This design comes from an exercise in tuning for small area, a short achievable clock period and few clock cycles on the open sky130 flow, not from production work.
Where RTL was checked, it was by simulation tests only, not by an equivalence proof against the original.
Some runs may be left out. An edit can pass the tests and still lose a function that they never use.
Only the layout flow was run in runs 6 and 7; the RTL was not checked for function there.

$ cat config.mk
export PLATFORM = sky130hd
export DESIGN_NAME = chip
export DESIGN_NICKNAME = chip
export VERILOG_FILES = /design/flow/design.v
export SDC_FILE = /design/flow/constraint.sdc
export NUM_CORES = 4
export LEC_CHECK = 0
export CAP_MARGIN = 20
export CORE_MARGIN = 2
export CORE_UTILIZATION = 40
export SLEW_MARGIN = 20
$ cat constraint.sdc
create_clock -name core_clock -period 10.0 [get_ports {clk}]
set_input_delay 2.0000 -clock core_clock [delete_from_list [all_inputs] [get_ports {clk}]]
set_output_delay 2.0000 -clock core_clock [all_outputs]
set_load 0.01 [all_outputs]
$ cat run.sh
#!/bin/bash
# synth_recipe.tcl (not shown) runs the flow's synth.tcl, then flattens the netlist and writes it again
# the make line also repeats each setting of config.mk as NAME=value (left out here)
make -C /OpenROAD-flow-scripts/flow DESIGN_CONFIG=/design/flow/config.mk WORK_HOME=/design/flow/orfs CLKGATE_MAP_FILE= SYNTH_SCRIPT=/design/flow/synth_recipe.tcl finish
$ cat design.v
module calculator (
    input wire clk,
    input wire rst,
    input wire signed [7:0] BplusX,
    input wire signed [7:0] BminX,
    input wire signed [7:0] BplusY,
    input wire signed [7:0] BminY,
    input wire signed [7:0] BplusZ,
    input wire signed [7:0] BminZ,
    output reg signed [15:0] omegaPsi,
    output reg signed [15:0] omegaTheta
);
    function automatic [8:0] abs9(input signed [8:0] v);
        abs9 = v[8] ? -v : v;
    endfunction
    function automatic [3:0] msb10(input [9:0] v);
        integer j;
        begin
            msb10 = 0;
            for (j = 0; j < 10; j = j + 1) begin
                if (v[j]) msb10 = j;
            end
        end
    endfunction
    reg signed  [8:0] dx, dy, dz;
    reg signed  [8:0] dx_t, dy_t, dz_t;
    reg         [9:0] sum_mag;
    reg         [9:0] sum_t;
    reg         [3:0] sh;
    reg         [3:0] sh_t;
    always_ff @(posedge clk) begin
        if (rst) begin
            dx <= 0; dy <= 0; dz <= 0;
            sum_mag <= 0; sh <= 0;
            omegaPsi <= 0; omegaTheta <= 0;
        end else begin
            dx_t  = BplusX - BminX;
            dy_t  = BplusY - BminY;
            dz_t  = BplusZ - BminZ;
            sum_t = abs9(dx_t) + abs9(dy_t) + abs9(dz_t);
            sh_t  = (sum_t == 0) ? 0 : msb10(sum_t);
            dx      <= dx_t;
            dy      <= dy_t;
            dz      <= dz_t;
            sum_mag <= sum_t;
            sh      <= sh_t;
            if (sum_t == 0) begin
                omegaPsi   <= 0;
                omegaTheta <= 0;
            end else begin
                omegaPsi   <= ($signed(dy_t)  <<< 8) >>> sh_t;
                omegaTheta <= ($signed(-dz_t) <<< 8) >>> sh_t;
            end
        end
    end
endmodule
module tmr (
    input  wire clk,
    input  wire rst,
    input  wire signed [7:0] BplusX,
    input  wire signed [7:0] BminX,
    input  wire signed [7:0] BplusY,
    input  wire signed [7:0] BminY,
    input  wire signed [7:0] BplusZ,
    input  wire signed [7:0] BminZ,
    output wire signed [15:0] omegaPsi,
    output wire signed [15:0] omegaTheta,
    output wire tmr_mismatch,
    output wire tmr_uncorrectable
);
    wire signed [15:0] psi0, psi1, psi2;
    wire signed [15:0] th0,  th1,  th2;
    calculator u_calc0 (
        .clk(clk), .rst(rst),
        .BplusX(BplusX), .BminX(BminX),
        .BplusY(BplusY), .BminY(BminY),
        .BplusZ(BplusZ), .BminZ(BminZ),
        .omegaPsi(psi0),
        .omegaTheta(th0)
    );
    calculator u_calc1 (
        .clk(clk), .rst(rst),
        .BplusX(BplusX), .BminX(BminX),
        .BplusY(BplusY), .BminY(BminY),
        .BplusZ(BplusZ), .BminZ(BminZ),
        .omegaPsi(psi1),
        .omegaTheta(th1)
    );
    calculator u_calc2 (
        .clk(clk), .rst(rst),
        .BplusX(BplusX), .BminX(BminX),
        .BplusY(BplusY), .BminY(BminY),
        .BplusZ(BplusZ), .BminZ(BminZ),
        .omegaPsi(psi2),
        .omegaTheta(th2)
    );
    assign omegaPsi   = (psi0 & psi1) | (psi0 & psi2) | (psi1 & psi2);
    assign omegaTheta = (th0  & th1 ) | (th0  & th2 ) | (th1  & th2 );
    wire diff_psi01 = (psi0 != psi1);
    wire diff_psi02 = (psi0 != psi2);
    wire diff_psi12 = (psi1 != psi2);
    wire diff_th01  = (th0 != th1);
    wire diff_th02  = (th0 != th2);
    wire diff_th12  = (th1 != th2);
    assign tmr_mismatch =
        (diff_psi01 | diff_psi02 | diff_psi12) |
        (diff_th01  | diff_th02  | diff_th12);
    wire uncor_psi = diff_psi01 & diff_psi02 & diff_psi12;
    wire uncor_th  = diff_th01  & diff_th02  & diff_th12;
    assign tmr_uncorrectable = uncor_psi | uncor_th;
endmodule
module crc8_stream #(
    parameter POLY = 8'h07
)(
    input wire clk,
    input wire rst_n,
    input wire start,
    input wire valid,
    input wire [7:0] byte_in,
    output reg [7:0] crc_out
);
    integer i;
    reg [7:0] temp;
    always @(posedge clk) begin
        if (!rst_n) begin
            crc_out <= 8'h00;
        end
        else if (start) begin
            crc_out <= 8'h00;
        end
        else if (valid) begin
            temp = crc_out ^ byte_in;
            for (i = 0; i < 8; i = i + 1) begin
                if (temp[7])
                    temp = (temp << 1) ^ POLY;
                else
                    temp = (temp << 1);
            end
            crc_out <= temp;
        end
    end
endmodule
module crc_controller #(
    parameter int N = 6
)(
    input wire clk,
    input wire rst_n,
    input wire start,
    input wire [8*N-1:0] bytes_flat,
    output reg done,
    output wire [7:0] crc_out
);
    logic crc_start, crc_valid;
    logic [7:0] crc_byte;
    logic [$clog2(N):0] idx;
    logic busy;
    crc8_stream u_crc (
        .clk (clk),
        .rst_n (rst_n),
        .start (crc_start),
        .valid (crc_valid),
        .byte_in (crc_byte),
        .crc_out (crc_out)
    );
    function automatic [7:0] get_byte(input int k);
        get_byte = bytes_flat[8*k +: 8];
    endfunction
    always_ff @(posedge clk) begin
        if (!rst_n) begin
            crc_start <= 1'b0;
            crc_valid <= 1'b0;
            crc_byte <= 8'd0;
            idx <= '0;
            busy <= 1'b0;
            done <= 1'b0;
        end else begin
            crc_start <= 1'b0;
            crc_valid <= 1'b0;
            done <= 1'b0;
            if (start && !busy) begin
                busy <= 1'b1;
                idx <= '0;
                crc_start <= 1'b1;
            end
            else if (busy) begin
                crc_valid <= 1'b1;
                crc_byte <= get_byte(idx);
                if (idx == N-1) begin
                    busy <= 1'b0;
                    done <= 1'b1;
                end
                idx <= idx + 1'b1;
            end
        end
    end
endmodule
module chip #(
    parameter int IN_BYTES  = 7,
    parameter int OUT_BYTES = 6
)(
    input wire clk,
    input wire rst_n,
    input wire in_valid,
    output wire in_ready,
    input  wire [7:0] in_data,
    output reg out_valid,
    input wire out_ready,
    output reg [7:0] out_data
);
    reg [7:0] in_buf [0:IN_BYTES-1];
    reg [$clog2(IN_BYTES):0] in_idx;
    wire signed [7:0] BplusX = $signed(in_buf[0]);
    wire signed [7:0] BminX  = $signed(in_buf[1]);
    wire signed [7:0] BplusY = $signed(in_buf[2]);
    wire signed [7:0] BminY  = $signed(in_buf[3]);
    wire signed [7:0] BplusZ = $signed(in_buf[4]);
    wire signed [7:0] BminZ  = $signed(in_buf[5]);
    wire [7:0] crc_in = in_buf[6];
    wire [8*6-1:0] sensor_flat =
        { in_buf[5], in_buf[4], in_buf[3], in_buf[2], in_buf[1], in_buf[0] };
    wire signed [15:0] omegaPsi;
    wire signed [15:0] omegaTheta;
    wire tmr_mismatch;
    wire tmr_uncorrectable;
    wire rst = ~rst_n;
    wire fire = out_valid && out_ready;
    tmr u_tmr (
        .clk(clk),
        .rst(rst),
        .BplusX(BplusX),
        .BminX(BminX),
        .BplusY(BplusY),
        .BminY(BminY),
        .BplusZ(BplusZ),
        .BminZ(BminZ),
        .omegaPsi(omegaPsi),
        .omegaTheta(omegaTheta),
        .tmr_mismatch(tmr_mismatch),
        .tmr_uncorrectable(tmr_uncorrectable)
    );
    reg crc1_start;
    wire crc1_done;
    wire [7:0] crc1_out;
    crc_controller #(.N(6)) u_crc1 (
        .clk(clk),
        .rst_n(rst_n),
        .start(crc1_start),
        .bytes_flat(sensor_flat),
        .done(crc1_done),
        .crc_out(crc1_out)
    );
    reg crc2_start;
    wire crc2_done;
    wire [7:0] crc2_out;
    wire [7:0] psi_hi = omegaPsi[15:8];
    wire [7:0] psi_lo = omegaPsi[7:0];
    wire [7:0] th_hi  = omegaTheta[15:8];
    wire [7:0] th_lo  = omegaTheta[7:0];
    wire [8*4-1:0] out_flat = { th_lo, th_hi, psi_lo, psi_hi };
    crc_controller #(.N(4)) u_crc2 (
        .clk(clk),
        .rst_n(rst_n),
        .start(crc2_start),
        .bytes_flat(out_flat),
        .done(crc2_done),
        .crc_out(crc2_out)
    );
    reg [7:0] out_buf [0:OUT_BYTES-1];
    reg [$clog2(OUT_BYTES):0] out_idx;
    reg crc_ok;
    reg error_crc;
    wire error_voter = tmr_mismatch;
    wire error_uncorrectable = tmr_uncorrectable;
    wire [7:0] flags_byte = {
        4'b0000,
        error_uncorrectable,
        error_voter,
        error_crc,
        crc_ok
    };
    typedef enum logic [3:0] {
        S_RECV       = 4'd0,
        S_CRC1       = 4'd1,
        S_CRC1_WAIT  = 4'd2,
        S_CHECK      = 4'd3,
        S_TMR_WAIT   = 4'd4,
        S_CRC2_PREP  = 4'd5,
        S_CRC2_START = 4'd6,
        S_CRC2_WAIT  = 4'd9,
        S_CRC2       = 4'd7,
        S_CRC2_LATCH = 4'd10,
        S_SEND       = 4'd8
    } state_t;
    state_t state;
    assign in_ready = (state == S_RECV);
    reg [3:0] wait_cnt;
    integer k;
    always_ff @(posedge clk) begin
    if (!rst_n) begin
        state <= S_RECV;
        in_idx <= 0;
        crc1_start <= 0;
        crc2_start <= 0;
        crc_ok <= 0;
        error_crc <= 0;
        out_valid <= 0;
        out_data <= 8'h00;
        out_idx <= 0;
        wait_cnt <= 0;
        for (k = 0; k < IN_BYTES; k = k + 1)  in_buf[k]  <= 8'h00;
        for (k = 0; k < OUT_BYTES; k = k + 1) out_buf[k] <= 8'h00;
    end else begin
        crc1_start <= 0;
        crc2_start <= 0;
        if (state != S_SEND) begin
            out_valid <= 0;
            out_idx <= 0;
        end
        case (state)
                S_RECV: begin  
                    crc_ok    <= 0;
                    error_crc <= 0;
                    if (in_valid && in_ready) begin
                        in_buf[in_idx] <= in_data;
                        if (in_idx == IN_BYTES-1) begin
                            in_idx <= 0;
                            crc1_start <= 1;
                            state <= S_CRC1;
                        end else begin
                            in_idx <= in_idx + 1;
                        end
                    end
                end
                S_CRC1: begin
                    if (crc1_done) begin
                        state <= S_CRC1_WAIT;
                    end
                end
                S_CRC1_WAIT: begin
                    state <= S_CHECK;
                end
                S_CHECK: begin
                    if (crc1_out == crc_in) begin
                        crc_ok <= 1;
                        error_crc <= 0;
                        wait_cnt <= 0;
                        state <= S_TMR_WAIT;
                    end else begin
                        crc_ok    <= 0;
                        error_crc <= 1;
                        out_buf[0] <= 8'h00;
                        out_buf[1] <= 8'h00;
                        out_buf[2] <= 8'h00;
                        out_buf[3] <= 8'h00;
                        out_buf[4] <= 8'h00;
                        out_buf[5] <= {
                            4'b0000,
                            error_uncorrectable,
                            error_voter,
                            1'b1,   
                            1'b0    
                        };
                        state      <= S_SEND;
                    end
                end
                S_TMR_WAIT: begin
                    if (wait_cnt == 4) begin
                        state <= S_CRC2_PREP;
                    end else begin
                        wait_cnt <= wait_cnt + 1;
                    end
                end
                S_CRC2_PREP: begin
                    state <= S_CRC2_START;
                end
                S_CRC2_START: begin
                    crc2_start <= 1;
                    state <= S_CRC2_WAIT;
                end
                S_CRC2_WAIT: begin
                    state <= S_CRC2;
                end
                S_CRC2: begin
                    if (crc2_done) begin
                        state <= S_CRC2_LATCH;
                    end
                end
                S_CRC2_LATCH: begin
                    out_buf[0] <= psi_hi;
                    out_buf[1] <= psi_lo;
                    out_buf[2] <= th_hi;
                    out_buf[3] <= th_lo;
                    out_buf[4] <= crc2_out;
                    out_buf[5] <= flags_byte;
                    state <= S_SEND;
                end
                S_SEND: begin
                    out_valid <= 1;
                    if (fire) begin
                        if (out_idx == OUT_BYTES-1) begin
                            out_valid <= 0;
                            out_idx <= 0;
                            state <= S_RECV;
                        end else begin
                            out_idx <= out_idx + 1;
                            out_data <= out_buf[out_idx + 1];
                        end
                    end else begin
                        out_data <= out_buf[out_idx];
                    end
                end
                default: begin
                    state <= S_RECV;
                end
            endcase
        end
    end
endmodule
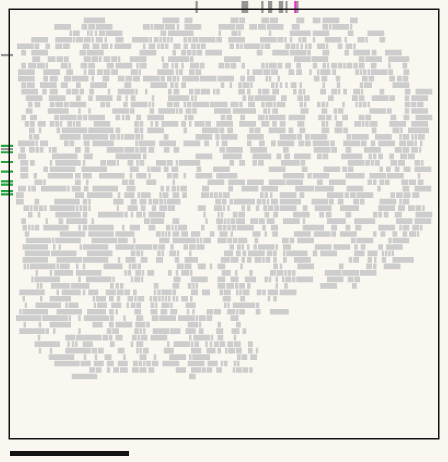
*Pin map, run 1*
The bar under the picture is 50 um long. Pins as bars across the die edge, other pins in grey.
[magenta] out_valid | pins: 1 | direction: output | edge: north
[green] in_data | pins: 8 | direction: input | edge: west
all pins by edge: 12 north, 10 west

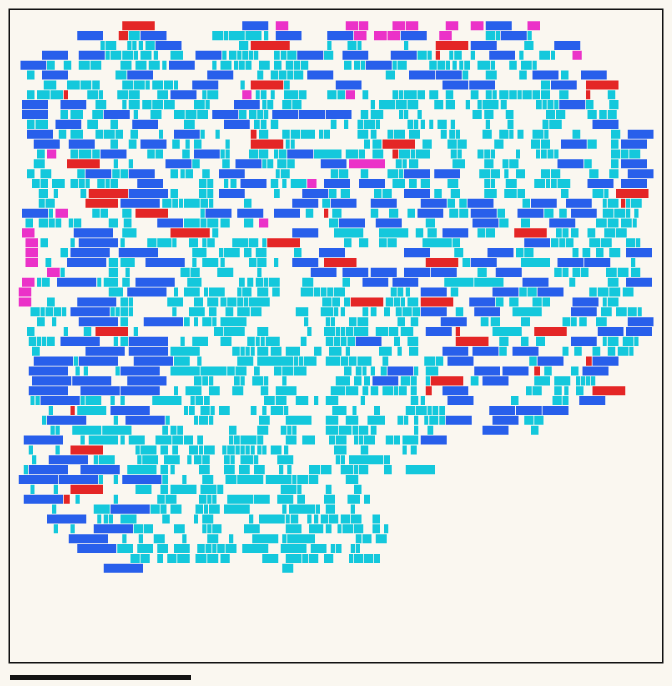
*Cells coloured by class, run 1*
The bar under the picture is 50 um long.
[blue] flip-flops | cells: 206 | share of their area: 35%
[magenta] other buffers and delay cells | cells: 28 | share of their area: 2.1%
[cyan] all other logic | cells: 1074 | share of their area: 57%
[red] clock drivers and dummy loads | cells: 40 | share of their area: 5.6%

==> metrics.json, run 1 <==
{
  "synth": {
    "mappedNetlistArea_sq_um": 12400,
    "synth_fp_nets": 1418,
    "synth_cells": 1351,
    "synth_cell_type_count": 84,
    "yosysTopAreaCell": "dfxtp_1",
    "synthFlopType": "dfxtp_1",
    "synthTopCellsByArea": "dfxtp_1 (26%), edfxtp_1 (12%), nor2b_1 (5.0%)",
    "syn_area_per_cell_sq_um": 9.15,
    "yosys_register_bits": 206,
    "count_of_flip_flops_with_a_built_in_enable_after_synthesis": 48,
    "yosysWarnings": 6,
    "synth_async_reset_ratio_pct": 0,
    "yosys.area.top_type_share_pct": 25.6,
    "synth_sequential_area_ratio_pct": 37.3
  },
  "timing": {
    "max_freq_mhz": 147,
    "totalNegativeSetupSlack_ns": 0,
    "rsz_0062_raised_after_global_routing": "no",
    "timing_hold_violations_final": 0,
    "layout_worst_path_cycle_share_pct": 67.9,
    "finalClockSkew_ns": 0.00728,
    "finalHoldWorstSlack_ns": 0.467,
    "measured_slew_at_the_worst_slew_check_pin_ns": 1.06,
    "period_needed_ns": 6.79,
    "final_setup_violation_count": 0,
    "timing.max_slew.rel_slack_pct": 29.4,
    "maxSlewViolCount": 0
  },
  "worst_setup_path": {
    "cp.arrival_ns": 7.17,
    "worstReg2RegStart": "in_buf[3][0]",
    "critical-path-max-stage-delay_ns": 0.85,
    "worst_setup_path_start_kind": "flop",
    "crit_slowest_cell": "o311ai_4",
    "worst_ep_required_time_ns": 10.39,
    "worstSetupPathType": "reg2reg",
    "critical_path.reg2reg.endpoint": "u_tmr.u_calc2.omegaPsi[1]",
    "crit_path_cell_trace": "ha_1 -> fa_1 -> nor2b_1 -> o21ai_0 -> a21boi_0 -> o21a_1 -> o21ai_0 -> a31oi_1 -> mux2i_1 -> fa_1 -> inv_1 -> ha_1 -> inv_1 -> fa_1 -> nand2b_1 -> a21oi_1 -> xor2_1 -> o21ba_2 -> o311ai_4 -> mux2i_1 -> mux2i_1 -> nor2b_1 -> o21a_1",
    "end_kind": "flop",
    "worstPathMaxFanout": 21,
    "setup_slack_reg_to_reg_ns": 3.21,
    "worst-r2r-cell-count": 23
  },
  "floorplan": {
    "fp.coreArea_sq_um": 30500,
    "core.rowCount": 64,
    "chipWidth_um": 180,
    "initial_utilization_pct": 40.5,
    "die_h_um": 180,
    "die_ar_sq_um": 32300,
    "top_level_ports": 22
  },
  "clock_tree": {
    "cts-buffers-inserted": 23,
    "hold_buffers": 0,
    "clock-root-buffer": "clkbuf_16",
    "htreeDepth": 1,
    "cts.repair_timing.setup_buffer_count": 0,
    "cts_resized": 0,
    "cts_sinks": 206,
    "clock_path_buffers": 3,
    "tritoncts": "built",
    "clk_pin_slew_ns": 0.06,
    "clock_latency_on_the_worst_skew_pair_ns": 0.50
  },
  "min_path": {
    "hold_end": "out_data[0]",
    "worst_min_path_start": "out_data[0]",
    "hp-class": "reg2reg",
    "hold-path-cell-count": 2
  },
  "job": {
    "cap_viol_max_count": 0
  },
  "layout": {
    "final_nets": 1400,
    "final_area_sq_um": 13600,
    "final_cell_count_no_fill": 1744,
    "antenna_diodes": 0,
    "layout.cells.most_common": "dfxtp_1",
    "layout-drive-gt1-share_pct": 7.12,
    "area_growth_pct": 9.98,
    "final_cell_mix": "dfxtp_1 (158), nor2_1 (120), nor2b_1 (99), nand2_1 (93), inv_1 (75)"
  },
  "placed_design": {
    "postPlaceCellArea_sq_um": 12800,
    "gp_routability_congestion": 0.901,
    "post-place-cells": 1703,
    "detailed_place_hpwl_um": 22700,
    "port-buffer-count": 21
  },
  "drt": {
    "wl_um": 30600,
    "avg_vias_per_cell": 5.49,
    "ant_nets": 0,
    "metal2_wl_um": 14900,
    "maxUsedRoutingLayer": "met4",
    "dr.pass1.iters": 5,
    "met3RoutedLength_um": 1190,
    "met1Wirelength_um": 13800,
    "drtIter0Drc": 799,
    "routed_via_count": 9583,
    "route.detailed.drc": 0,
    "routed_wire_length_per_instance_um": 17.5
  },
  "grt": {
    "grt_first_pass_wirelength_um": 49900,
    "first_global_vias": 9218,
    "globalRoute.totalOverflow": 0,
    "grtUsageTotal_pct": 18.6,
    "grt_antenna_before_repair": 0,
    "grt_max_degree": 68
  },
  "run_status": {
    "result_of_the_run": "no timing/DRC/antenna violations"
  }
}
Testbench counts for the RTL of run 1, summed over its fixed seeds: cycles 14,592.
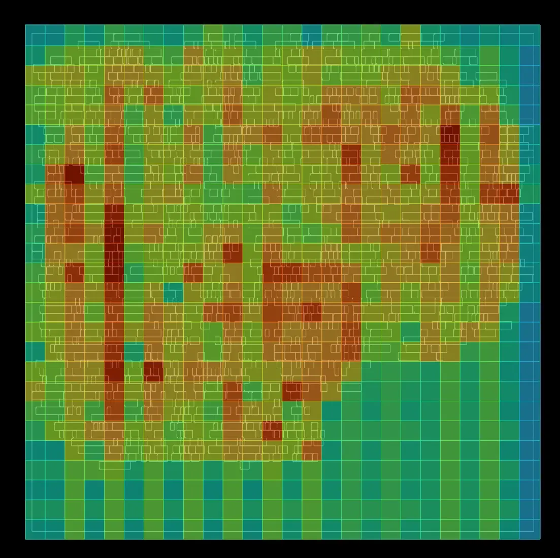
*Routing congestion, run 1*
met3 capacity usage during global routing: 2.05%
layer with the highest usage: met2

==> run 1: cell type report <==
| class | count | area (sq um) |
|---|---|---|
| fill | 2932 | 16900 |
| multi-input combinational | 997 | 7190 |
| sequential | 206 | 4600 |
| clock buffer | 28 | 594 |
| tap | 396 | 495 |
| inverter | 77 | 289 |
| timing repair buffer | 28 | 280 |
| clock inverter | 12 | 135 |
==> run 1: flip-flops by register name (all words and copies together) (netlist names), 3 cells and up <==
name                      count
u_tmr.u_calc2.omegaPsi       16
in_buf                       56
out_idx                       4
u_crc2.idx                    3
out_buf                      42
state                         4
wait_cnt                      4
u_crc1.idx                    4
u_tmr.u_calc2.omegaTheta     16
in_idx                        4
u_crc1.crc_byte               8
out_data                      8
u_crc1.u_crc.crc_out          8
u_crc2.crc_byte               8
u_crc2.u_crc.crc_out          8
==> run 1: per-stage QoR <==
step                setup slack [ns]  utilization (%)
CTS                             3.29             44.4
global route                    2.69             44.6
detailed placement              3.27             42.1
floorplan                       4.44                -
global placement                3.28             42.1
finish                          3.21             44.6
==> run 1: cell usage after synthesis, drive strengths merged, types with 43 or more instances <==
master / number
edfxtp: 48
xnor2: 50
clkbuf: 50
nand2: 95
nor2b: 99
nor2: 121
xor2: 57
a21oi: 53
and2: 43
o21ai: 48
dfxtp: 158
inv: 75
a22oi: 66
==> run 1: worst max-delay path by stage <==
| stage | start | to | cells past startpoint |
|---|---|---|---|
| after floorplan | in_buf[3][0] | u_tmr.u_calc2.omegaPsi[8] | 24 |
| after global placement | in_buf[4][0] | u_tmr.u_calc2.omegaPsi[11] | 20 |
| after CTS | in_buf[3][0] | u_tmr.u_calc2.omegaPsi[11] | 23 |
| after detailed placement | in_buf[3][0] | u_tmr.u_calc2.omegaPsi[1] | 23 |
| final | in_buf[3][0] | u_tmr.u_calc2.omegaPsi[1] | 23 |
| after global routing | in_buf[3][0] | u_tmr.u_calc2.omegaPsi[8] | 22 |
==> run 1: layer usage <==
layer / vias to the layer above / track usage (%)
met2: 234 / 31.5
met5: - / 0
met3: 47 / 2.05
met1: 4587 / 25.3
li1: 4715 / -
met4: 0 / 4.65
==> run 1: critical path: cells and delay by family, from the launching register on <==
kind,cells,cell delay [ns]
AOI/OAI and AO/OA,9,2.66
xor gates and xnor gates,1,0.32
adders and majority gates,5,1.64
buffers and inverters,2,0.13
DFF,1,0.39
muxes,3,1.00
and+or+nand+nor,3,0.51
==> run 1: logic make-up after synthesis <==
| kind of cell | Yosys count | synth area share, % |
|---|---|---|
| fa+ha+maj | 55 | 6.36 |
| mux | 69 | 7.49 |
| simple gates | 464 | 19.2 |
| compound gates | 302 | 17.2 |
| buf+inv | 148 | 4.74 |
| xor+xnor | 107 | 7.70 |
| flops | 206 | 37.3 |
==> run 2, diff against run 1 <==
==> design.v (replaced) <==
module chip #(
    parameter int IN_BYTES  = 7,
    parameter int OUT_BYTES = 6
)(
    input wire clk,
    input wire rst_n,
    input wire in_valid,
    output reg in_ready,
    input  wire [7:0] in_data,
    output reg out_valid,
    input wire out_ready,
    output reg [7:0] out_data
);
    function automatic [7:0] crc8_upd(input [7:0] c, input [7:0] b);
        reg [7:0] t;
        integer i;
        begin
            t = c ^ b;
            for (i = 0; i < 8; i = i + 1)
                t = t[7] ? ((t << 1) ^ 8'h07) : (t << 1);
            crc8_upd = t;
        end
    endfunction
    function automatic [3:0] msb10(input [9:0] v);
        integer j;
        begin
            msb10 = 0;
            for (j = 0; j < 10; j = j + 1)
                if (v[j]) msb10 = j[3:0];
        end
    endfunction
    reg [2:0] icnt;      
    reg [7:0] P;         
    reg       sg;        
    reg       dv;        
    reg [9:0] S;         
    reg [7:0] Y;         
    reg [7:0] Z;         
    reg [7:0] crc_i;     
    reg       pok;       
    reg       full;      
    localparam [2:0] O_IDLE = 3'd0, O_LOAD = 3'd1, O_B0 = 3'd2, O_B1 = 3'd3,
                     O_B2 = 3'd4, O_B3 = 3'd5, O_B4 = 3'd6, O_B5 = 3'd7;
    reg [2:0] ost;       
    reg [3:0] sh;
    reg       ok;
    reg [7:0] crc_o;     
    wire accept = in_valid & in_ready;
    wire fire   = out_valid & out_ready;
    wire       zpair = (icnt == 3'd5);
    wire [8:0] tsum  = {P[7], P} + {~in_data[7], ~in_data} + {8'd0, ~zpair};
    wire [8:0] dnew  = tsum ^ {9{zpair}};
    wire [9:0] s_base = (icnt == 3'd2) ? 10'd0 : S;
    wire [9:0] s_new  = s_base + {2'b00, P ^ {8{sg}}} + {9'd0, sg};
    wire commit = full && (ost == O_IDLE || (ost == O_B5 && out_ready));
    wire       use_z = (ost == O_B1) || (ost == O_B2);           
    wire       hi    = (ost == O_LOAD) || (ost == O_B1);         
    wire [7:0] v     = use_z ? Z : Y;
    wire [24:0] wsrc = {{9{v[7]}}, v, 8'h00};
    wire [4:0]  wsh  = {1'b0, sh} + (hi ? 5'd8 : 5'd0);
    wire [24:0] wres = wsrc >> wsh;
    wire [7:0]  vbyte = ok ? wres[7:0] : 8'h00;
    reg [2:0] icnt_n;
    reg       full_n;
    reg [2:0] ost_n;
    always @* begin
        icnt_n = icnt;
        if (accept) icnt_n = (icnt == 3'd6) ? 3'd0 : icnt + 3'd1;
        full_n = (full & ~commit) | (accept & (icnt == 3'd6));
        ost_n = ost;
        if (commit) ost_n = O_LOAD;
        else if (ost == O_LOAD) ost_n = O_B0;
        else if (fire) ost_n = (ost == O_B5) ? O_IDLE : ost + 3'd1;
    end
    reg ready_n;
    always @* begin
        case (icnt_n)
            3'd1:    ready_n = ~full_n;
            3'd3:    ready_n = ~(ost_n == O_LOAD || ost_n == O_B0);
            3'd5:    ready_n = ~(ost_n == O_LOAD || ost_n == O_B0 || ost_n == O_B1 || ost_n == O_B2);
            default: ready_n = 1'b1;
        endcase
    end
    always @(posedge clk) begin
        if (!rst_n) begin
            icnt      <= 3'd0;
            dv        <= 1'b0;
            full      <= 1'b0;
            ost       <= O_IDLE;
            out_valid <= 1'b0;
            in_ready  <= 1'b1;
        end else begin
            icnt     <= icnt_n;
            full     <= full_n;
            ost      <= ost_n;
            in_ready <= ready_n;
            dv       <= accept & icnt[0];
            if (ost == O_LOAD) out_valid <= 1'b1;
            else if (fire && ost == O_B5) out_valid <= 1'b0;
        end
        if (accept) begin
            if (icnt != 3'd6) crc_i <= crc8_upd((icnt == 3'd0) ? 8'h00 : crc_i, in_data);
            else              pok   <= (crc_i == in_data);
            if (icnt[0]) begin
                P  <= dnew[7:0];
                sg <= dnew[8];
            end else begin
                P  <= in_data;
            end
            if (icnt == 3'd3) Y <= dnew[7:0];
            if (icnt == 3'd5) Z <= dnew[7:0];
        end
        if (dv) S <= s_new;
        if (commit) begin
            sh <= msb10(S);
            ok <= pok;
        end
        if (ost == O_LOAD) out_data <= vbyte;
        else if (fire) begin
            case (ost)
                O_B0, O_B1, O_B2: out_data <= vbyte;
                O_B3:             out_data <= crc8_upd(crc_o, out_data);
                O_B4:             out_data <= ok ? 8'h01 : 8'h02;
                default:          ;
            endcase
            if (ost == O_B0)                    crc_o <= crc8_upd(8'h00, out_data);
            else if (ost == O_B1 || ost == O_B2) crc_o <= crc8_upd(crc_o, out_data);
        end
    end
endmodule
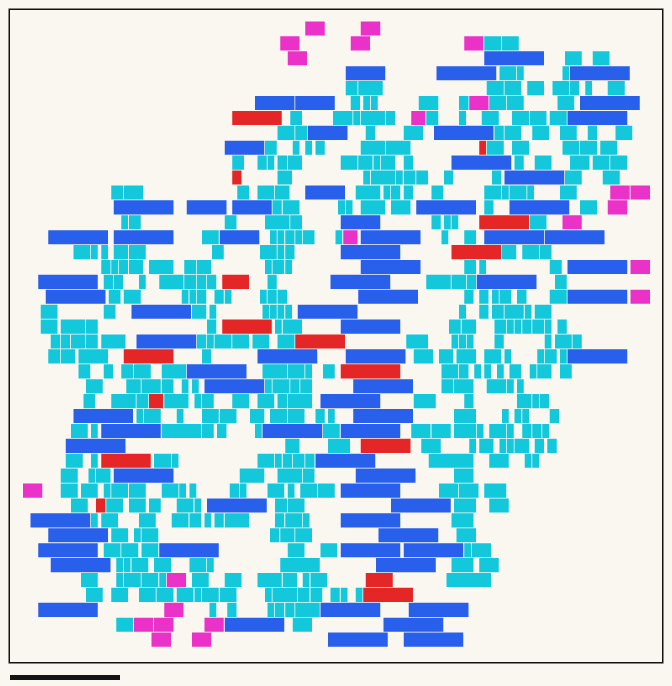
*Cells coloured by class, run 2*
The bar under the picture is 20 um long.
[red] clock drivers and dummy loads | cells: 16 | share of their area: 5.3%
[magenta] other buffers and delay cells | cells: 23 | share of their area: 3.9%
[blue] flip-flops | cells: 75 | share of their area: 37%
[cyan] all other logic | cells: 441 | share of their area: 53%

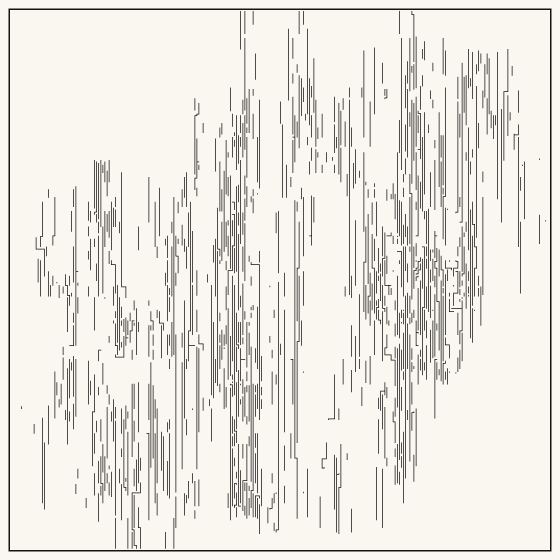
*Metal 2, run 2*
wire length on this layer: 5500 um
longest straight run: 56.8 um
share of all routed wire: 49%

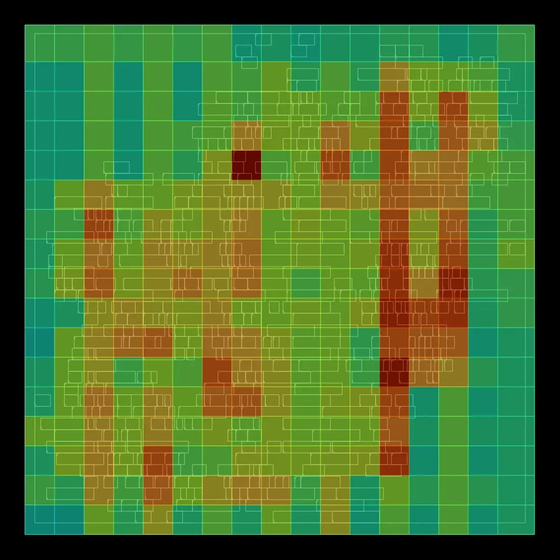
*Routing congestion, run 2*
combined global-route utilization of all metal layers: 16.4%
met2 usage in global routing: 27.9%

==> run 2 against run 1 <==
  * Final area shrank 56%
  * Maximum frequency grew 43%
  * Register-to-register slack gained 3.5 ns
  * Sequential cell count shrank 131
  * Die area shrank 56%
  * Sequential share of layout area grew 2.2 points
  * Clock skew grew 0.0010 ns
  * Routed wire length shrank 63%
  * Highest routed layer unchanged
==> metrics.json, run 2 <==
{
  "worst_setup_path": {
    "cp.arrival_ns": 4.80,
    "end_kind": "flop",
    "worstPathMaxFanout": 4,
    "worst_ep_required_time_ns": 10.06,
    "worstSetupPathType": "in2reg",
    "worst_setup_path_start_kind": "input port",
    "worst-r2r-cell-count": 10
  },
  "synth": {
    "synth_async_reset_ratio_pct": 0,
    "yosysWarnings": 1,
    "syn_area_per_cell_sq_um": 9.92,
    "synth_cells": 533,
    "synthTopCellsByArea": "edfxtp_1 (37%), xnor2_1 (11%), xor2_1 (5.8%)",
    "mappedNetlistArea_sq_um": 5290,
    "yosys.area.top_type_share_pct": 36.9,
    "synth_fp_nets": 571,
    "yosysTopAreaCell": "edfxtp_1",
    "synth_sequential_area_ratio_pct": 40.7,
    "yosys-mux-area-fraction_pct": 6.18,
    "count_of_flip_flops_with_a_built_in_enable_after_synthesis": 65,
    "yosys-top-cells-count": "xnor2_1 (68), edfxtp_1 (65), nand2_1 (47)",
    "synth_area_in_xor_xnor_pct": 17.1,
    "synthFlopType": "edfxtp_1",
    "synth_simple_gate_area_share_pct": 13.8,
    "synth_cell_type_count": 61,
    "synthMostInstantiatedCell": "xnor2_1",
    "synth_compound_area_share_pct": 12.1,
    "main_combinational_cell_family_by_area_after_synthesis": "XOR/XNOR gates",
    "synth-adder-area-share_pct": 6.44,
    "yosys_register_bits": 75
  },
  "job": {
    "cap_viol_max_count": 0
  },
  "clock_tree": {
    "cts-buffers-inserted": 9,
    "cts_sinks": 75,
    "clock_path_buffers": 2,
    "clk_pin_slew_ns": 0.06,
    "clock-root-buffer": "clkbuf_16",
    "hold_buffers": 0,
    "htreeDepth": 3,
    "tritoncts": "built",
    "cts.repair_timing.setup_buffer_count": 0,
    "clock_latency_on_the_worst_skew_pair_ns": 0.34,
    "cts_resized": 0
  },
  "timing": {
    "rsz_0062_raised_after_global_routing": "no",
    "totalNegativeSetupSlack_ns": 0,
    "timing.max_slew.rel_slack_pct": 38.9,
    "finalClockSkew_ns": 0.00830,
    "period_needed_ns": 4.74,
    "maxSlewViolCount": 0,
    "timing_hold_violations_final": 0,
    "max_freq_mhz": 211,
    "measured_slew_at_the_worst_slew_check_pin_ns": 0.915,
    "final_setup_violation_count": 0,
    "layout_worst_path_cycle_share_pct": 47.4
  },
  "drt": {
    "drtIter0Drc": 278,
    "ant_nets": 0,
    "wl_um": 11300,
    "routed_wire_length_per_instance_um": 15.4,
    "dr.pass1.iters": 5,
    "routed_via_count": 3857,
    "route.detailed.drc": 0,
    "avg_vias_per_cell": 5.28
  },
  "min_path": {
    "hold-path-cell-count": 0,
    "hp-class": "reg2reg"
  },
  "layout": {
    "antenna_diodes": 0,
    "largest-register": "S",
    "final_nets": 588,
    "final-seq-area_sq_um": 2150,
    "largest_register_ff_count": 10,
    "area_growth_pct": 13.0,
    "final_area_sq_um": 5970,
    "final.fill_count": 1203,
    "final_cell_mix": "xnor2_1 (68), edfxtp_1 (65), nand2_1 (47), xor2_1 (35), nor2_1 (34)",
    "layout.cells.most_common": "xnor2_1",
    "layout-drive-gt1-share_pct": 6.49,
    "multi_input_area_sq_um": 2950
  },
  "grt": {
    "globalRoute.totalOverflow": 0,
    "grt_antenna_before_repair": 0,
    "grt_first_pass_wirelength_um": 18500,
    "grt_max_degree": 28,
    "first_global_vias": 3796
  },
  "placed_design": {
    "postPlaceCellArea_sq_um": 5660,
    "port-buffer-count": 21,
    "gp_routability_congestion": 0.888,
    "detailed_place_hpwl_um": 8490
  },
  "floorplan": {
    "die_ar_sq_um": 14200,
    "core.rowCount": 42,
    "chipWidth_um": 119,
    "die_h_um": 119,
    "top_level_ports": 22,
    "fp.coreArea_sq_um": 13100,
    "initial_utilization_pct": 40.4
  },
  "run_status": {
    "result_of_the_run": "no timing/DRC/antenna violations"
  }
}
Testbench counts for the RTL of run 2, summed over its fixed seeds: cycles 2,752.
[run 2: cell types whose count changed in the layout (fill, tap and decap cells not counted), moves of 19 or more]
cell     change
nor2_1      -86
dfxtp_1    -148
a22oi_1     -64
inv_1       -44
xor2_1      -21
xnor2_1     +19
nor2b_1     -87
a21oi_1     -28
and2_1      -34
nand2_1     -46
[run 2: metal layers]
layer	share of wire, %	vias to the layer above	wire length (um)	GRT usage [%]
met2	49	80	5500	27.9
met5	0	-	0	0
li1	-	1919	-	-
met4	2.5	0	281	7.74
met1	46	1837	5160	20.4
met3	2.9	21	326	2.59
[run 2: final timing paths]
path                                 start  endpoint  slack [ns]
worst max-delay path            in_data[0]        sg        5.26
worst max register to register     icnt[0]        sg        6.68
worst min register to register         pok        ok        0.44
worst min-delay path                   pok        ok        0.44
[run 2: kinds of logic after synthesis]
logic type	Yosys count
DFF	75
buffers and inverters	49
xor gates and xnor gates	103
adders and majority gates	26
muxes	29
AOI/OAI and AO/OA	100
and+or+nand+nor	151
[run 2: final cells by class]
cell class	instances	share of cell area (%)
clock buffer	11	4.23
clock inverter	5	0.859
inverter	32	2.01
multi-input combinational	409	49.4
sequential	75	36.0
tap	176	3.69
timing repair buffer	23	3.77
[run 2: per-stage QoR]
stage                     util (%)  std cells  hold WS, ns  setup slack [ns]
after detailed placement      43.2        715        0.430              4.96
after floorplan                  -        533        0.400              5.75
after global routing          45.6        731        0.451              5.01
after global placement        43.2        715        0.413              5.00
after CTS                     45.6        731        0.445              5.31
final                         45.6        731        0.436              5.26
[run 2: critical path: stages]
cell,delay (ns)
clkdlybuf4s50_1,0.56
inv_1,0.06
ha_1,0.34
a21o_1,0.19
fa_1,0.39
a21o_1,0.17
a21oi_1,0.22
o21ai_0,0.18
a2111oi_0,0.45
a21oi_1,0.09
xor2_1,0.16
==> run 3: a larger rewrite; changed files in full <==
removed: run.sh
==> design.v <==
module chip #(
    parameter int IN_BYTES  = 7,
    parameter int OUT_BYTES = 6
)(
    input wire clk,
    input wire rst_n,
    input wire in_valid,
    output reg in_ready,
    input  wire [7:0] in_data,
    output reg out_valid,
    input wire out_ready,
    output reg [7:0] out_data
);
    function automatic [7:0] crc8_upd(input [7:0] c, input [7:0] b);
        reg [7:0] t;
        integer i;
        begin
            t = c ^ b;
            for (i = 0; i < 8; i = i + 1)
                t = t[7] ? ((t << 1) ^ 8'h07) : (t << 1);
            crc8_upd = t;
        end
    endfunction
    function automatic [3:0] msb10(input [9:0] v);
        integer j;
        begin
            msb10 = 0;
            for (j = 0; j < 10; j = j + 1)
                if (v[j]) msb10 = j[3:0];
        end
    endfunction
    reg [2:0] icnt;      
    reg [7:0] din;       
    reg       acc_r;     
    reg [7:0] P;         
    reg       sg;        
    reg       dv;        
    reg       dfirst;    
    reg [9:0] S;         
    reg [7:0] Y;         
    reg [7:0] Z;         
    reg [7:0] crc_i;     
    reg       pok;       
    reg       full;      
    localparam [2:0] O_IDLE = 3'd0, O_LOAD = 3'd1, O_B0 = 3'd2, O_B1 = 3'd3,
                     O_B2 = 3'd4, O_B3 = 3'd5, O_B4 = 3'd6, O_B5 = 3'd7;
    reg [2:0] ost;       
    reg       lat;       
    reg [3:0] sh;
    reg       ok;
    reg [7:0] crc_o;     
    wire accept = in_valid & in_ready;
    wire fire   = out_valid & out_ready;
    wire [2:0] k = (icnt == 3'd0) ? 3'd6 : icnt - 3'd1;
    wire       zpair = (k == 3'd5);
    wire [8:0] tsum  = {P[7], P} + {~din[7], ~din} + {8'd0, ~zpair};
    wire [8:0] dnew  = tsum ^ {9{zpair}};
    wire [9:0] s_base = dfirst ? 10'd0 : S;
    wire [9:0] s_new  = s_base + {2'b00, P ^ {8{sg}}} + {9'd0, sg};
    wire [7:0] crc_i_new = crc8_upd((k == 3'd0) ? 8'h00 : crc_i, din);
    wire       proc6     = acc_r && (k == 3'd6);
    wire latch_ok = full && !lat && (ost == O_IDLE || ost == O_B5);
    wire go       = (lat || latch_ok) && (ost == O_IDLE || (ost == O_B5 && out_ready));
    wire       use_z = (ost == O_B1) || (ost == O_B2);           
    wire       hi    = (ost == O_LOAD) || (ost == O_B1);         
    wire [7:0] v     = use_z ? Z : Y;
    wire [24:0] wsrc = {{9{v[7]}}, v, 8'h00};
    wire [4:0]  wsh  = {1'b0, sh} + (hi ? 5'd8 : 5'd0);
    wire [24:0] wres = wsrc >> wsh;
    wire [7:0]  vbyte = ok ? wres[7:0] : 8'h00;
    wire [7:0]  crc_o_new = crc8_upd((ost == O_B0) ? 8'h00 : crc_o, out_data);
    reg [2:0] icnt_n;
    reg       full_n;
    reg       lat_n;
    reg [2:0] ost_n;
    always @* begin
        icnt_n = icnt;
        if (accept) icnt_n = (icnt == 3'd6) ? 3'd0 : icnt + 3'd1;
        full_n = (full & ~latch_ok) | proc6;
        lat_n  = (lat | latch_ok) & ~go;
        ost_n  = ost;
        if (go) ost_n = O_LOAD;
        else if (ost == O_LOAD) ost_n = O_B0;
        else if (fire) ost_n = (ost == O_B5) ? O_IDLE : ost + 3'd1;
    end
    reg ready_n;
    always @* begin
        case (icnt_n)
            3'd1:    ready_n = ~full_n | (~lat_n & (ost_n == O_IDLE || ost_n == O_B5));
            3'd4:    ready_n = ~full_n & ~lat_n & ~(ost_n == O_LOAD || ost_n == O_B0);
            3'd6:    ready_n = ~full_n & ~lat_n & ~(ost_n == O_LOAD || ost_n == O_B0 ||
                                                    ost_n == O_B1 || ost_n == O_B2);
            default: ready_n = 1'b1;
        endcase
    end
    always @(posedge clk) begin
        din <= in_data;
        if (!rst_n) begin
            icnt      <= 3'd0;
            acc_r     <= 1'b0;
            dv        <= 1'b0;
            full      <= 1'b0;
            lat       <= 1'b0;
            ost       <= O_IDLE;
            out_valid <= 1'b0;
            in_ready  <= 1'b1;
        end else begin
            icnt     <= icnt_n;
            acc_r    <= accept;
            full     <= full_n;
            lat      <= lat_n;
            ost      <= ost_n;
            in_ready <= ready_n;
            dv       <= acc_r & k[0];
            if (ost == O_LOAD) out_valid <= 1'b1;
            else if (fire && ost == O_B5) out_valid <= 1'b0;
        end
        if (acc_r) begin
            crc_i <= crc_i_new;
            if (k == 3'd6) pok <= (crc_i_new == 8'h00);
            if (k[0]) begin
                P      <= dnew[7:0];
                sg     <= dnew[8];
                dfirst <= (k == 3'd1);
            end else begin
                P      <= din;
            end
            if (k == 3'd4) Y <= P;
            if (k == 3'd6) Z <= P;
        end
        if (dv) S <= s_new;
        if (latch_ok) begin
            sh <= msb10(S);
            ok <= pok;
        end
        if (ost == O_LOAD) out_data <= vbyte;
        else if (fire) begin
            case (ost)
                O_B0, O_B1, O_B2: out_data <= vbyte;
                O_B3:             out_data <= crc_o_new;
                O_B4:             out_data <= ok ? 8'h01 : 8'h02;
                default:          ;
            endcase
            if (ost == O_B0 || ost == O_B1 || ost == O_B2) crc_o <= crc_o_new;
        end
    end
endmodule
==> flow/run.sh <==
#!/bin/bash
# Standard ORFS layout (standard.sh, unchanged synthesis, floorplan,
# power grid, placement, CTS and routing) with a tighter setup target for
# the timing repair steps, so that the resizer also shortens paths that
# already meet the 10 ns clock. Constraints (constraint.sdc) are unchanged.
set -euo pipefail
bash standard.sh SETUP_SLACK_MARGIN=7.0 finish > standard_make.log 2>&1
==> standard.sh <==
#!/bin/bash
# synth_recipe.tcl (not shown) runs the flow's synth.tcl, then flattens the netlist and writes it again
# the make line also repeats each setting of config.mk as NAME=value (left out here)
make -C /OpenROAD-flow-scripts/flow DESIGN_CONFIG=/design/flow/config.mk WORK_HOME=/design/flow/orfs CLKGATE_MAP_FILE= SYNTH_SCRIPT=/design/flow/synth_recipe.tcl "${@:-finish}"
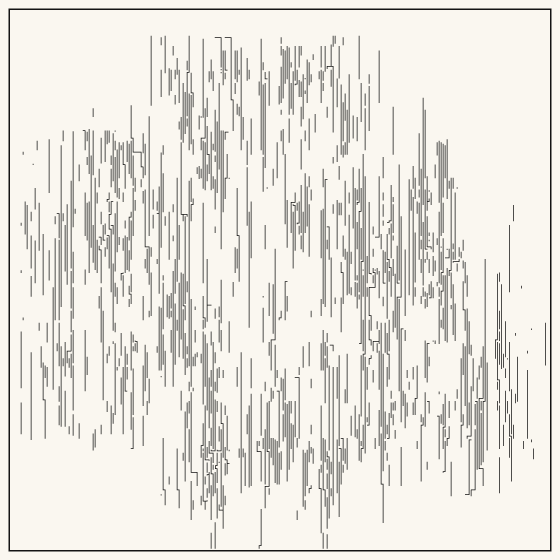
*Metal 2, run 3*
wire length on this layer: 6270 um
share of all routed wire: 50%
nets with wire on the layer: 557

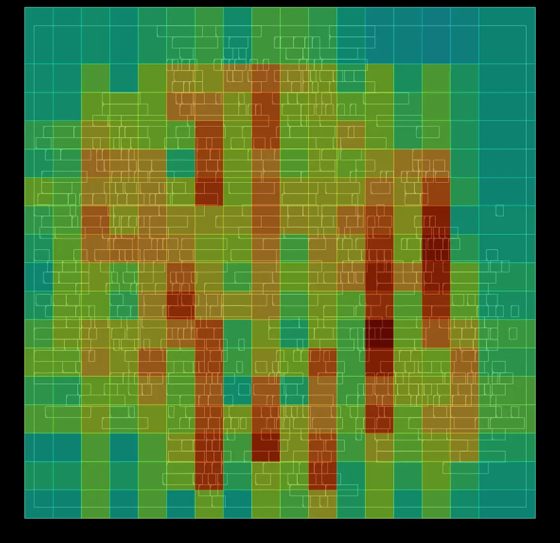
*Routing congestion, run 3*
met2 usage in global routing: 28.9%
met1 track demand over resource: 21.4%
fin util: 48.0%

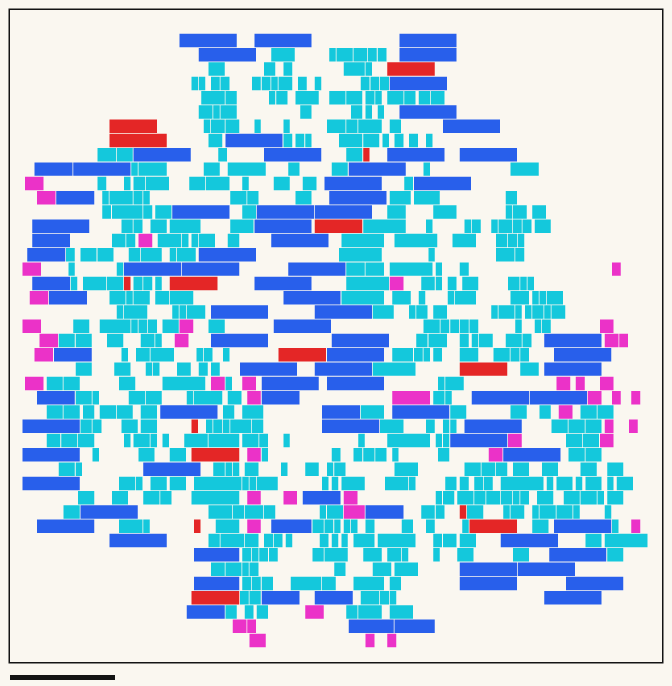
*Cells coloured by class, run 3*
The bar under the picture is 20 um long.
post-route design area: 6710 sq um
num rows: 43
Seq area share: 35.7%
total core area: 14000 sq um

==> run 3 against run 2 <==
  * Setup slack better by 1.8 ns
  * Synthesized area up 9.2%
  * Critical endpoint is now in_ready
  * Register-to-register slack gained 0.37 ns
  * Maximum frequency up 60%
  * First-iteration DRC count fell by 2.5%
==> metrics.json, run 3 <==
{
  "timing": {
    "period_needed_ns": 2.96,
    "layout_worst_path_cycle_share_pct": 29.6,
    "totalNegativeSetupSlack_ns": 0,
    "finalClockSkew_ns": 0.00561,
    "timing_hold_violations_final": 0,
    "timing.max_slew.rel_slack_pct": 41.1,
    "rsz_0062_raised_after_global_routing": "yes",
    "measured_slew_at_the_worst_slew_check_pin_ns": 0.882,
    "maxSlewViolCount": 0,
    "finalHoldWorstSlack_ns": 0.430,
    "final_setup_violation_count": 0,
    "max_freq_mhz": 338
  },
  "layout": {
    "final-seq-area_sq_um": 2400,
    "final_nets": 650,
    "largest-register": "S",
    "largest_register_ff_count": 10,
    "final.fill_count": 1285,
    "antenna_diodes": 0,
    "multi_input_area_sq_um": 3350,
    "layout.cells.most_common": "edfxtp_1",
    "final_cell_mix": "edfxtp_1 (66), xnor2_1 (53), nand2_1 (47), nor2_1 (45), a21oi_1 (29)",
    "area_growth_pct": 16.3,
    "layout-drive-gt1-share_pct": 15.4
  },
  "grt": {
    "first_global_vias": 4064,
    "grt_antenna_before_repair": 0,
    "globalRoute.totalOverflow": 0,
    "grtUsageTotal_pct": 17.2,
    "grt_max_degree": 20,
    "grt_first_pass_wirelength_um": 20200
  },
  "min_path": {
    "hold-path-cell-count": 0,
    "worst_min_path_start": "pok",
    "hold_end": "ok",
    "hp-class": "reg2reg"
  },
  "synth": {
    "synthMostInstantiatedCell": "edfxtp_1",
    "synth_sequential_area_ratio_pct": 41.3,
    "synth_cell_type_count": 72,
    "synth_cells": 569,
    "yosys-top-cells-count": "edfxtp_1 (66), xnor2_1 (55), nand2_1 (49)",
    "count_of_flip_flops_with_a_built_in_enable_after_synthesis": 66,
    "synth_async_reset_ratio_pct": 0,
    "mappedNetlistArea_sq_um": 5770,
    "syn_area_per_cell_sq_um": 10.1,
    "yosysWarnings": 1,
    "yosys.area.top_type_share_pct": 34.3,
    "synthTopCellsByArea": "edfxtp_1 (34%), xnor2_1 (8.3%), dfxtp_1 (6.9%)",
    "synthFlopType": "edfxtp_1",
    "yosysTopAreaCell": "edfxtp_1",
    "synth_fp_nets": 612,
    "yosys_register_bits": 86
  },
  "worst_setup_path": {
    "worst_ep_required_time_ns": 10.22,
    "cp.arrival_ns": 3.18,
    "setup_slack_reg_to_reg_ns": 7.05,
    "end_kind": "flop",
    "worstPathMaxFanout": 7,
    "worstReg2RegStart": "icnt[1]",
    "worst-r2r-cell-count": 12,
    "worst_setup_path_start_kind": "input port",
    "worstSetupPathType": "in2reg",
    "critical_path.reg2reg.endpoint": "sg"
  },
  "clock_tree": {
    "clock_path_buffers": 2,
    "clock-root-buffer": "clkbuf_16",
    "htreeDepth": 3,
    "clk_pin_slew_ns": 0.06,
    "cts_sinks": 86,
    "hold_buffers": 0,
    "cts-buffers-inserted": 9,
    "tritoncts": "built",
    "clock_latency_on_the_worst_skew_pair_ns": 0.35
  },
  "floorplan": {
    "top_level_ports": 22,
    "initial_utilization_pct": 41.3,
    "die_h_um": 124,
    "die_ar_sq_um": 15400,
    "chipWidth_um": 124
  },
  "placed_design": {
    "gp_routability_congestion": 0.918,
    "port-buffer-count": 21,
    "detailed_place_hpwl_um": 9130
  },
  "drt": {
    "drtIter0Drc": 271,
    "dr.pass1.iters": 5,
    "avg_vias_per_cell": 5.40,
    "routed_via_count": 4275,
    "routed_wire_length_per_instance_um": 16.0,
    "wl_um": 12600,
    "route.detailed.drc": 0,
    "ant_nets": 0
  },
  "run_status": {
    "result_of_the_run": "no timing/DRC/antenna violations"
  },
  "job": {
    "cap_viol_max_count": 0
  }
}
Testbench counts for the RTL of run 3, summed over its fixed seeds: cycles 2,760.
## run 3: cell types whose count changed after synthesis, sizes merged, moves of 4 or more
cell,delta
nand4,-4
mux4,+6
ha,+5
mux2i,-9
a21oi,+9
nor2,+11
nand2b,+6
o31ai,-4
xor2,-7
dfxtp,+10
a211oi,+8
mux2,-5
xnor2,-13
## run 3: per-stage QoR
stage	instance area (sq um)	utilization [%]	setup WS (ns)	std cells
6_report	6710	48.0	7.04	791
5_1_grt	6710	48.0	6.92	791
4_1_cts	6610	47.3	6.96	781
3_5_place_dp	6180	44.2	6.17	753
3_3_place_gp	6180	44.2	6.25	753
2_1_floorplan	5820	-	6.95	569
## run 3: logic make-up (layout without fill, tap and decap cells)
group / Yosys count / count (layout) / synth area share [%]
and+or+nand+nor: 167 / 167 / 14.1
AOI/OAI and AO/OA: 132 / 132 / 15.6
DFF: 86 / 86 / 41.3
xor gates and xnor gates: 85 / 85 / 13.4
buffers and inverters: 47 / 89 / 3.23
adders and majority gates: 31 / 31 / 6.98
muxes: 21 / 21 / 5.53
## run 3: worst max-delay path, cell delays in order
cell and delay, ns:
dlygate4sd2_1 0.26, nand2_2 0.12, o21ai_0 0.35, o21ai_1 0.16
a41oi_2 0.23, a31oi_1 0.06
## run 3: cell type report
type / instances / share of cell area [%]
multi-input combinational: 436 / 49.9
clock buffer: 13 / 3.58
inverter: 29 / 1.77
tap: 180 / 3.36
clock inverter: 2 / 0.503
sequential: 86 / 35.7
timing repair buffer: 45 / 5.22
## run 3: worst max path at each step
stage,start,endpoint,slack (ns),cells past startpoint
final,in_valid,in_ready,7.04,6
after global routing,icnt[1],sg,6.92,12
after CTS,out_data[2],out_data[2],6.96,1
after detailed placement,out_ready,in_ready,6.17,7
after global placement,out_ready,in_ready,6.25,7
after floorplan,out_ready,in_ready,6.95,6
## run 3: layer usage
layer | vias to the layer above | track usage, % | wire length, um
li1 | 2137 | - | -
met1 | 2034 | 21.4 | 5630
met2 | 85 | 28.9 | 6270
met3 | 19 | 3.34 | 415
met4 | 0 | 7.51 | 315
met5 | - | 0 | 0
## run 3: repair_timing
| action | CTS | global route |
|---|---|---|
| gates resized for setup | 43 | 28 |
| buffers inserted | 13 | 10 |
| setup endpoints to repair | 38 | 19 |
| pin swaps | 3 | 12 |
==> run 4, diff against run 3 <==
--- a/flow/run.sh
+++ b/flow/run.sh
@@ -5,3 +5,3 @@
 # already meet the 10 ns clock. Constraints (constraint.sdc) are unchanged.
 set -euo pipefail
-bash standard.sh SETUP_SLACK_MARGIN=7.0 finish > standard_make.log 2>&1
+bash standard.sh SETUP_SLACK_MARGIN=6.5 finish > standard_make.log 2>&1
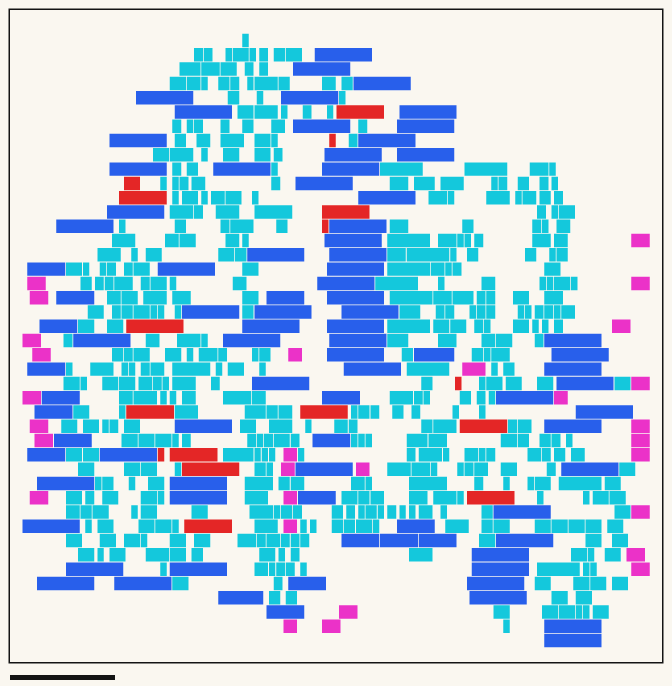
*Cells coloured by class, run 4*
The bar under the picture is 20 um long.
[blue] flip-flops | cells: 86 | share of their area: 38%
[cyan] all other logic | cells: 465 | share of their area: 53%
[red] clock drivers and dummy loads | cells: 16 | share of their area: 4.9%
[magenta] other buffers and delay cells | cells: 29 | share of their area: 4.3%

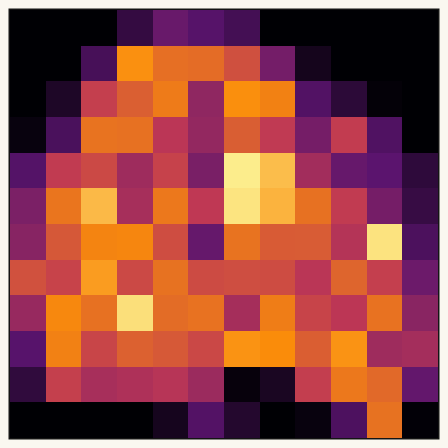
*Cell area per tile, run 4*
12 x 12 tiles, from black (low) to pale yellow (high), 0 to 100% covered.
densest ninth of the die: centre
nearly empty tiles: 17%
emptiest ninth of the die: north-east
fullest tile: 96%
tiles over 75% full: 9.0%
mean over tiles: 41%

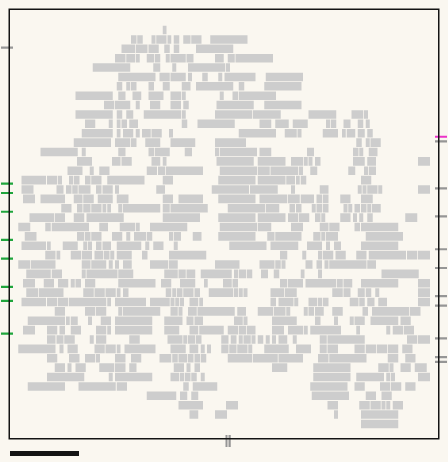
*Pin map, run 4*
The bar under the picture is 20 um long. Pins as bars across the die edge, other pins in grey.
[green] in_data | pins: 8 | direction: input | edge: west
[magenta] out_valid | pins: 1 | direction: output | edge: east
all pins by edge: 11 east, 9 west, 2 south

==> run 4 against run 3 <==
  * Utilization is 1.1 points lower
  * Worst hold slack better by 0.0053 ns
  * Sequential share of layout area is 0.74 points higher
  * Still clean on timing, DRC and antenna
  * Global-route usage is 0.22 points higher
  * Critical endpoint is now sg
  * Routed wire length is 0.17% lower
==> metrics.json, run 4 <==
{
  "clock_tree": {
    "cts-buffers-inserted": 9,
    "cts_sinks": 86,
    "clock_path_buffers": 2,
    "clock-root-buffer": "clkbuf_16",
    "tritoncts": "built",
    "clock_latency_on_the_worst_skew_pair_ns": 0.34,
    "hold_buffers": 0,
    "htreeDepth": 3,
    "clk_pin_slew_ns": 0.06
  },
  "drt": {
    "dr.pass1.iters": 5,
    "route.detailed.drc": 0,
    "routed_wire_length_per_instance_um": 16.2,
    "drtIter0Drc": 268,
    "avg_vias_per_cell": 5.47,
    "ant_nets": 0,
    "routed_via_count": 4254,
    "wl_um": 12600
  },
  "timing": {
    "layout_worst_path_cycle_share_pct": 33.6,
    "measured_slew_at_the_worst_slew_check_pin_ns": 0.952,
    "totalNegativeSetupSlack_ns": 0,
    "period_needed_ns": 3.36,
    "maxSlewViolCount": 0,
    "timing.max_slew.rel_slack_pct": 36.5,
    "rsz_0062_raised_after_global_routing": "no",
    "finalWorstSetupSlack_ns": 6.64,
    "timing_hold_violations_final": 0,
    "final_setup_violation_count": 0,
    "max_freq_mhz": 298,
    "finalClockSkew_ns": 0.00815
  },
  "placed_design": {
    "dp_worst_setup_slack_ns": 5.85,
    "gp_routability_congestion": 0.880,
    "detailed_place_hpwl_um": 9290,
    "port-buffer-count": 21
  },
  "layout": {
    "final_nets": 634,
    "largest-register": "S",
    "final.fill_count": 1329,
    "layout.cells.most_common": "edfxtp_1",
    "layout-drive-gt1-share_pct": 8.56,
    "area_growth_pct": 13.5,
    "largest_register_ff_count": 10,
    "final_cell_mix": "edfxtp_1 (66), xnor2_1 (55), nand2_1 (49), nor2_1 (45), a21oi_1 (30)"
  },
  "worst_setup_path": {
    "worstSetupPathType": "reg2reg",
    "worstReg2RegStart": "icnt[0]",
    "setup_slack_reg_to_reg_ns": 6.64,
    "worst_ep_required_time_ns": 10.08,
    "critical_path.reg2reg.endpoint": "sg",
    "worstPathMaxFanout": 6,
    "end_kind": "flop",
    "cp.arrival_ns": 3.44,
    "worst_setup_path_start_kind": "flop",
    "crit_path_start": "icnt[0]",
    "worst-r2r-cell-count": 12,
    "critPathCapture": "sg"
  },
  "floorplan": {
    "die_h_um": 124,
    "fp.coreArea_sq_um": 14000,
    "chipWidth_um": 124,
    "die_ar_sq_um": 15400,
    "initial_utilization_pct": 41.3,
    "top_level_ports": 22,
    "core.rowCount": 43
  },
  "grt": {
    "first_global_vias": 4206,
    "grt_antenna_before_repair": 0,
    "globalRoute.totalOverflow": 0,
    "grt_first_pass_wirelength_um": 20500,
    "grt_max_degree": 20,
    "grtUsageTotal_pct": 17.4
  },
  "synth": {
    "synth_cell_type_count": 72,
    "count_of_flip_flops_with_a_built_in_enable_after_synthesis": 66,
    "yosys_register_bits": 86,
    "synth_async_reset_ratio_pct": 0,
    "synth_sequential_area_ratio_pct": 41.3,
    "yosys.area.top_type_share_pct": 34.3,
    "mappedNetlistArea_sq_um": 5770,
    "synth_cells": 569,
    "synthTopCellsByArea": "edfxtp_1 (34%), xnor2_1 (8.3%), dfxtp_1 (6.9%)",
    "synth_fp_nets": 612,
    "yosys-top-cells-count": "edfxtp_1 (66), xnor2_1 (55), nand2_1 (49)",
    "yosysTopAreaCell": "edfxtp_1",
    "synthFlopType": "edfxtp_1",
    "synthMostInstantiatedCell": "edfxtp_1",
    "syn_area_per_cell_sq_um": 10.1,
    "yosysWarnings": 1
  },
  "min_path": {
    "hold-path-cell-count": 0,
    "hp-class": "reg2reg"
  },
  "run_status": {
    "result_of_the_run": "no timing/DRC/antenna violations"
  },
  "job": {
    "cap_viol_max_count": 0
  }
}
-- run 4: cells by family (layout without fill, tap and decap cells) --
kind of cell / Yosys count / count (layout) / synth area share (%)
compound gates: 132 / 132 / 15.6
xor+xnor: 85 / 85 / 13.4
fa+ha+maj: 31 / 31 / 6.98
buf+inv: 47 / 74 / 3.23
flops: 86 / 86 / 41.3
mux: 21 / 21 / 5.53
other cells: 0 / 1 / 0
simple gates: 167 / 167 / 14.1
-- run 4: metal layers --
layer	part of all wire, %	up-vias	track usage [%]
met2	50	94	29.8
met3	3.2	20	3.34
met1	45	2041	21.5
met5	0	-	0
li1	-	2099	-
met4	2.3	0	7.02
-- run 4: layout make-up --
type / count / area (sq um) / area share (%)
diodes: 1 / 2.50 / 0.0382
clock inverters: 4 / 72.6 / 1.11
clock buffers: 12 / 236 / 3.61
well taps: 180 / 225 / 3.44
repair buffers: 29 / 273 / 4.16
inverters: 29 / 113 / 1.72
flip-flops and latches: 86 / 2390 / 36.4
multi-input cells: 436 / 3240 / 49.5
-- run 4: worst max-delay path, stage by stage, from the launching register on --
cell	delay [ns]
dfxtp_4	0.38
clkinvlp_4	0.14
ha_1	0.27
or3b_2	0.53
a21o_4	0.25
a21o_1	0.19
fa_1	0.39
a21o_1	0.18
a21oi_2	0.18
o21bai_1	0.11
a21oi_2	0.18
o221ai_1	0.15
xnor2_1	0.14
-- run 4: through the flow --
stage	area [sq um]	std cells	hold slack (ns)	util [%]
2_1_floorplan	5770	569	0.400	-
3_3_place_gp	6140	753	0.413	43.9
3_5_place_dp	6140	753	0.435	43.9
4_1_cts	6470	770	0.446	46.2
5_1_grt	6550	776	0.452	46.8
6_report	6550	777	0.435	46.8
-- run 4: worst min path at each step --
stage,slack (ns),to,start
detailed placement,0.44,ok,pok
finish,0.43,ok,pok
CTS,0.45,ok,pok
global route,0.45,ok,pok
floorplan,0.40,ok,pok
global placement,0.41,ok,pok
-- run 4: timing repair --
action | 4_1_cts | 5_1_grt
gates resized for setup | 5 | 8
setup buffers | 1 | 6
setup endpoints to repair | 13 | 22
pin swaps | 0 | 2
==> run 5, diff against run 4 <==
==> run.sh (new file) <==
#!/bin/bash
# synth_recipe.tcl (not shown) runs the flow's synth.tcl, then flattens the netlist and writes it again
# the make line also repeats each setting of config.mk as NAME=value (left out here)
make -C /OpenROAD-flow-scripts/flow DESIGN_CONFIG=/design/flow/config.mk WORK_HOME=/design/flow/orfs CLKGATE_MAP_FILE= SYNTH_SCRIPT=/design/flow/synth_recipe.tcl finish
removed: flow/run.sh
removed: standard.sh
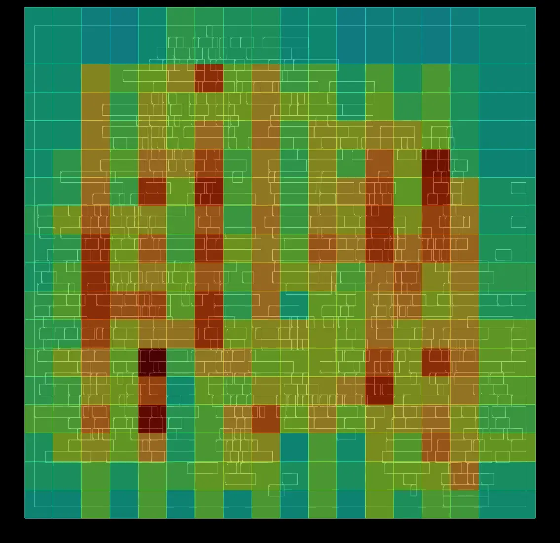
*Routing congestion, run 5*
met3 capacity usage during global routing: 3.34%
fin util: 46.1%
met2 usage in global routing: 29.8%
average detailed-routed wire length per instance: 16.1 um

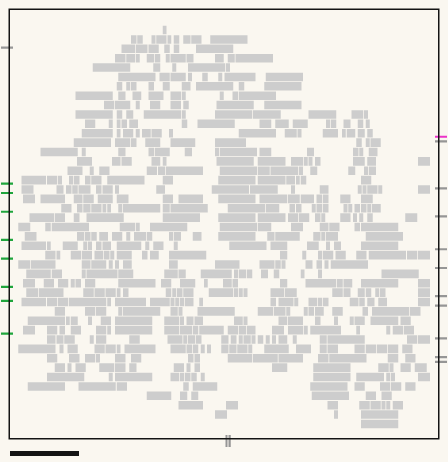
*Pin map, run 5*
The bar under the picture is 20 um long. Pins as bars across the die edge, other pins in grey.
Port Buf Inserts: 21
Die Width: 124 um
floorplan die height: 124 um

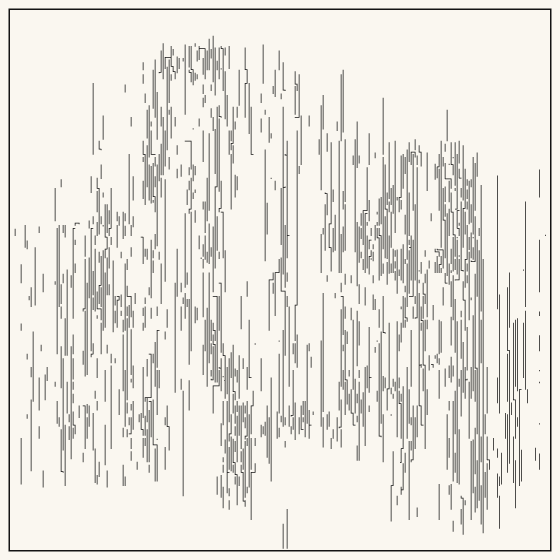
*Metal 2, run 5*
nets with wire on the layer: 538
longest straight run: 62.9 um
share of all routed wire: 49%
main direction: vertical

==> run 5 against run 4 <==
  * Still clean
  * Routed wire length decreased by 1.5%
  * Final area shrank 1.5%
  * Register-to-register slack got worse by 0.35 ns
  * Synthesized cell count unchanged
  * Global-route usage about the same
  * First-iteration DRC count rose by 17%
  * Final cell count shrank 0.90%
  * Worst hold slack lost 0.0024 ns
  * Synthesized area did not move
  * Sequential share of layout area up 0.49 points
==> metrics.json, run 5 <==
{
  "run_status": {
    "result_of_the_run": "no timing/DRC/antenna violations"
  },
  "drt": {
    "route.detailed.drc": 0,
    "ant_nets": 0,
    "metal2_wl_um": 6120,
    "met3RoutedLength_um": 416,
    "maxUsedRoutingLayer": "met4",
    "drtIter0Drc": 313,
    "avg_vias_per_cell": 5.46,
    "dr.pass1.iters": 6,
    "wl_um": 12400,
    "met1Wirelength_um": 5580,
    "routed_via_count": 4208
  },
  "timing": {
    "final_setup_violation_count": 0,
    "finalClockSkew_ns": 0.00820,
    "timing.max_slew.rel_slack_pct": 37.1,
    "totalNegativeSetupSlack_ns": 0,
    "maxSlewViolCount": 0,
    "max_freq_mhz": 261,
    "layout_worst_path_cycle_share_pct": 38.3,
    "rsz_0062_raised_after_global_routing": "no",
    "measured_slew_at_the_worst_slew_check_pin_ns": 0.942,
    "period_needed_ns": 3.83,
    "timing_hold_violations_final": 0
  },
  "grt": {
    "first_global_vias": 4208,
    "globalRoute.totalOverflow": 0,
    "grt_antenna_before_repair": 0,
    "grt_max_degree": 20,
    "grt_first_pass_wirelength_um": 20400,
    "grtUsageTotal_pct": 17.4
  },
  "clock_tree": {
    "clock_path_buffers": 2,
    "clock-root-buffer": "clkbuf_16",
    "cts-buffers-inserted": 9,
    "tritoncts": "built",
    "clk_pin_slew_ns": 0.06,
    "cts_sinks": 86,
    "htreeDepth": 3,
    "hold_buffers": 0,
    "cts_resized": 0,
    "cts.repair_timing.setup_buffer_count": 0,
    "clock_latency_on_the_worst_skew_pair_ns": 0.34
  },
  "layout": {
    "largest-register": "S",
    "final_nets": 628,
    "largest_register_ff_count": 10,
    "layout.cells.most_common": "edfxtp_1",
    "final_cell_mix": "edfxtp_1 (66), xnor2_1 (55), nand2_1 (49), nor2_1 (45), a21oi_1 (32)",
    "area_growth_pct": 11.8,
    "layout-drive-gt1-share_pct": 6.27,
    "antenna_diodes": 0,
    "final_cell_count_no_fill": 770,
    "final.fill_count": 1334
  },
  "worst_setup_path": {
    "worst-r2r-cell-count": 12,
    "critPathCapture": "in_ready",
    "critical_path_cell_count": 7,
    "worstSetupPathType": "in2reg",
    "crit_path_cell_trace": "clkdlybuf4s50_1 -> nand2_1 -> a211oi_1 -> nor3b_1 -> o21ai_0 -> a41oi_1 -> a31oi_1",
    "worst_ep_required_time_ns": 10.22,
    "end_kind": "flop",
    "crit_slowest_cell": "clkdlybuf4s50_1",
    "cp.buffers_inverters": 1,
    "critical_path.reg2reg.endpoint": "sg",
    "worstReg2RegStart": "icnt[0]",
    "crit_path_start": "out_ready",
    "setup_slack_reg_to_reg_ns": 6.29,
    "worst_path_dominant_cell_family": "compound AO/OA/AOI/OAI gates",
    "critical-path-max-stage-delay_ns": 0.62,
    "worstPathMaxFanout": 8,
    "cp.arrival_ns": 4.05,
    "worst_setup_path_start_kind": "input port"
  },
  "placed_design": {
    "post-place-cells": 753,
    "gp_routability_congestion": 0.880,
    "detailed_place_hpwl_um": 9290
  },
  "floorplan": {
    "fp.coreArea_sq_um": 14000,
    "top_level_ports": 22,
    "core.rowCount": 43,
    "die_ar_sq_um": 15400,
    "initial_utilization_pct": 41.3
  },
  "job": {
    "cap_viol_max_count": 0
  },
  "synth": {
    "yosys.area.top_type_share_pct": 34.3,
    "synth_sequential_area_ratio_pct": 41.3,
    "yosysTopAreaCell": "edfxtp_1",
    "synth_cells": 569,
    "yosysWarnings": 1,
    "synth_fp_nets": 612,
    "syn_area_per_cell_sq_um": 10.1,
    "synthMostInstantiatedCell": "edfxtp_1",
    "synth_cell_type_count": 72,
    "count_of_flip_flops_with_a_built_in_enable_after_synthesis": 66,
    "yosys_register_bits": 86,
    "synth_async_reset_ratio_pct": 0,
    "synthTopCellsByArea": "edfxtp_1 (34%), xnor2_1 (8.3%), dfxtp_1 (6.9%)",
    "synthFlopType": "edfxtp_1",
    "mappedNetlistArea_sq_um": 5770,
    "yosys-top-cells-count": "edfxtp_1 (66), xnor2_1 (55), nand2_1 (49)"
  },
  "min_path": {
    "hp-class": "reg2reg"
  }
}
## run 5: changes by cell type in the layout (fill, tap and decap cells not counted), moves of 2 or more
cell	change
a21oi_1	+2
dfxtp_1	+2
buf_4	-7
a21oi_2	-2
## run 5: cell type report
class	instances	area [sq um]	share of cell area (%)
clock buffers	12	236	3.66
clock inverters	4	72.6	1.12
inverters	29	109	1.69
multi-input cells	436	3200	49.7
flip-flops and latches	86	2380	36.9
well taps	180	225	3.49
repair buffers	23	223	3.45
## run 5: cell families after synthesis
family,share of synthesized area (%)
DFF,41.3
muxes,5.53
adders and majority gates,6.98
and+or+nand+nor,14.1
buffers and inverters,3.23
xor gates and xnor gates,13.4
AOI/OAI and AO/OA,15.6
## run 5: worst min-delay path by stage
stage / endpoint / from / slack, ns / cells after the start
after floorplan: ok / pok / 0.40 / 0
after global placement: ok / pok / 0.41 / 0
after detailed placement: ok / pok / 0.44 / 0
after CTS: ok / pok / 0.45 / 0
after global routing: ok / pok / 0.45 / 0
final: ok / pok / 0.43 / 0
## run 5: worst reg2reg max path, stage by stage, from the launching register on
cell      delay (ns)
dfxtp_1         0.52
inv_1           0.20
ha_1            0.29
or3b_2          0.52
a21o_1          0.26
a21o_1          0.21
fa_1            0.39
a21o_1          0.17
a21oi_1         0.23
o21bai_1        0.10
a21oi_1         0.24
o221ai_1        0.18
xnor2_1         0.14
## run 5: stage by stage
stage | hold slack (ns) | cell area [sq um] | setup WS, ns
5_1_grt | 0.452 | 6450 | 6.02
6_report | 0.433 | 6450 | 6.17
2_1_floorplan | 0.400 | 5770 | 6.52
3_5_place_dp | 0.435 | 6140 | 5.85
4_1_cts | 0.446 | 6450 | 6.20
3_3_place_gp | 0.413 | 6140 | 5.92
## run 5: routing by layer
metal / up-vias / track usage [%]
li1: 2088 / -
met4: 0 / 7.02
met1: 2020 / 21.4
met2: 80 / 29.8
met5: - / 0
met3: 20 / 3.34
==> run 6, diff against run 5 <==
--- a/design.v
+++ b/design.v
@@ -52,12 +52,17 @@
     wire accept = in_valid & in_ready;
     wire fire   = out_valid & out_ready;
-    wire [2:0] k = (icnt == 3'd0) ? 3'd6 : icnt - 3'd1;
-    wire       zpair = (k == 3'd5);
+    wire k0   = (icnt == 3'd1);
+    wire k1   = (icnt == 3'd2);
+    wire k4   = (icnt == 3'd5);
+    wire k5   = (icnt == 3'd6);
+    wire k6   = (icnt == 3'd0);
+    wire kodd = (icnt == 3'd2) || (icnt == 3'd4) || (icnt == 3'd6);
+    wire       zpair = k5;
     wire [8:0] tsum  = {P[7], P} + {~din[7], ~din} + {8'd0, ~zpair};
     wire [8:0] dnew  = tsum ^ {9{zpair}};
     wire [9:0] s_base = dfirst ? 10'd0 : S;
     wire [9:0] s_new  = s_base + {2'b00, P ^ {8{sg}}} + {9'd0, sg};
-    wire [7:0] crc_i_new = crc8_upd((k == 3'd0) ? 8'h00 : crc_i, din);
-    wire       proc6     = acc_r && (k == 3'd6);
+    wire [7:0] crc_i_new = crc8_upd(k0 ? 8'h00 : crc_i, din);
+    wire       proc6     = acc_r && k6;
     wire latch_ok = full && !lat && (ost == O_IDLE || ost == O_B5);
     wire go       = (lat || latch_ok) && (ost == O_IDLE || (ost == O_B5 && out_ready));
@@ -65,8 +70,8 @@
     wire       hi    = (ost == O_LOAD) || (ost == O_B1);         
     wire [7:0] v     = use_z ? Z : Y;
-    wire [24:0] wsrc = {{9{v[7]}}, v, 8'h00};
-    wire [4:0]  wsh  = {1'b0, sh} + (hi ? 5'd8 : 5'd0);
-    wire [24:0] wres = wsrc >> wsh;
-    wire [7:0]  vbyte = ok ? wres[7:0] : 8'h00;
+    wire [16:0] lsrc = {v[7], v, 8'h00};
+    wire [16:0] lres = lsrc >> sh;
+    wire        hbit = (sh[3] | (sh[2:0] == 3'd7)) ? v[7] : v[sh[2:0]];
+    wire [7:0]  vbyte = ~ok ? 8'h00 : hi ? {{7{v[7]}}, hbit} : lres[7:0];
     wire [7:0]  crc_o_new = crc8_upd((ost == O_B0) ? 8'h00 : crc_o, out_data);
     reg [2:0] icnt_n;
@@ -112,5 +117,5 @@
             ost      <= ost_n;
             in_ready <= ready_n;
-            dv       <= acc_r & k[0];
+            dv       <= acc_r & kodd;
             if (ost == O_LOAD) out_valid <= 1'b1;
             else if (fire && ost == O_B5) out_valid <= 1'b0;
@@ -118,14 +123,14 @@
         if (acc_r) begin
             crc_i <= crc_i_new;
-            if (k == 3'd6) pok <= (crc_i_new == 8'h00);
-            if (k[0]) begin
+            if (k6) pok <= (crc_i_new == 8'h00);
+            if (kodd) begin
                 P      <= dnew[7:0];
                 sg     <= dnew[8];
-                dfirst <= (k == 3'd1);
+                dfirst <= k1;
             end else begin
                 P      <= din;
             end
-            if (k == 3'd4) Y <= P;
-            if (k == 3'd6) Z <= P;
+            if (k4) Y <= P;
+            if (k6) Z <= P;
         end
         if (dv) S <= s_new;
==> flow/run.sh (new file) <==
#!/bin/bash
# Standard ORFS layout (standard.sh: unchanged synthesis, floorplan,
# power grid, placement, CTS and routing) with a tighter setup target for the
# timing repair steps, so that the resizer also shortens paths that already
# meet the 10 ns clock. The constraints (constraint.sdc) are not changed.
# make's full output goes to standard_make.log; each ORFS step keeps its own
# log under orfs/logs/.
set -euo pipefail
bash standard.sh SETUP_SLACK_MARGIN=7.0 finish > standard_make.log 2>&1
==> standard.sh (new file) <==
#!/bin/bash
# synth_recipe.tcl (not shown) runs the flow's synth.tcl, then flattens the netlist and writes it again
# the make line also repeats each setting of config.mk as NAME=value (left out here)
make -C /OpenROAD-flow-scripts/flow DESIGN_CONFIG=/design/flow/config.mk WORK_HOME=/design/flow/orfs CLKGATE_MAP_FILE= SYNTH_SCRIPT=/design/flow/synth_recipe.tcl "${@:-finish}"
--- a/config.mk
+++ b/config.mk
@@ -8,4 +8,5 @@
 export CAP_MARGIN = 20
 export CORE_MARGIN = 2
-export CORE_UTILIZATION = 40
+export CORE_UTILIZATION = 65
+export CTS_BUF_LIST = sky130_fd_sc_hd__clkbuf_4 sky130_fd_sc_hd__clkbuf_8
 export SLEW_MARGIN = 20
removed: run.sh
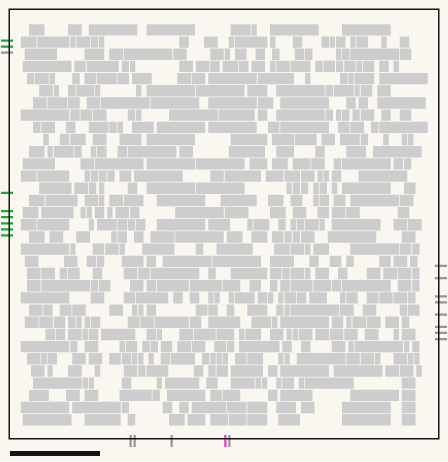
*Pin map, run 6*
The bar under the picture is 20 um long. Pins as bars across the die edge, other pins in grey.
floorplan die height: 95.6 um
Die Width: 95.6 um

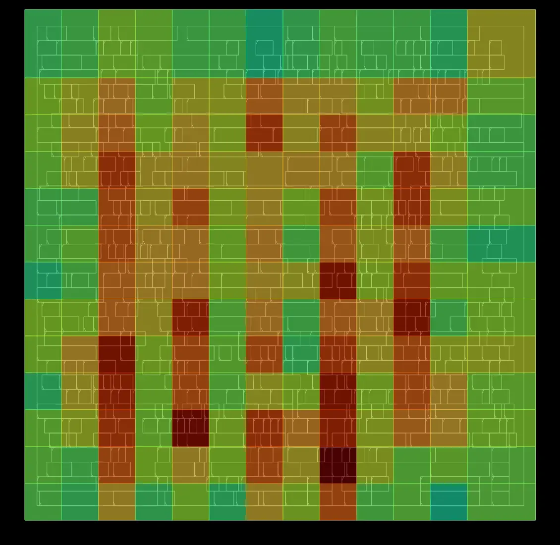
*Routing congestion, run 6*
average detailed-routed wire length per instance: 16.7 um
met3 capacity usage during global routing: 4.51%
met1 track demand over resource: 31.9%
met2 usage in global routing: 45.9%

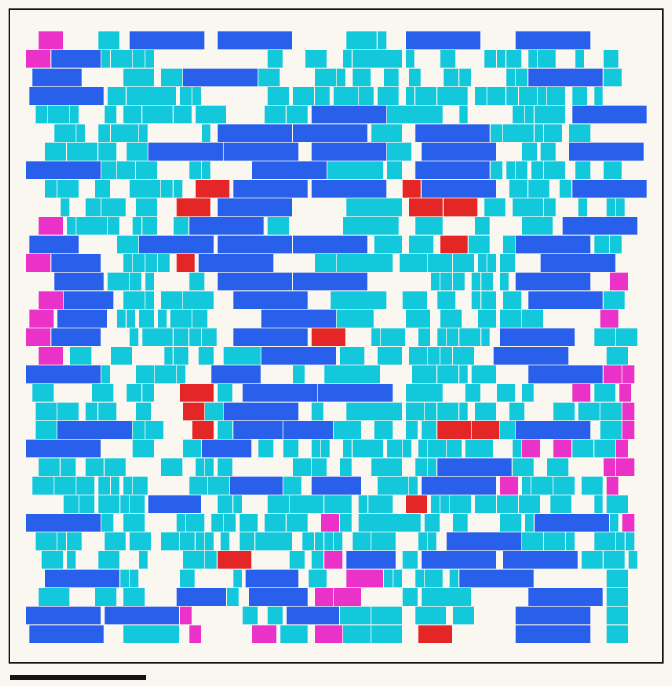
*Cells coloured by class, run 6*
The bar under the picture is 20 um long.
Seq area share: 39.6%
total core area: 8180 sq um
fin util: 73.9%

==> run 6 against run 5 <==
  * Largest cell class unchanged
  * Synthesized cell count down 9.1%
  * Setup slack better by 0.84 ns
  * Clock skew up 0.0014 ns
==> metrics.json, run 6 <==
{
  "run_status": {
    "result_of_the_run": "no timing/DRC/antenna violations"
  },
  "worst_setup_path": {
    "worst-r2r-cell-count": 9,
    "setup_slack_reg_to_reg_ns": 7.07,
    "worst_setup_path_start_kind": "input port",
    "worstSetupPathType": "in2reg",
    "cp.arrival_ns": 3.31,
    "end_kind": "flop",
    "worst_ep_required_time_ns": 10.32,
    "worstReg2RegStart": "icnt[0]",
    "critical_path.reg2reg.endpoint": "sg",
    "worstPathMaxFanout": 8
  },
  "timing": {
    "finalHoldWorstSlack_ns": 0.435,
    "totalNegativeSetupSlack_ns": 0,
    "final_setup_violation_count": 0,
    "timing.max_slew.rel_slack_pct": 30.1,
    "maxSlewViolCount": 0,
    "layout_worst_path_cycle_share_pct": 29.9,
    "finalClockSkew_ns": 0.00956,
    "measured_slew_at_the_worst_slew_check_pin_ns": 1.05,
    "period_needed_ns": 2.99,
    "timing_hold_violations_final": 0,
    "rsz_0062_raised_after_global_routing": "yes",
    "max_freq_mhz": 334
  },
  "synth": {
    "synthTopCellsByArea": "edfxtp_1 (36%), xnor2_1 (9.0%), dfxtp_1 (7.3%)",
    "yosys_register_bits": 86,
    "synth_async_reset_ratio_pct": 0,
    "count_of_flip_flops_with_a_built_in_enable_after_synthesis": 66,
    "synth_sequential_area_ratio_pct": 43.7,
    "mappedNetlistArea_sq_um": 5450,
    "synth_fp_nets": 554,
    "yosys-top-cells-count": "edfxtp_1 (66), xnor2_1 (56), nor2_1 (38)",
    "synth_cell_type_count": 64,
    "synthMostInstantiatedCell": "edfxtp_1",
    "syn_area_per_cell_sq_um": 10.5,
    "yosysWarnings": 1,
    "synth_cells": 517,
    "yosysTopAreaCell": "edfxtp_1",
    "synthFlopType": "edfxtp_1",
    "yosys.area.top_type_share_pct": 36.4
  },
  "layout": {
    "final_nets": 580,
    "antenna_diodes": 0,
    "final_area_sq_um": 6040,
    "largest-register": "S",
    "final_cell_mix": "edfxtp_1 (66), xnor2_1 (56), nor2_1 (38), nand2_1 (35), o21ai_0 (25)",
    "area_growth_pct": 10.8,
    "layout-drive-gt1-share_pct": 14.1,
    "largest_register_ff_count": 10,
    "final_cell_count_no_fill": 653,
    "layout.cells.most_common": "edfxtp_1"
  },
  "drt": {
    "routed_via_count": 3854,
    "wl_um": 10900,
    "drtIter0Drc": 139,
    "avg_vias_per_cell": 5.90,
    "met1Wirelength_um": 4630,
    "maxUsedRoutingLayer": "met4",
    "dr.pass1.iters": 4,
    "met3RoutedLength_um": 367,
    "metal2_wl_um": 5690,
    "ant_nets": 0,
    "route.detailed.drc": 0
  },
  "grt": {
    "grtUsageTotal_pct": 25.8,
    "grt_first_pass_wirelength_um": 17900,
    "grt_antenna_before_repair": 0,
    "globalRoute.totalOverflow": 0,
    "first_global_vias": 3774,
    "grt_max_degree": 21
  },
  "floorplan": {
    "core.rowCount": 33,
    "die_ar_sq_um": 9130,
    "initial_utilization_pct": 66.7,
    "top_level_ports": 22
  },
  "clock_tree": {
    "cts-buffers-inserted": 9,
    "clock_path_buffers": 2,
    "tritoncts": "built",
    "clock-root-buffer": "clkbuf_8",
    "htreeDepth": 3,
    "cts_sinks": 86,
    "hold_buffers": 0,
    "clock_latency_on_the_worst_skew_pair_ns": 0.37,
    "clk_pin_slew_ns": 0.10
  },
  "job": {
    "cap_viol_max_count": 0
  },
  "placed_design": {
    "detailed_place_hpwl_um": 8030,
    "gp_routability_congestion": 0.844,
    "port-buffer-count": 21,
    "postPlaceCellArea_sq_um": 5730,
    "post-place-cells": 625
  },
  "min_path": {
    "hold-path-cell-count": 0,
    "hold_end": "ok",
    "worst_min_path_start": "pok",
    "hp-class": "reg2reg"
  }
}
-- run 6: changes by cell type in the layout (fill, tap and decap cells not counted), moves of 6 or more --
| cell | before | now |
|---|---|---|
| inv_1 | 28 | 21 |
| a21oi_1 | 32 | 16 |
| buf_4 | 1 | 11 |
| nor2_1 | 45 | 38 |
| clkbuf_16 | 9 | 0 |
| buf_2 | 0 | 8 |
| ha_1 | 29 | 23 |
| nor3_1 | 11 | 4 |
| clkbuf_8 | 0 | 9 |
| clkdlybuf4s50_1 | 21 | 9 |
| nand2_1 | 49 | 35 |
-- run 6: timing repair --
item | CTS | global route
gates resized for setup | 50 | 21
pin swaps | 5 | 10
buffers inserted | 11 | 1
endpoints found under the setup margin | 28 | 15
-- run 6: metal layers --
| layer | vias up | track usage [%] |
|---|---|---|
| met5 | - | 0 |
| met4 | 0 | 8.21 |
| met3 | 17 | 4.51 |
| met2 | 79 | 45.9 |
| met1 | 1841 | 31.9 |
| li1 | 1917 | - |
-- run 6: layout make-up --
class	instances	area, sq um
Clock inverter	7	63.8
Fill cell	590	2140
Clock buffer	9	124
Tap cell	105	131
Timing Repair Buffer	33	260
Multi-Input combinational cell	391	2990
Inverter	22	82.6
Sequential cell	86	2390
-- run 6: logic make-up after synthesis --
kind of cell    share of synthesized area [%]
fa+ha+maj                                6.02
compound gates                           13.2
mux                                      6.25
flops                                    43.7
buf+inv                                  2.82
simple gates                             14.9
xor+xnor                                 13.1
-- run 6: worst max-delay path by stage --
stage / slack (ns) / endpoint / from
4_1_cts: 6.96 / in_ready / out_ready
3_3_place_gp: 6.09 / in_ready / out_ready
3_5_place_dp: 5.98 / in_ready / out_ready
2_1_floorplan: 6.79 / in_ready / out_ready
6_report: 7.01 / in_ready / out_ready
5_1_grt: 6.94 / in_ready / out_ready
-- run 6: critical path: stages --
cell and delay, ns:
buf_8 0.11, and4b_1 0.21, a211oi_4 0.24, and3_4 0.24, o21ai_2 0.06, a2111oi_2 0.31
a211o_1 0.14
-- run 6: through the flow --
step / setup WS [ns] / utilization (%)
after floorplan: 6.79 / -
after global routing: 6.94 / 73.9
final: 7.01 / 73.9
after global placement: 6.09 / 70.1
after detailed placement: 5.98 / 70.1
after CTS: 6.96 / 73.2
==> run 7, diff against run 6 <==
--- a/config.mk
+++ b/config.mk
@@ -8,5 +8,4 @@
 export CAP_MARGIN = 20
 export CORE_MARGIN = 2
-export CORE_UTILIZATION = 65
-export CTS_BUF_LIST = sky130_fd_sc_hd__clkbuf_4 sky130_fd_sc_hd__clkbuf_8
+export CORE_UTILIZATION = 40
 export SLEW_MARGIN = 20
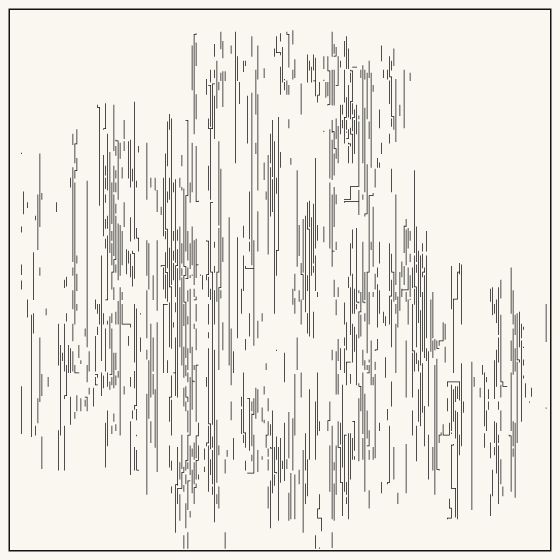
*Metal 2, run 7*
met2 usage in global routing: 28.4%
routed via count: 3828

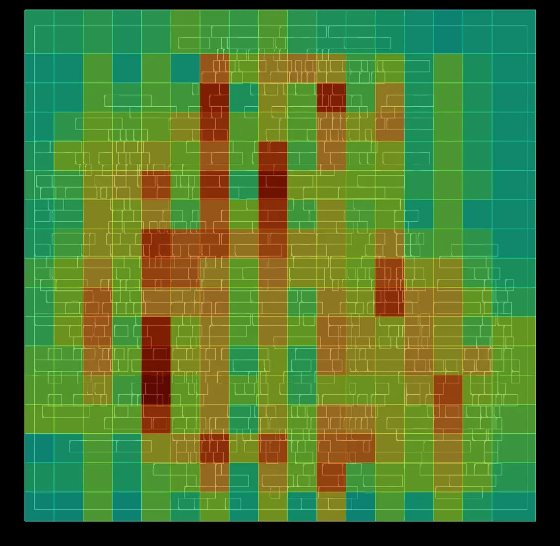
*Routing congestion, run 7*
met3 capacity usage during global routing: 2.41%
average detailed-routed wire length per instance: 15.1 um
met1 track demand over resource: 19.8%
combined global-route utilization of all metal layers: 16.1%

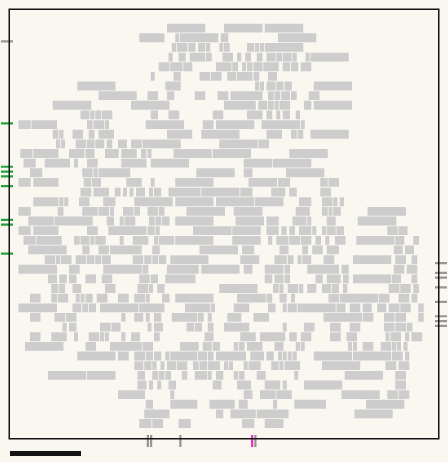
*Pin map, run 7*
The bar under the picture is 20 um long. Pins as bars across the die edge, other pins in grey.
[magenta] out_valid | pins: 1 | direction: output | edge: south
[green] in_data | pins: 8 | direction: input | edge: west
all pins by edge: 9 west, 8 east, 5 south

==> run 7 against run 6 <==
  * Largest cell class unchanged
  * Utilization shrank 27 points
  * Still clean
  * Critical path depth is the same
  * Sequential share of layout area shrank 1.3 points
  * Setup slack lost 0.086 ns
  * Synthesized area is the same
  * Maximum frequency shrank 2.8%
  * Register-to-register slack gained 0.06 ns
  * Clock skew shrank 0.0023 ns
  * Via count shrank 0.67%
==> metrics.json, run 7 <==
{
  "synth": {
    "synth_fp_nets": 554,
    "synth_cell_type_count": 64,
    "synth_cells": 517,
    "yosysWarnings": 1,
    "synth_sequential_area_ratio_pct": 43.7,
    "synthTopCellsByArea": "edfxtp_1 (36%), xnor2_1 (9.0%), dfxtp_1 (7.3%)",
    "syn_area_per_cell_sq_um": 10.5,
    "mappedNetlistArea_sq_um": 5450,
    "yosys.area.top_type_share_pct": 36.4,
    "synthFlopType": "edfxtp_1",
    "synthMostInstantiatedCell": "edfxtp_1",
    "yosysTopAreaCell": "edfxtp_1",
    "yosys-top-cells-count": "edfxtp_1 (66), xnor2_1 (56), nor2_1 (38)",
    "synth_async_reset_ratio_pct": 0,
    "yosys_register_bits": 86,
    "count_of_flip_flops_with_a_built_in_enable_after_synthesis": 66
  },
  "floorplan": {
    "initial_utilization_pct": 41.0,
    "top_level_ports": 22,
    "die_ar_sq_um": 14600,
    "die_h_um": 121,
    "fp.coreArea_sq_um": 13300,
    "core.rowCount": 42,
    "chipWidth_um": 121
  },
  "clock_tree": {
    "clock_latency_on_the_worst_skew_pair_ns": 0.35,
    "hold_buffers": 0,
    "cts_sinks": 86,
    "clock_path_buffers": 2,
    "htreeDepth": 3,
    "clock-root-buffer": "clkbuf_16",
    "cts-buffers-inserted": 9,
    "tritoncts": "built",
    "clk_pin_slew_ns": 0.06
  },
  "worst_setup_path": {
    "worstReg2RegStart": "P[0]",
    "worst_ep_required_time_ns": 10.29,
    "worst_path_dominant_cell_family": "compound AO/OA/AOI/OAI gates",
    "worst-r2r-cell-count": 9,
    "crit_path_start": "out_ready",
    "critPathCapture": "in_ready",
    "critical_path_cell_count": 7,
    "cp.arrival_ns": 3.36,
    "worstPathMaxFanout": 7,
    "crit_path_cell_trace": "buf_8 -> and4b_2 -> a211oi_4 -> and3_1 -> o21ai_1 -> a2111oi_2 -> a211o_1",
    "cp.buffers_inverters": 1,
    "critical_path.reg2reg.endpoint": "sg",
    "worstSetupPathType": "in2reg",
    "setup_slack_reg_to_reg_ns": 7.13,
    "crit_slowest_cell": "a2111oi_2",
    "end_kind": "flop",
    "worst_setup_path_start_kind": "input port",
    "critical-path-max-stage-delay_ns": 0.36
  },
  "grt": {
    "globalRoute.totalOverflow": 0,
    "first_global_vias": 3836,
    "grt_antenna_before_repair": 0,
    "grt_first_pass_wirelength_um": 18500,
    "grt_max_degree": 21
  },
  "layout": {
    "largest_register_ff_count": 10,
    "layout-drive-gt1-share_pct": 12.8,
    "largest-register": "S",
    "final_nets": 580,
    "final_cell_mix": "edfxtp_1 (66), xnor2_1 (56), nor2_1 (38), nand2_1 (36), o21ai_0 (25)",
    "antenna_diodes": 0,
    "area_growth_pct": 14.4,
    "finish.utilization_pct": 46.9,
    "layout.cells.most_common": "edfxtp_1",
    "final.fill_count": 1229
  },
  "min_path": {
    "hp-class": "reg2reg",
    "hold-path-cell-count": 0
  },
  "timing": {
    "timing.max_slew.rel_slack_pct": 36.9,
    "maxSlewViolCount": 0,
    "finalClockSkew_ns": 0.00729,
    "rsz_0062_raised_after_global_routing": "yes",
    "totalNegativeSetupSlack_ns": 0,
    "period_needed_ns": 3.08,
    "final_setup_violation_count": 0,
    "max_freq_mhz": 325,
    "layout_worst_path_cycle_share_pct": 30.8,
    "timing_hold_violations_final": 0,
    "measured_slew_at_the_worst_slew_check_pin_ns": 0.945
  },
  "placed_design": {
    "port-buffer-count": 21,
    "gp_routability_congestion": 0.843,
    "detailed_place_hpwl_um": 8050
  },
  "drt": {
    "wl_um": 11000,
    "avg_vias_per_cell": 5.29,
    "dr.pass1.iters": 5,
    "drtIter0Drc": 198,
    "ant_nets": 0,
    "route.detailed.drc": 0
  },
  "job": {
    "cap_viol_max_count": 0
  },
  "run_status": {
    "result_of_the_run": "no timing/DRC/antenna violations"
  }
}
## run 7: metrics by stage
step / hold slack [ns] / cells / setup WS, ns / cell area (sq um)
2_1_floorplan: 0.400 / 517 / 6.79 / 5450
4_1_cts: 0.429 / 721 / 6.74 / 6200
3_5_place_dp: 0.412 / 696 / 5.99 / 5820
6_report: 0.424 / 724 / 6.92 / 6230
5_1_grt: 0.442 / 724 / 6.80 / 6230
3_3_place_gp: 0.407 / 696 / 6.07 / 5820
## run 7: logic make-up (layout without fill, tap and decap cells)
logic type	after synthesis	after routing	share of synthesized area (%)
AND/OR/NAND/NOR	157	157	14.9
AO/OA/AOI/OAI	106	106	13.2
flip-flops	86	86	43.7
XOR/XNOR	80	80	13.1
buffers and inverters	40	71	2.82
adder cells (fa/ha/maj)	25	25	6.02
multiplexers	23	23	6.25
## run 7: area by class of cell
class	count	area [sq um]	area share (%)
Clock buffer	9	225	3.61
Clock inverter	7	65.1	1.04
Inverter	22	82.6	1.32
Multi-Input combinational cell	391	2990	47.9
Sequential cell	86	2390	38.3
Tap cell	176	220	3.53
Timing Repair Buffer	33	264	4.24
## run 7: worst min path at each step
stage | from | end | slack, ns
2_1_floorplan | pok | ok | 0.40
3_3_place_gp | pok | ok | 0.41
3_5_place_dp | pok | ok | 0.41
4_1_cts | pok | ok | 0.43
5_1_grt | pok | ok | 0.44
6_report | pok | ok | 0.42
## run 7: layer usage
layer	routed length (um)	up-vias	global-route usage (%)	part of all wire [%]
li1	-	1928	-	-
met5	0	-	0	0
met1	5050	1842	19.8	46
met2	5570	48	28.4	51
met3	207	10	2.41	1.9
met4	144	0	5.89	1.3
## run 7: worst reg2reg max path, stage by stage (launching register included)
cell and delay, ns:
edfxtp_1 0.50, ha_1 0.36, a21o_1 0.20, fa_1 0.42
a21o_1 0.17, a21o_1 0.19, a21o_1 0.19, a21oi_2 0.21
nor2_1 0.08, a211o_1 0.29
## run 7: timing repair
action,4_1_cts,5_1_grt
buffers inserted,9,3
gates resized for setup,35,22
gates cloned,0,0
hold endpoints to repair,0,0
pin swaps,1,6
setup endpoints to repair,28,27
==> run 8, diff against run 7 <==
--- a/design.v
+++ b/design.v
@@ -81,5 +81,5 @@
     always @* begin
         icnt_n = icnt;
-        if (accept) icnt_n = (icnt == 3'd6) ? 3'd0 : icnt + 3'd1;
+        if (accept) icnt_n = icnt_inc;
         full_n = (full & ~latch_ok) | proc6;
         lat_n  = (lat | latch_ok) & ~go;
@@ -89,14 +89,24 @@
         else if (fire) ost_n = (ost == O_B5) ? O_IDLE : ost + 3'd1;
     end
-    reg ready_n;
-    always @* begin
-        case (icnt_n)
-            3'd1:    ready_n = ~full_n | (~lat_n & (ost_n == O_IDLE || ost_n == O_B5));
-            3'd4:    ready_n = ~full_n & ~lat_n & ~(ost_n == O_LOAD || ost_n == O_B0);
-            3'd6:    ready_n = ~full_n & ~lat_n & ~(ost_n == O_LOAD || ost_n == O_B0 ||
-                                                    ost_n == O_B1 || ost_n == O_B2);
-            default: ready_n = 1'b1;
-        endcase
-    end
+    wire [2:0] icnt_inc = (icnt == 3'd6) ? 3'd0 : icnt + 3'd1;
+    wire is1 = accept ? (icnt == 3'd0) : (icnt == 3'd1);
+    wire is4 = accept ? (icnt == 3'd3) : (icnt == 3'd4);
+    wire is6 = accept ? (icnt == 3'd5) : (icnt == 3'd6);
+    wire       go0 = (lat || latch_ok) && (ost == O_IDLE);
+    wire       go1 = (lat || latch_ok) && (ost == O_IDLE || ost == O_B5);
+    wire       lat_n0 = (lat | latch_ok) & ~go0;
+    wire       lat_n1 = (lat | latch_ok) & ~go1;
+    wire [2:0] ost_step = (ost == O_B5) ? O_IDLE : ost + 3'd1;
+    wire [2:0] ost_n0 = go0 ? O_LOAD : (ost == O_LOAD) ? O_B0 : ost;
+    wire [2:0] ost_n1 = go1 ? O_LOAD : (ost == O_LOAD) ? O_B0 : out_valid ? ost_step : ost;
+    function automatic [2:0] conds(input fl, input lt, input [2:0] os);
+        conds[0] = ~fl | (~lt & (os == O_IDLE || os == O_B5));
+        conds[1] = ~fl & ~lt & ~(os == O_LOAD || os == O_B0);
+        conds[2] = ~fl & ~lt & ~(os == O_LOAD || os == O_B0 || os == O_B1 || os == O_B2);
+    endfunction
+    wire [2:0] c0 = conds(full_n, lat_n0, ost_n0);
+    wire [2:0] c1 = conds(full_n, lat_n1, ost_n1);
+    wire [2:0] c  = out_ready ? c1 : c0;
+    wire ready_n = ~((is1 & ~c[0]) | (is4 & ~c[1]) | (is6 & ~c[2]));
     always @(posedge clk) begin
         din <= in_data;
--- a/config.mk
+++ b/config.mk
@@ -8,4 +8,5 @@
 export CAP_MARGIN = 20
 export CORE_MARGIN = 2
-export CORE_UTILIZATION = 40
+export CORE_UTILIZATION = 75
+export CTS_BUF_LIST = sky130_fd_sc_hd__clkbuf_4 sky130_fd_sc_hd__clkbuf_8
 export SLEW_MARGIN = 20
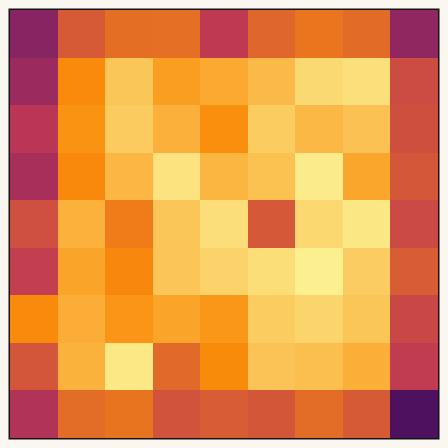
*Cell area per tile, run 8*
9 x 9 tiles, from black (low) to pale yellow (high), 0 to 100% covered.
mean over tiles: 73%
tiles over 75% full: 52%
fullest tile: 96%

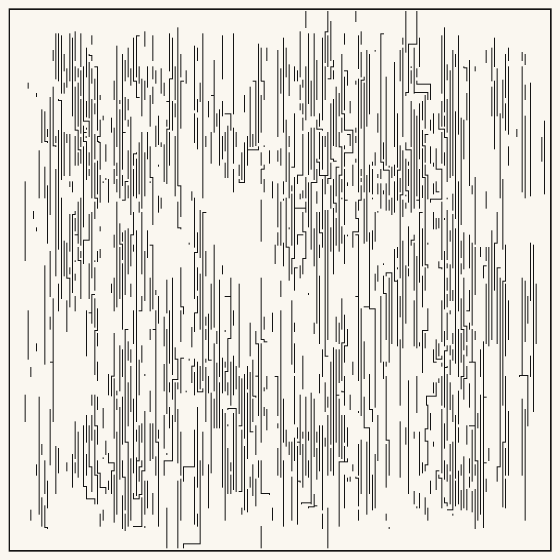
*Metal 2, run 8*
longest straight run: 31.6 um
wire length on this layer: 5760 um
main direction: vertical
share of all routed wire: 50%
nets with wire on the layer: 517

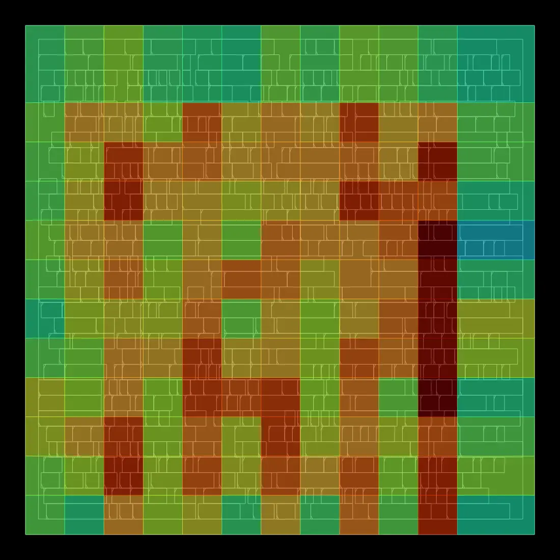
*Routing congestion, run 8*
fin util: 83.2%
met1 track demand over resource: 39.3%

==> run 8 against run 7 <==
  * Still clean on timing, DRC and antenna
  * Register-to-register slack better by 0.03 ns
  * Clock skew up 0.0045 ns
  * Die area down 45%
  * Sequential share of layout area increased by 1.7 points
  * Largest cell class unchanged
==> metrics.json, run 8 <==
{
  "layout": {
    "layout.cells.most_common": "edfxtp_1",
    "final_cell_mix": "edfxtp_1 (66), xnor2_1 (50), nor2_1 (39), a21oi_1 (39)",
    "area_growth_pct": 9.00,
    "layout-drive-gt1-share_pct": 12.1,
    "largest_register_ff_count": 10,
    "final.fill_count": 436,
    "largest-register": "S"
  },
  "timing": {
    "period_needed_ns": 3.00,
    "finalClockSkew_ns": 0.0118,
    "layout_worst_path_cycle_share_pct": 30.0,
    "totalNegativeSetupSlack_ns": 0,
    "measured_slew_at_the_worst_slew_check_pin_ns": 0.879,
    "maxSlewViolCount": 0,
    "timing.max_slew.rel_slack_pct": 40.9,
    "rsz_0062_raised_after_global_routing": "yes"
  },
  "drt": {
    "routed_via_count": 4160,
    "routed_wire_length_per_instance_um": 17.6,
    "drtIter0Drc": 345,
    "route.detailed.drc": 0
  },
  "synth": {
    "synth_cell_type_count": 63,
    "yosysTopAreaCell": "edfxtp_1",
    "syn_area_per_cell_sq_um": 10.2,
    "yosys.area.top_type_share_pct": 36.2,
    "yosys-top-cells-count": "edfxtp_1 (66), xnor2_1 (50), nor2_1 (40)",
    "synth_sequential_area_ratio_pct": 43.5,
    "mappedNetlistArea_sq_um": 5480,
    "synth_fp_nets": 572,
    "count_of_flip_flops_with_a_built_in_enable_after_synthesis": 66,
    "synthFlopType": "edfxtp_1",
    "synthTopCellsByArea": "edfxtp_1 (36%), xnor2_1 (8.0%), dfxtp_1 (7.3%)",
    "yosysWarnings": 1,
    "yosys_register_bits": 86
  },
  "floorplan": {
    "fp.coreArea_sq_um": 7180,
    "die_ar_sq_um": 8000,
    "chipWidth_um": 89.5,
    "core.rowCount": 31,
    "die_h_um": 89.5,
    "top_level_ports": 22
  },
  "grt": {
    "grtUsageTotal_pct": 30.5,
    "grt_antenna_before_repair": 0,
    "grt_max_degree": 21,
    "first_global_vias": 3818,
    "globalRoute.totalOverflow": 0
  },
  "placed_design": {
    "gp_routability_congestion": 0.895,
    "port-buffer-count": 21,
    "detailed_place_hpwl_um": 8250
  },
  "worst_setup_path": {
    "end_kind": "flop",
    "worst_setup_path_start_kind": "input port",
    "worst_ep_required_time_ns": 10.24,
    "worstSetupPathType": "in2reg",
    "worstReg2RegStart": "P[0]",
    "crit_path_cell_trace": "dlygate4sd2_1 -> nand4b_1 -> o21ai_0 -> a22o_1 -> nor2_1 -> a221oi_1 -> a41oi_2",
    "cp.arrival_ns": 3.24
  },
  "clock_tree": {
    "clock_latency_on_the_worst_skew_pair_ns": 0.37,
    "clock_path_buffers": 2,
    "tritoncts": "built",
    "clock-root-buffer": "clkbuf_8",
    "cts-buffers-inserted": 9,
    "htreeDepth": 3
  },
  "min_path": {
    "hp-class": "reg2reg",
    "hold_end": "ok"
  },
  "run_status": {
    "result_of_the_run": "no timing/DRC/antenna violations"
  },
  "job": {
    "cap_viol_max_count": 0
  }
}
Testbench counts for the RTL of run 8, summed over its fixed seeds: cycles 2,760.
==> run 8: changes by cell type after synthesis, moves of 3 or more <==
cell / change
inv_1: +6
a21oi_1: +22
clkbuf_1: +3
nand3b_1: +4
nand4_1: -4
xor2_1: +6
nand2_1: -6
a21o_1: -3
nand3_1: -3
nor3_1: +8
xnor2_1: -6
o21ai_0: +3
a22o_1: -3
==> run 8: how the worst max path moves through the flow <==
| stage | slack, ns | from | cells past startpoint | endpoint |
|---|---|---|---|---|
| after CTS | 6.94 | out_valid | 1 | out_valid |
| after floorplan | 7.03 | in_valid | 6 | in_ready |
| after detailed placement | 6.20 | out_ready | 3 | crc_o[4] |
| after global placement | 6.28 | out_ready | 3 | crc_o[3] |
| after global routing | 6.92 | in_valid | 7 | in_ready |
| final | 7.00 | in_valid | 7 | in_ready |
==> run 8: what timing repair did <==
| action | in CTS | in global routing |
|---|---|---|
| endpoints found under the setup margin | 29 | 6 |
| buffers inserted | 9 | 0 |
| hold endpoints to repair | 0 | 0 |
| hold buffers | 0 | 0 |
| gates resized for setup | 43 | 11 |
| pin swaps | 2 | 2 |
==> run 8: worst max-delay path: cells and delay by family <==
family / cells / cell delay (ns)
simple gates: 2 / 0.26
compound gates: 4 / 0.71
buf+inv: 1 / 0.26
==> run 8: layer usage <==
layer	global-route usage, %	routed length [um]
met2	51.1	5760
met1	39.3	4920
met3	7.02	682
met5	0	0
met4	10.3	261
==> run 8: cells by family (layout without fill, tap and decap cells) <==
logic type,count (synthesis),in the layout,synth area share (%)
DFF,86,86,43.5
xor gates and xnor gates,79,79,12.6
AOI/OAI and AO/OA,125,125,14.3
and+or+nand+nor,150,150,14.0
buffers and inverters,49,75,3.68
adders and majority gates,25,25,5.98
muxes,21,21,5.85
==> run 8: stage by stage <==
stage          cell area, sq um  setup slack [ns]
2_1_floorplan              5480              7.03
3_3_place_gp               5730              6.28
3_5_place_dp               5730              6.20
4_1_cts                    5970              6.94
5_1_grt                    5970              6.92
6_report                   5970              7.00
==> run 8: cell type report <==
type / instances / area, sq um / area share (%)
multi-input cells: 400 / 2930 / 49.1
flip-flops and latches: 86 / 2390 / 40.0
repair buffers: 31 / 233 / 3.90
clock buffers: 10 / 138 / 2.31
well taps: 99 / 124 / 2.07
inverters: 28 / 105 / 1.76
clock inverters: 6 / 46.3 / 0.775
==> run 9, diff against run 8 <==
--- a/config.mk
+++ b/config.mk
@@ -8,5 +8,5 @@
 export CAP_MARGIN = 20
 export CORE_MARGIN = 2
-export CORE_UTILIZATION = 75
+export CORE_UTILIZATION = 65
 export CTS_BUF_LIST = sky130_fd_sc_hd__clkbuf_4 sky130_fd_sc_hd__clkbuf_8
 export SLEW_MARGIN = 20
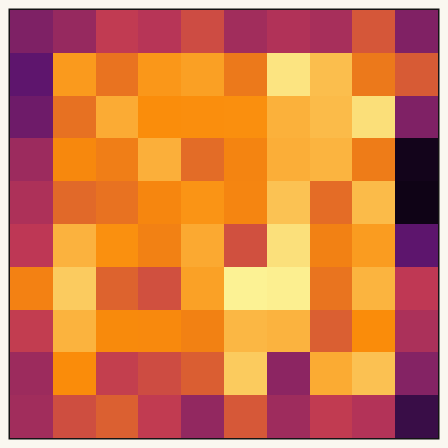
*Cell area per tile, run 9*
10 x 10 tiles, from black (low) to pale yellow (high), 0 to 100% covered.
fin util: 73.4%
initial core utilization: 67.0%

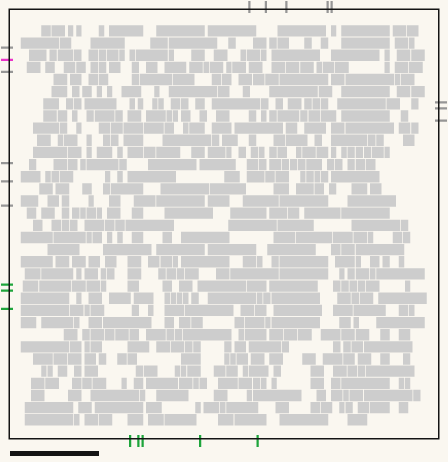
*Pin map, run 9*
The bar under the picture is 20 um long. Pins as bars across the die edge, other pins in grey.
[green] in_data | pins: 8 | direction: input | edge: 5 south, 3 west
[magenta] out_valid | pins: 1 | direction: output | edge: west

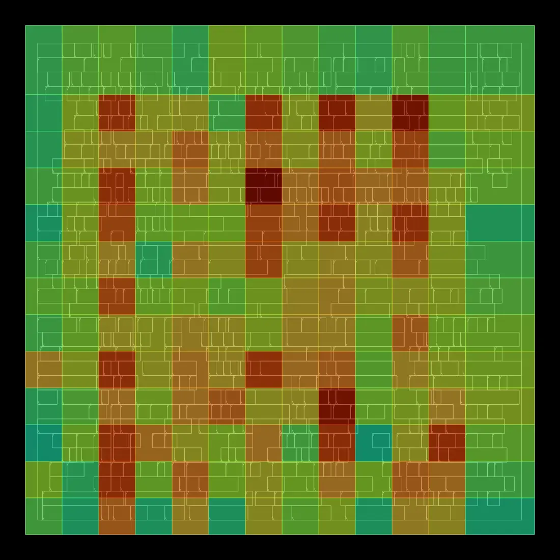
*Routing congestion, run 9*
met3 capacity usage during global routing: 4.93%
met2 usage in global routing: 40.6%
average detailed-routed wire length per instance: 16.5 um

==> run 9 against run 8 <==
  * Sequential cell count unchanged
  * Global-route usage fell by 4.8 points
  * Utilization is 9.9 points lower
  * First-iteration DRC count is 29% lower
  * Critical path type unchanged
  * Still clean
  * Die area up 15%
==> metrics.json, run 9 <==
{
  "run_status": {
    "result_of_the_run": "no timing/DRC/antenna violations"
  },
  "layout": {
    "area_growth_pct": 9.48,
    "antenna_diodes": 0,
    "multi_input_area_sq_um": 2930,
    "layout.cells.most_common": "edfxtp_1",
    "final_cell_mix": "edfxtp_1 (66), xnor2_1 (50), nor2_1 (39), a21oi_1 (39)",
    "final-seq-area_sq_um": 2390,
    "final.fill_count": 581,
    "largest_register_ff_count": 10,
    "largest-register": "S",
    "layout-drive-gt1-share_pct": 12.3,
    "final_nets": 594
  },
  "clock_tree": {
    "clk_pin_slew_ns": 0.07,
    "clock-root-buffer": "clkbuf_8",
    "cts_sinks": 86,
    "htreeDepth": 3,
    "clock_latency_on_the_worst_skew_pair_ns": 0.36,
    "tritoncts": "built",
    "clock_path_buffers": 2,
    "cts-buffers-inserted": 9,
    "hold_buffers": 0
  },
  "worst_setup_path": {
    "crit_path_cell_trace": "clkdlybuf4s15_2 -> and2_4 -> o21ai_2 -> nand2_2 -> o311ai_2 -> a31o_2 -> a41oi_1",
    "end_kind": "flop",
    "crit_slowest_cell": "o311ai_2",
    "worstPathMaxFanout": 4,
    "worstSetupPathType": "in2reg",
    "worst_setup_path_start_kind": "input port",
    "worst_ep_required_time_ns": 10.21,
    "cp.buffers_inverters": 1,
    "critical-path-max-stage-delay_ns": 0.29,
    "cp.arrival_ns": 3.19,
    "setup_slack_reg_to_reg_ns": 7.15,
    "worst_path_dominant_cell_family": "compound AO/OA/AOI/OAI gates"
  },
  "timing": {
    "totalNegativeSetupSlack_ns": 0,
    "maxSlewViolCount": 0,
    "timing_hold_violations_final": 0,
    "finalClockSkew_ns": 0.0120,
    "max_freq_mhz": 336,
    "period_needed_ns": 2.98,
    "final_setup_violation_count": 0,
    "rsz_0062_raised_after_global_routing": "yes",
    "measured_slew_at_the_worst_slew_check_pin_ns": 0.882,
    "timing.max_slew.rel_slack_pct": 40.8,
    "layout_worst_path_cycle_share_pct": 29.8
  },
  "synth": {
    "synth_cells": 535,
    "yosys_register_bits": 86,
    "synth_async_reset_ratio_pct": 0,
    "synthMostInstantiatedCell": "edfxtp_1",
    "mappedNetlistArea_sq_um": 5480,
    "synthFlopType": "edfxtp_1",
    "yosysTopAreaCell": "edfxtp_1",
    "synth_cell_type_count": 63,
    "count_of_flip_flops_with_a_built_in_enable_after_synthesis": 66,
    "yosys-top-cells-count": "edfxtp_1 (66), xnor2_1 (50), nor2_1 (40)",
    "yosysWarnings": 1,
    "yosys.area.top_type_share_pct": 36.2,
    "synth_fp_nets": 572,
    "synthTopCellsByArea": "edfxtp_1 (36%), xnor2_1 (8.0%), dfxtp_1 (7.3%)",
    "synth_sequential_area_ratio_pct": 43.5,
    "syn_area_per_cell_sq_um": 10.2
  },
  "grt": {
    "grt_antenna_before_repair": 0,
    "globalRoute.totalOverflow": 0,
    "first_global_vias": 3854,
    "grtUsageTotal_pct": 25.8,
    "grt_first_pass_wirelength_um": 18200,
    "grt_max_degree": 21
  },
  "job": {
    "cap_viol_max_count": 0
  },
  "floorplan": {
    "die_ar_sq_um": 9180,
    "chipWidth_um": 95.8,
    "core.rowCount": 33,
    "die_h_um": 95.8,
    "top_level_ports": 22,
    "fp.coreArea_sq_um": 8180
  },
  "drt": {
    "route.detailed.drc": 0,
    "dr.pass1.iters": 4,
    "ant_nets": 0,
    "wl_um": 11000,
    "drtIter0Drc": 245,
    "routed_via_count": 3989,
    "avg_vias_per_cell": 5.98
  },
  "placed_design": {
    "port-buffer-count": 21,
    "detailed_place_hpwl_um": 8130,
    "gp_routability_congestion": 0.835
  },
  "min_path": {
    "hp-class": "reg2reg"
  }
}
==> run 9: cell families after synthesis <==
group                      count (synthesis)  synth area share, %
AOI/OAI and AO/OA                        125                 14.3
xor gates and xnor gates                  79                 12.6
adders and majority gates                 25                 5.98
buffers and inverters                     49                 3.68
DFF                                       86                 43.5
muxes                                     21                 5.85
and+or+nand+nor                          150                 14.0
==> run 9: worst reg2reg max path: stages, from the launching register on <==
cell,delay (ns)
edfxtp_1,0.52
ha_1,0.38
a21o_1,0.18
fa_1,0.39
a21o_1,0.17
a21o_1,0.20
a21o_1,0.18
a21oi_1,0.32
xnor2_1,0.16
o21ai_0,0.09
==> run 9: path summary, 6_finish.rpt <==
| kind | from | to | cells after the start |
|---|---|---|---|
| worst max register to register | P[0] | P[6] | 9 |
| worst min-delay path | pok | ok | 0 |
| worst min register to register | pok | ok | 0 |
| worst max-delay path | in_valid | in_ready | 7 |
==> run 9: routing by layer <==
| metal | share of wire, % | routed length (um) | vias up | global-route usage (%) |
|---|---|---|---|---|
| li1 | - | - | 1974 | - |
| met1 | 46 | 5090 | 1863 | 36.3 |
| met2 | 46 | 5070 | 134 | 40.6 |
| met3 | 6.2 | 683 | 18 | 4.93 |
| met4 | 1.5 | 166 | 0 | 7.98 |
| met5 | 0 | 0 | - | 0 |
==> run 9: repair_timing <==
action | in CTS | in global routing
endpoints found under the setup margin | 30 | 7
gates resized for setup | 45 | 10
pin swaps | 4 | 0
buffers inserted | 9 | 1
==> run 9: metrics by stage <==
step / cell area, sq um / setup WS, ns / hold WS [ns] / cells
after floorplan: 5480 / 7.03 / 0.400 / 535
after global placement: 5740 / 6.27 / 0.413 / 641
after detailed placement: 5740 / 6.19 / 0.414 / 641
after CTS: 6000 / 7.00 / 0.431 / 666
after global routing: 6000 / 6.96 / 0.444 / 667
final: 6000 / 7.02 / 0.430 / 667
==> run 9: cell type report <==
type,count,share of cell area (%)
multi-input cells,400,48.9
repair buffers,32,4.19
flip-flops and latches,86,39.8
clock inverters,3,0.313
well taps,105,2.19
inverters,28,1.75
clock buffers,13,2.77

==> screenshots <==
Pin map.
The bar under the picture is 20 um long. Pins as bars across the die edge, other pins in grey.
(a)
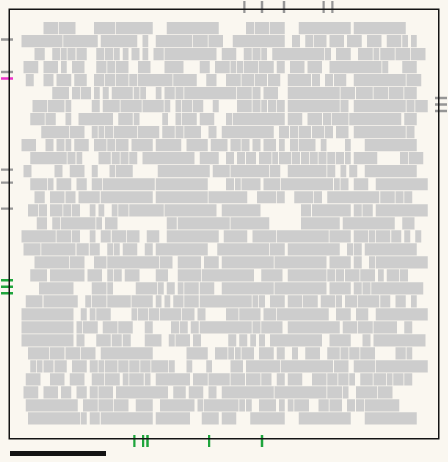
(b)
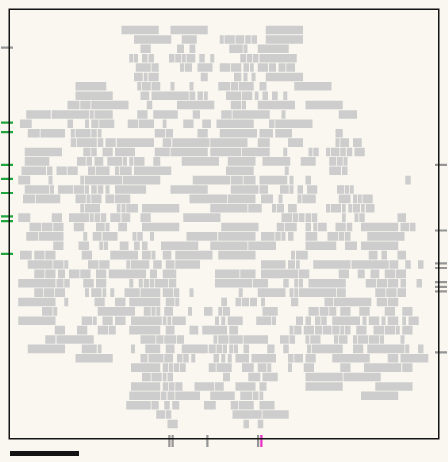
(c)
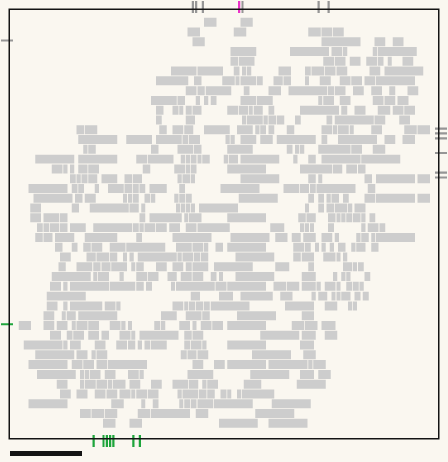
For run 3, see (b).
For run 2, see (c).
For run 8, see (a).


## Gallery

Cells coloured by class.
The bar under the picture is 20 um long.
shot_01.png
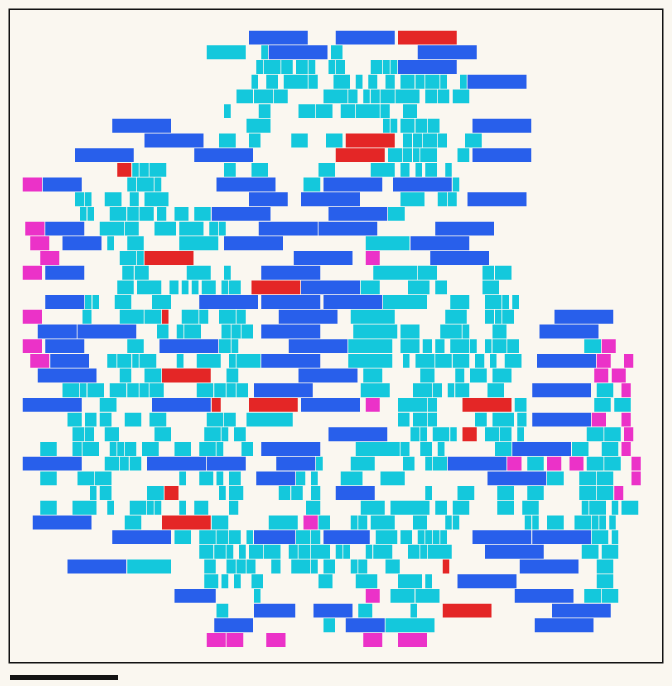
shot_02.png
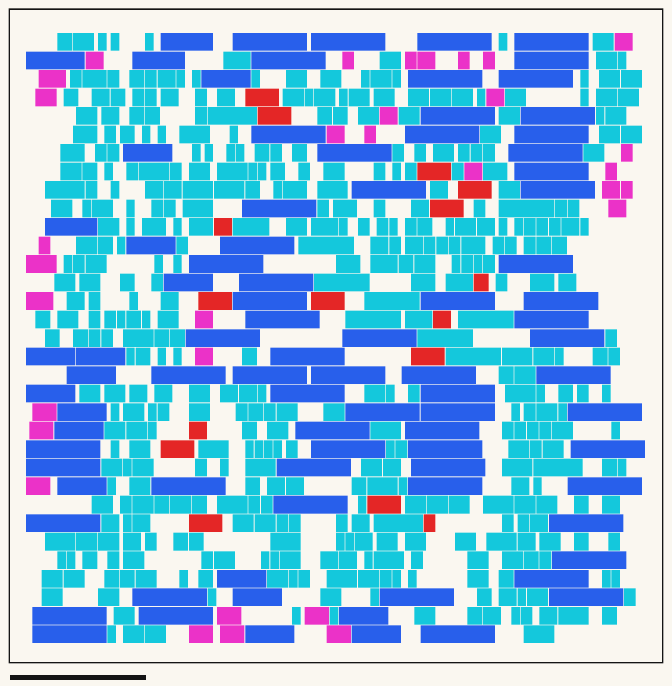
shot_03.png
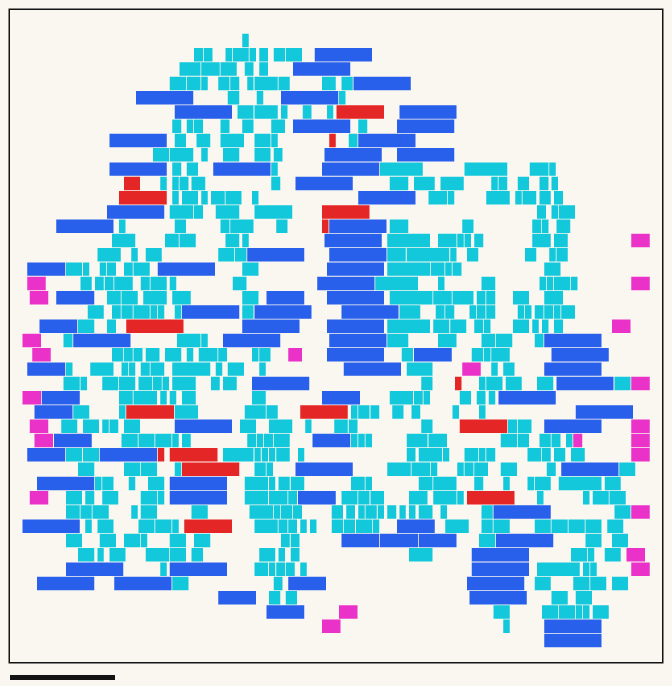
| from | picture |
|---|---|
| run 9 | shot_02.png |
| run 7 | shot_01.png |
| run 5 | shot_03.png |

Key to shot_01.png:
[red] clock drivers and dummy loads | cells: 16 | share of their area: 4.8%
[magenta] other buffers and delay cells | cells: 33 | share of their area: 4.4%
[cyan] all other logic | cells: 413 | share of their area: 51%
[blue] flip-flops | cells: 86 | share of their area: 40%

-- re-timing with driven ports --
In the flow no input, the clock included, has a driving cell. The finished layouts below were timed again as built, in two steps.
Step 1: set_driving_cell puts a clkbuf_16 on clk and a buf_2 on each other input, an assumption about the parent block.
Step 2 times the ports against the registers' clock, not the clock port: input delays grow and output delays shrink by t, the midpoint of the rising clock arrivals with the driver on.
a / b / c = no drivers / after step 1 / after step 2; a / b = the first two.
run	t (ns)	setup WS [ns]	hold slack, ns	worst register clock-pin slew, ns	pins driven straight from the clock port
run 1	0.542	3.215 / 3.215 / 3.215	0.467 / 0.467 / 0.467	0.06 / 0.06	1
run 2	0.371	5.260 / 5.275 / 4.903	0.436 / 0.436 / 0.436	0.06 / 0.06	1
run 3	0.384	7.041 / 7.041 / 6.677	0.430 / 0.430 / 0.430	0.06 / 0.06	1
run 4	0.384	6.640 / 6.612 / 6.403	0.435 / 0.435 / 0.435	0.06 / 0.06	1
run 5	0.385	6.167 / 6.144 / 5.759	0.433 / 0.433 / 0.433	0.06 / 0.06	1
run 6	0.400	7.009 / 6.992 / 6.601	0.435 / 0.435 / 0.435	0.10 / 0.10	1
run 7	0.381	6.923 / 6.922 / 6.541	0.424 / 0.424 / 0.424	0.07 / 0.07	1
run 8	0.394	7.000 / 7.008 / 6.615	0.447 / 0.447 / 0.447	0.09 / 0.09	1
run 9	0.385	7.020 / 7.033 / 6.648	0.430 / 0.430 / 0.430	0.09 / 0.09	1
After both steps every run listed still meets setup and hold.
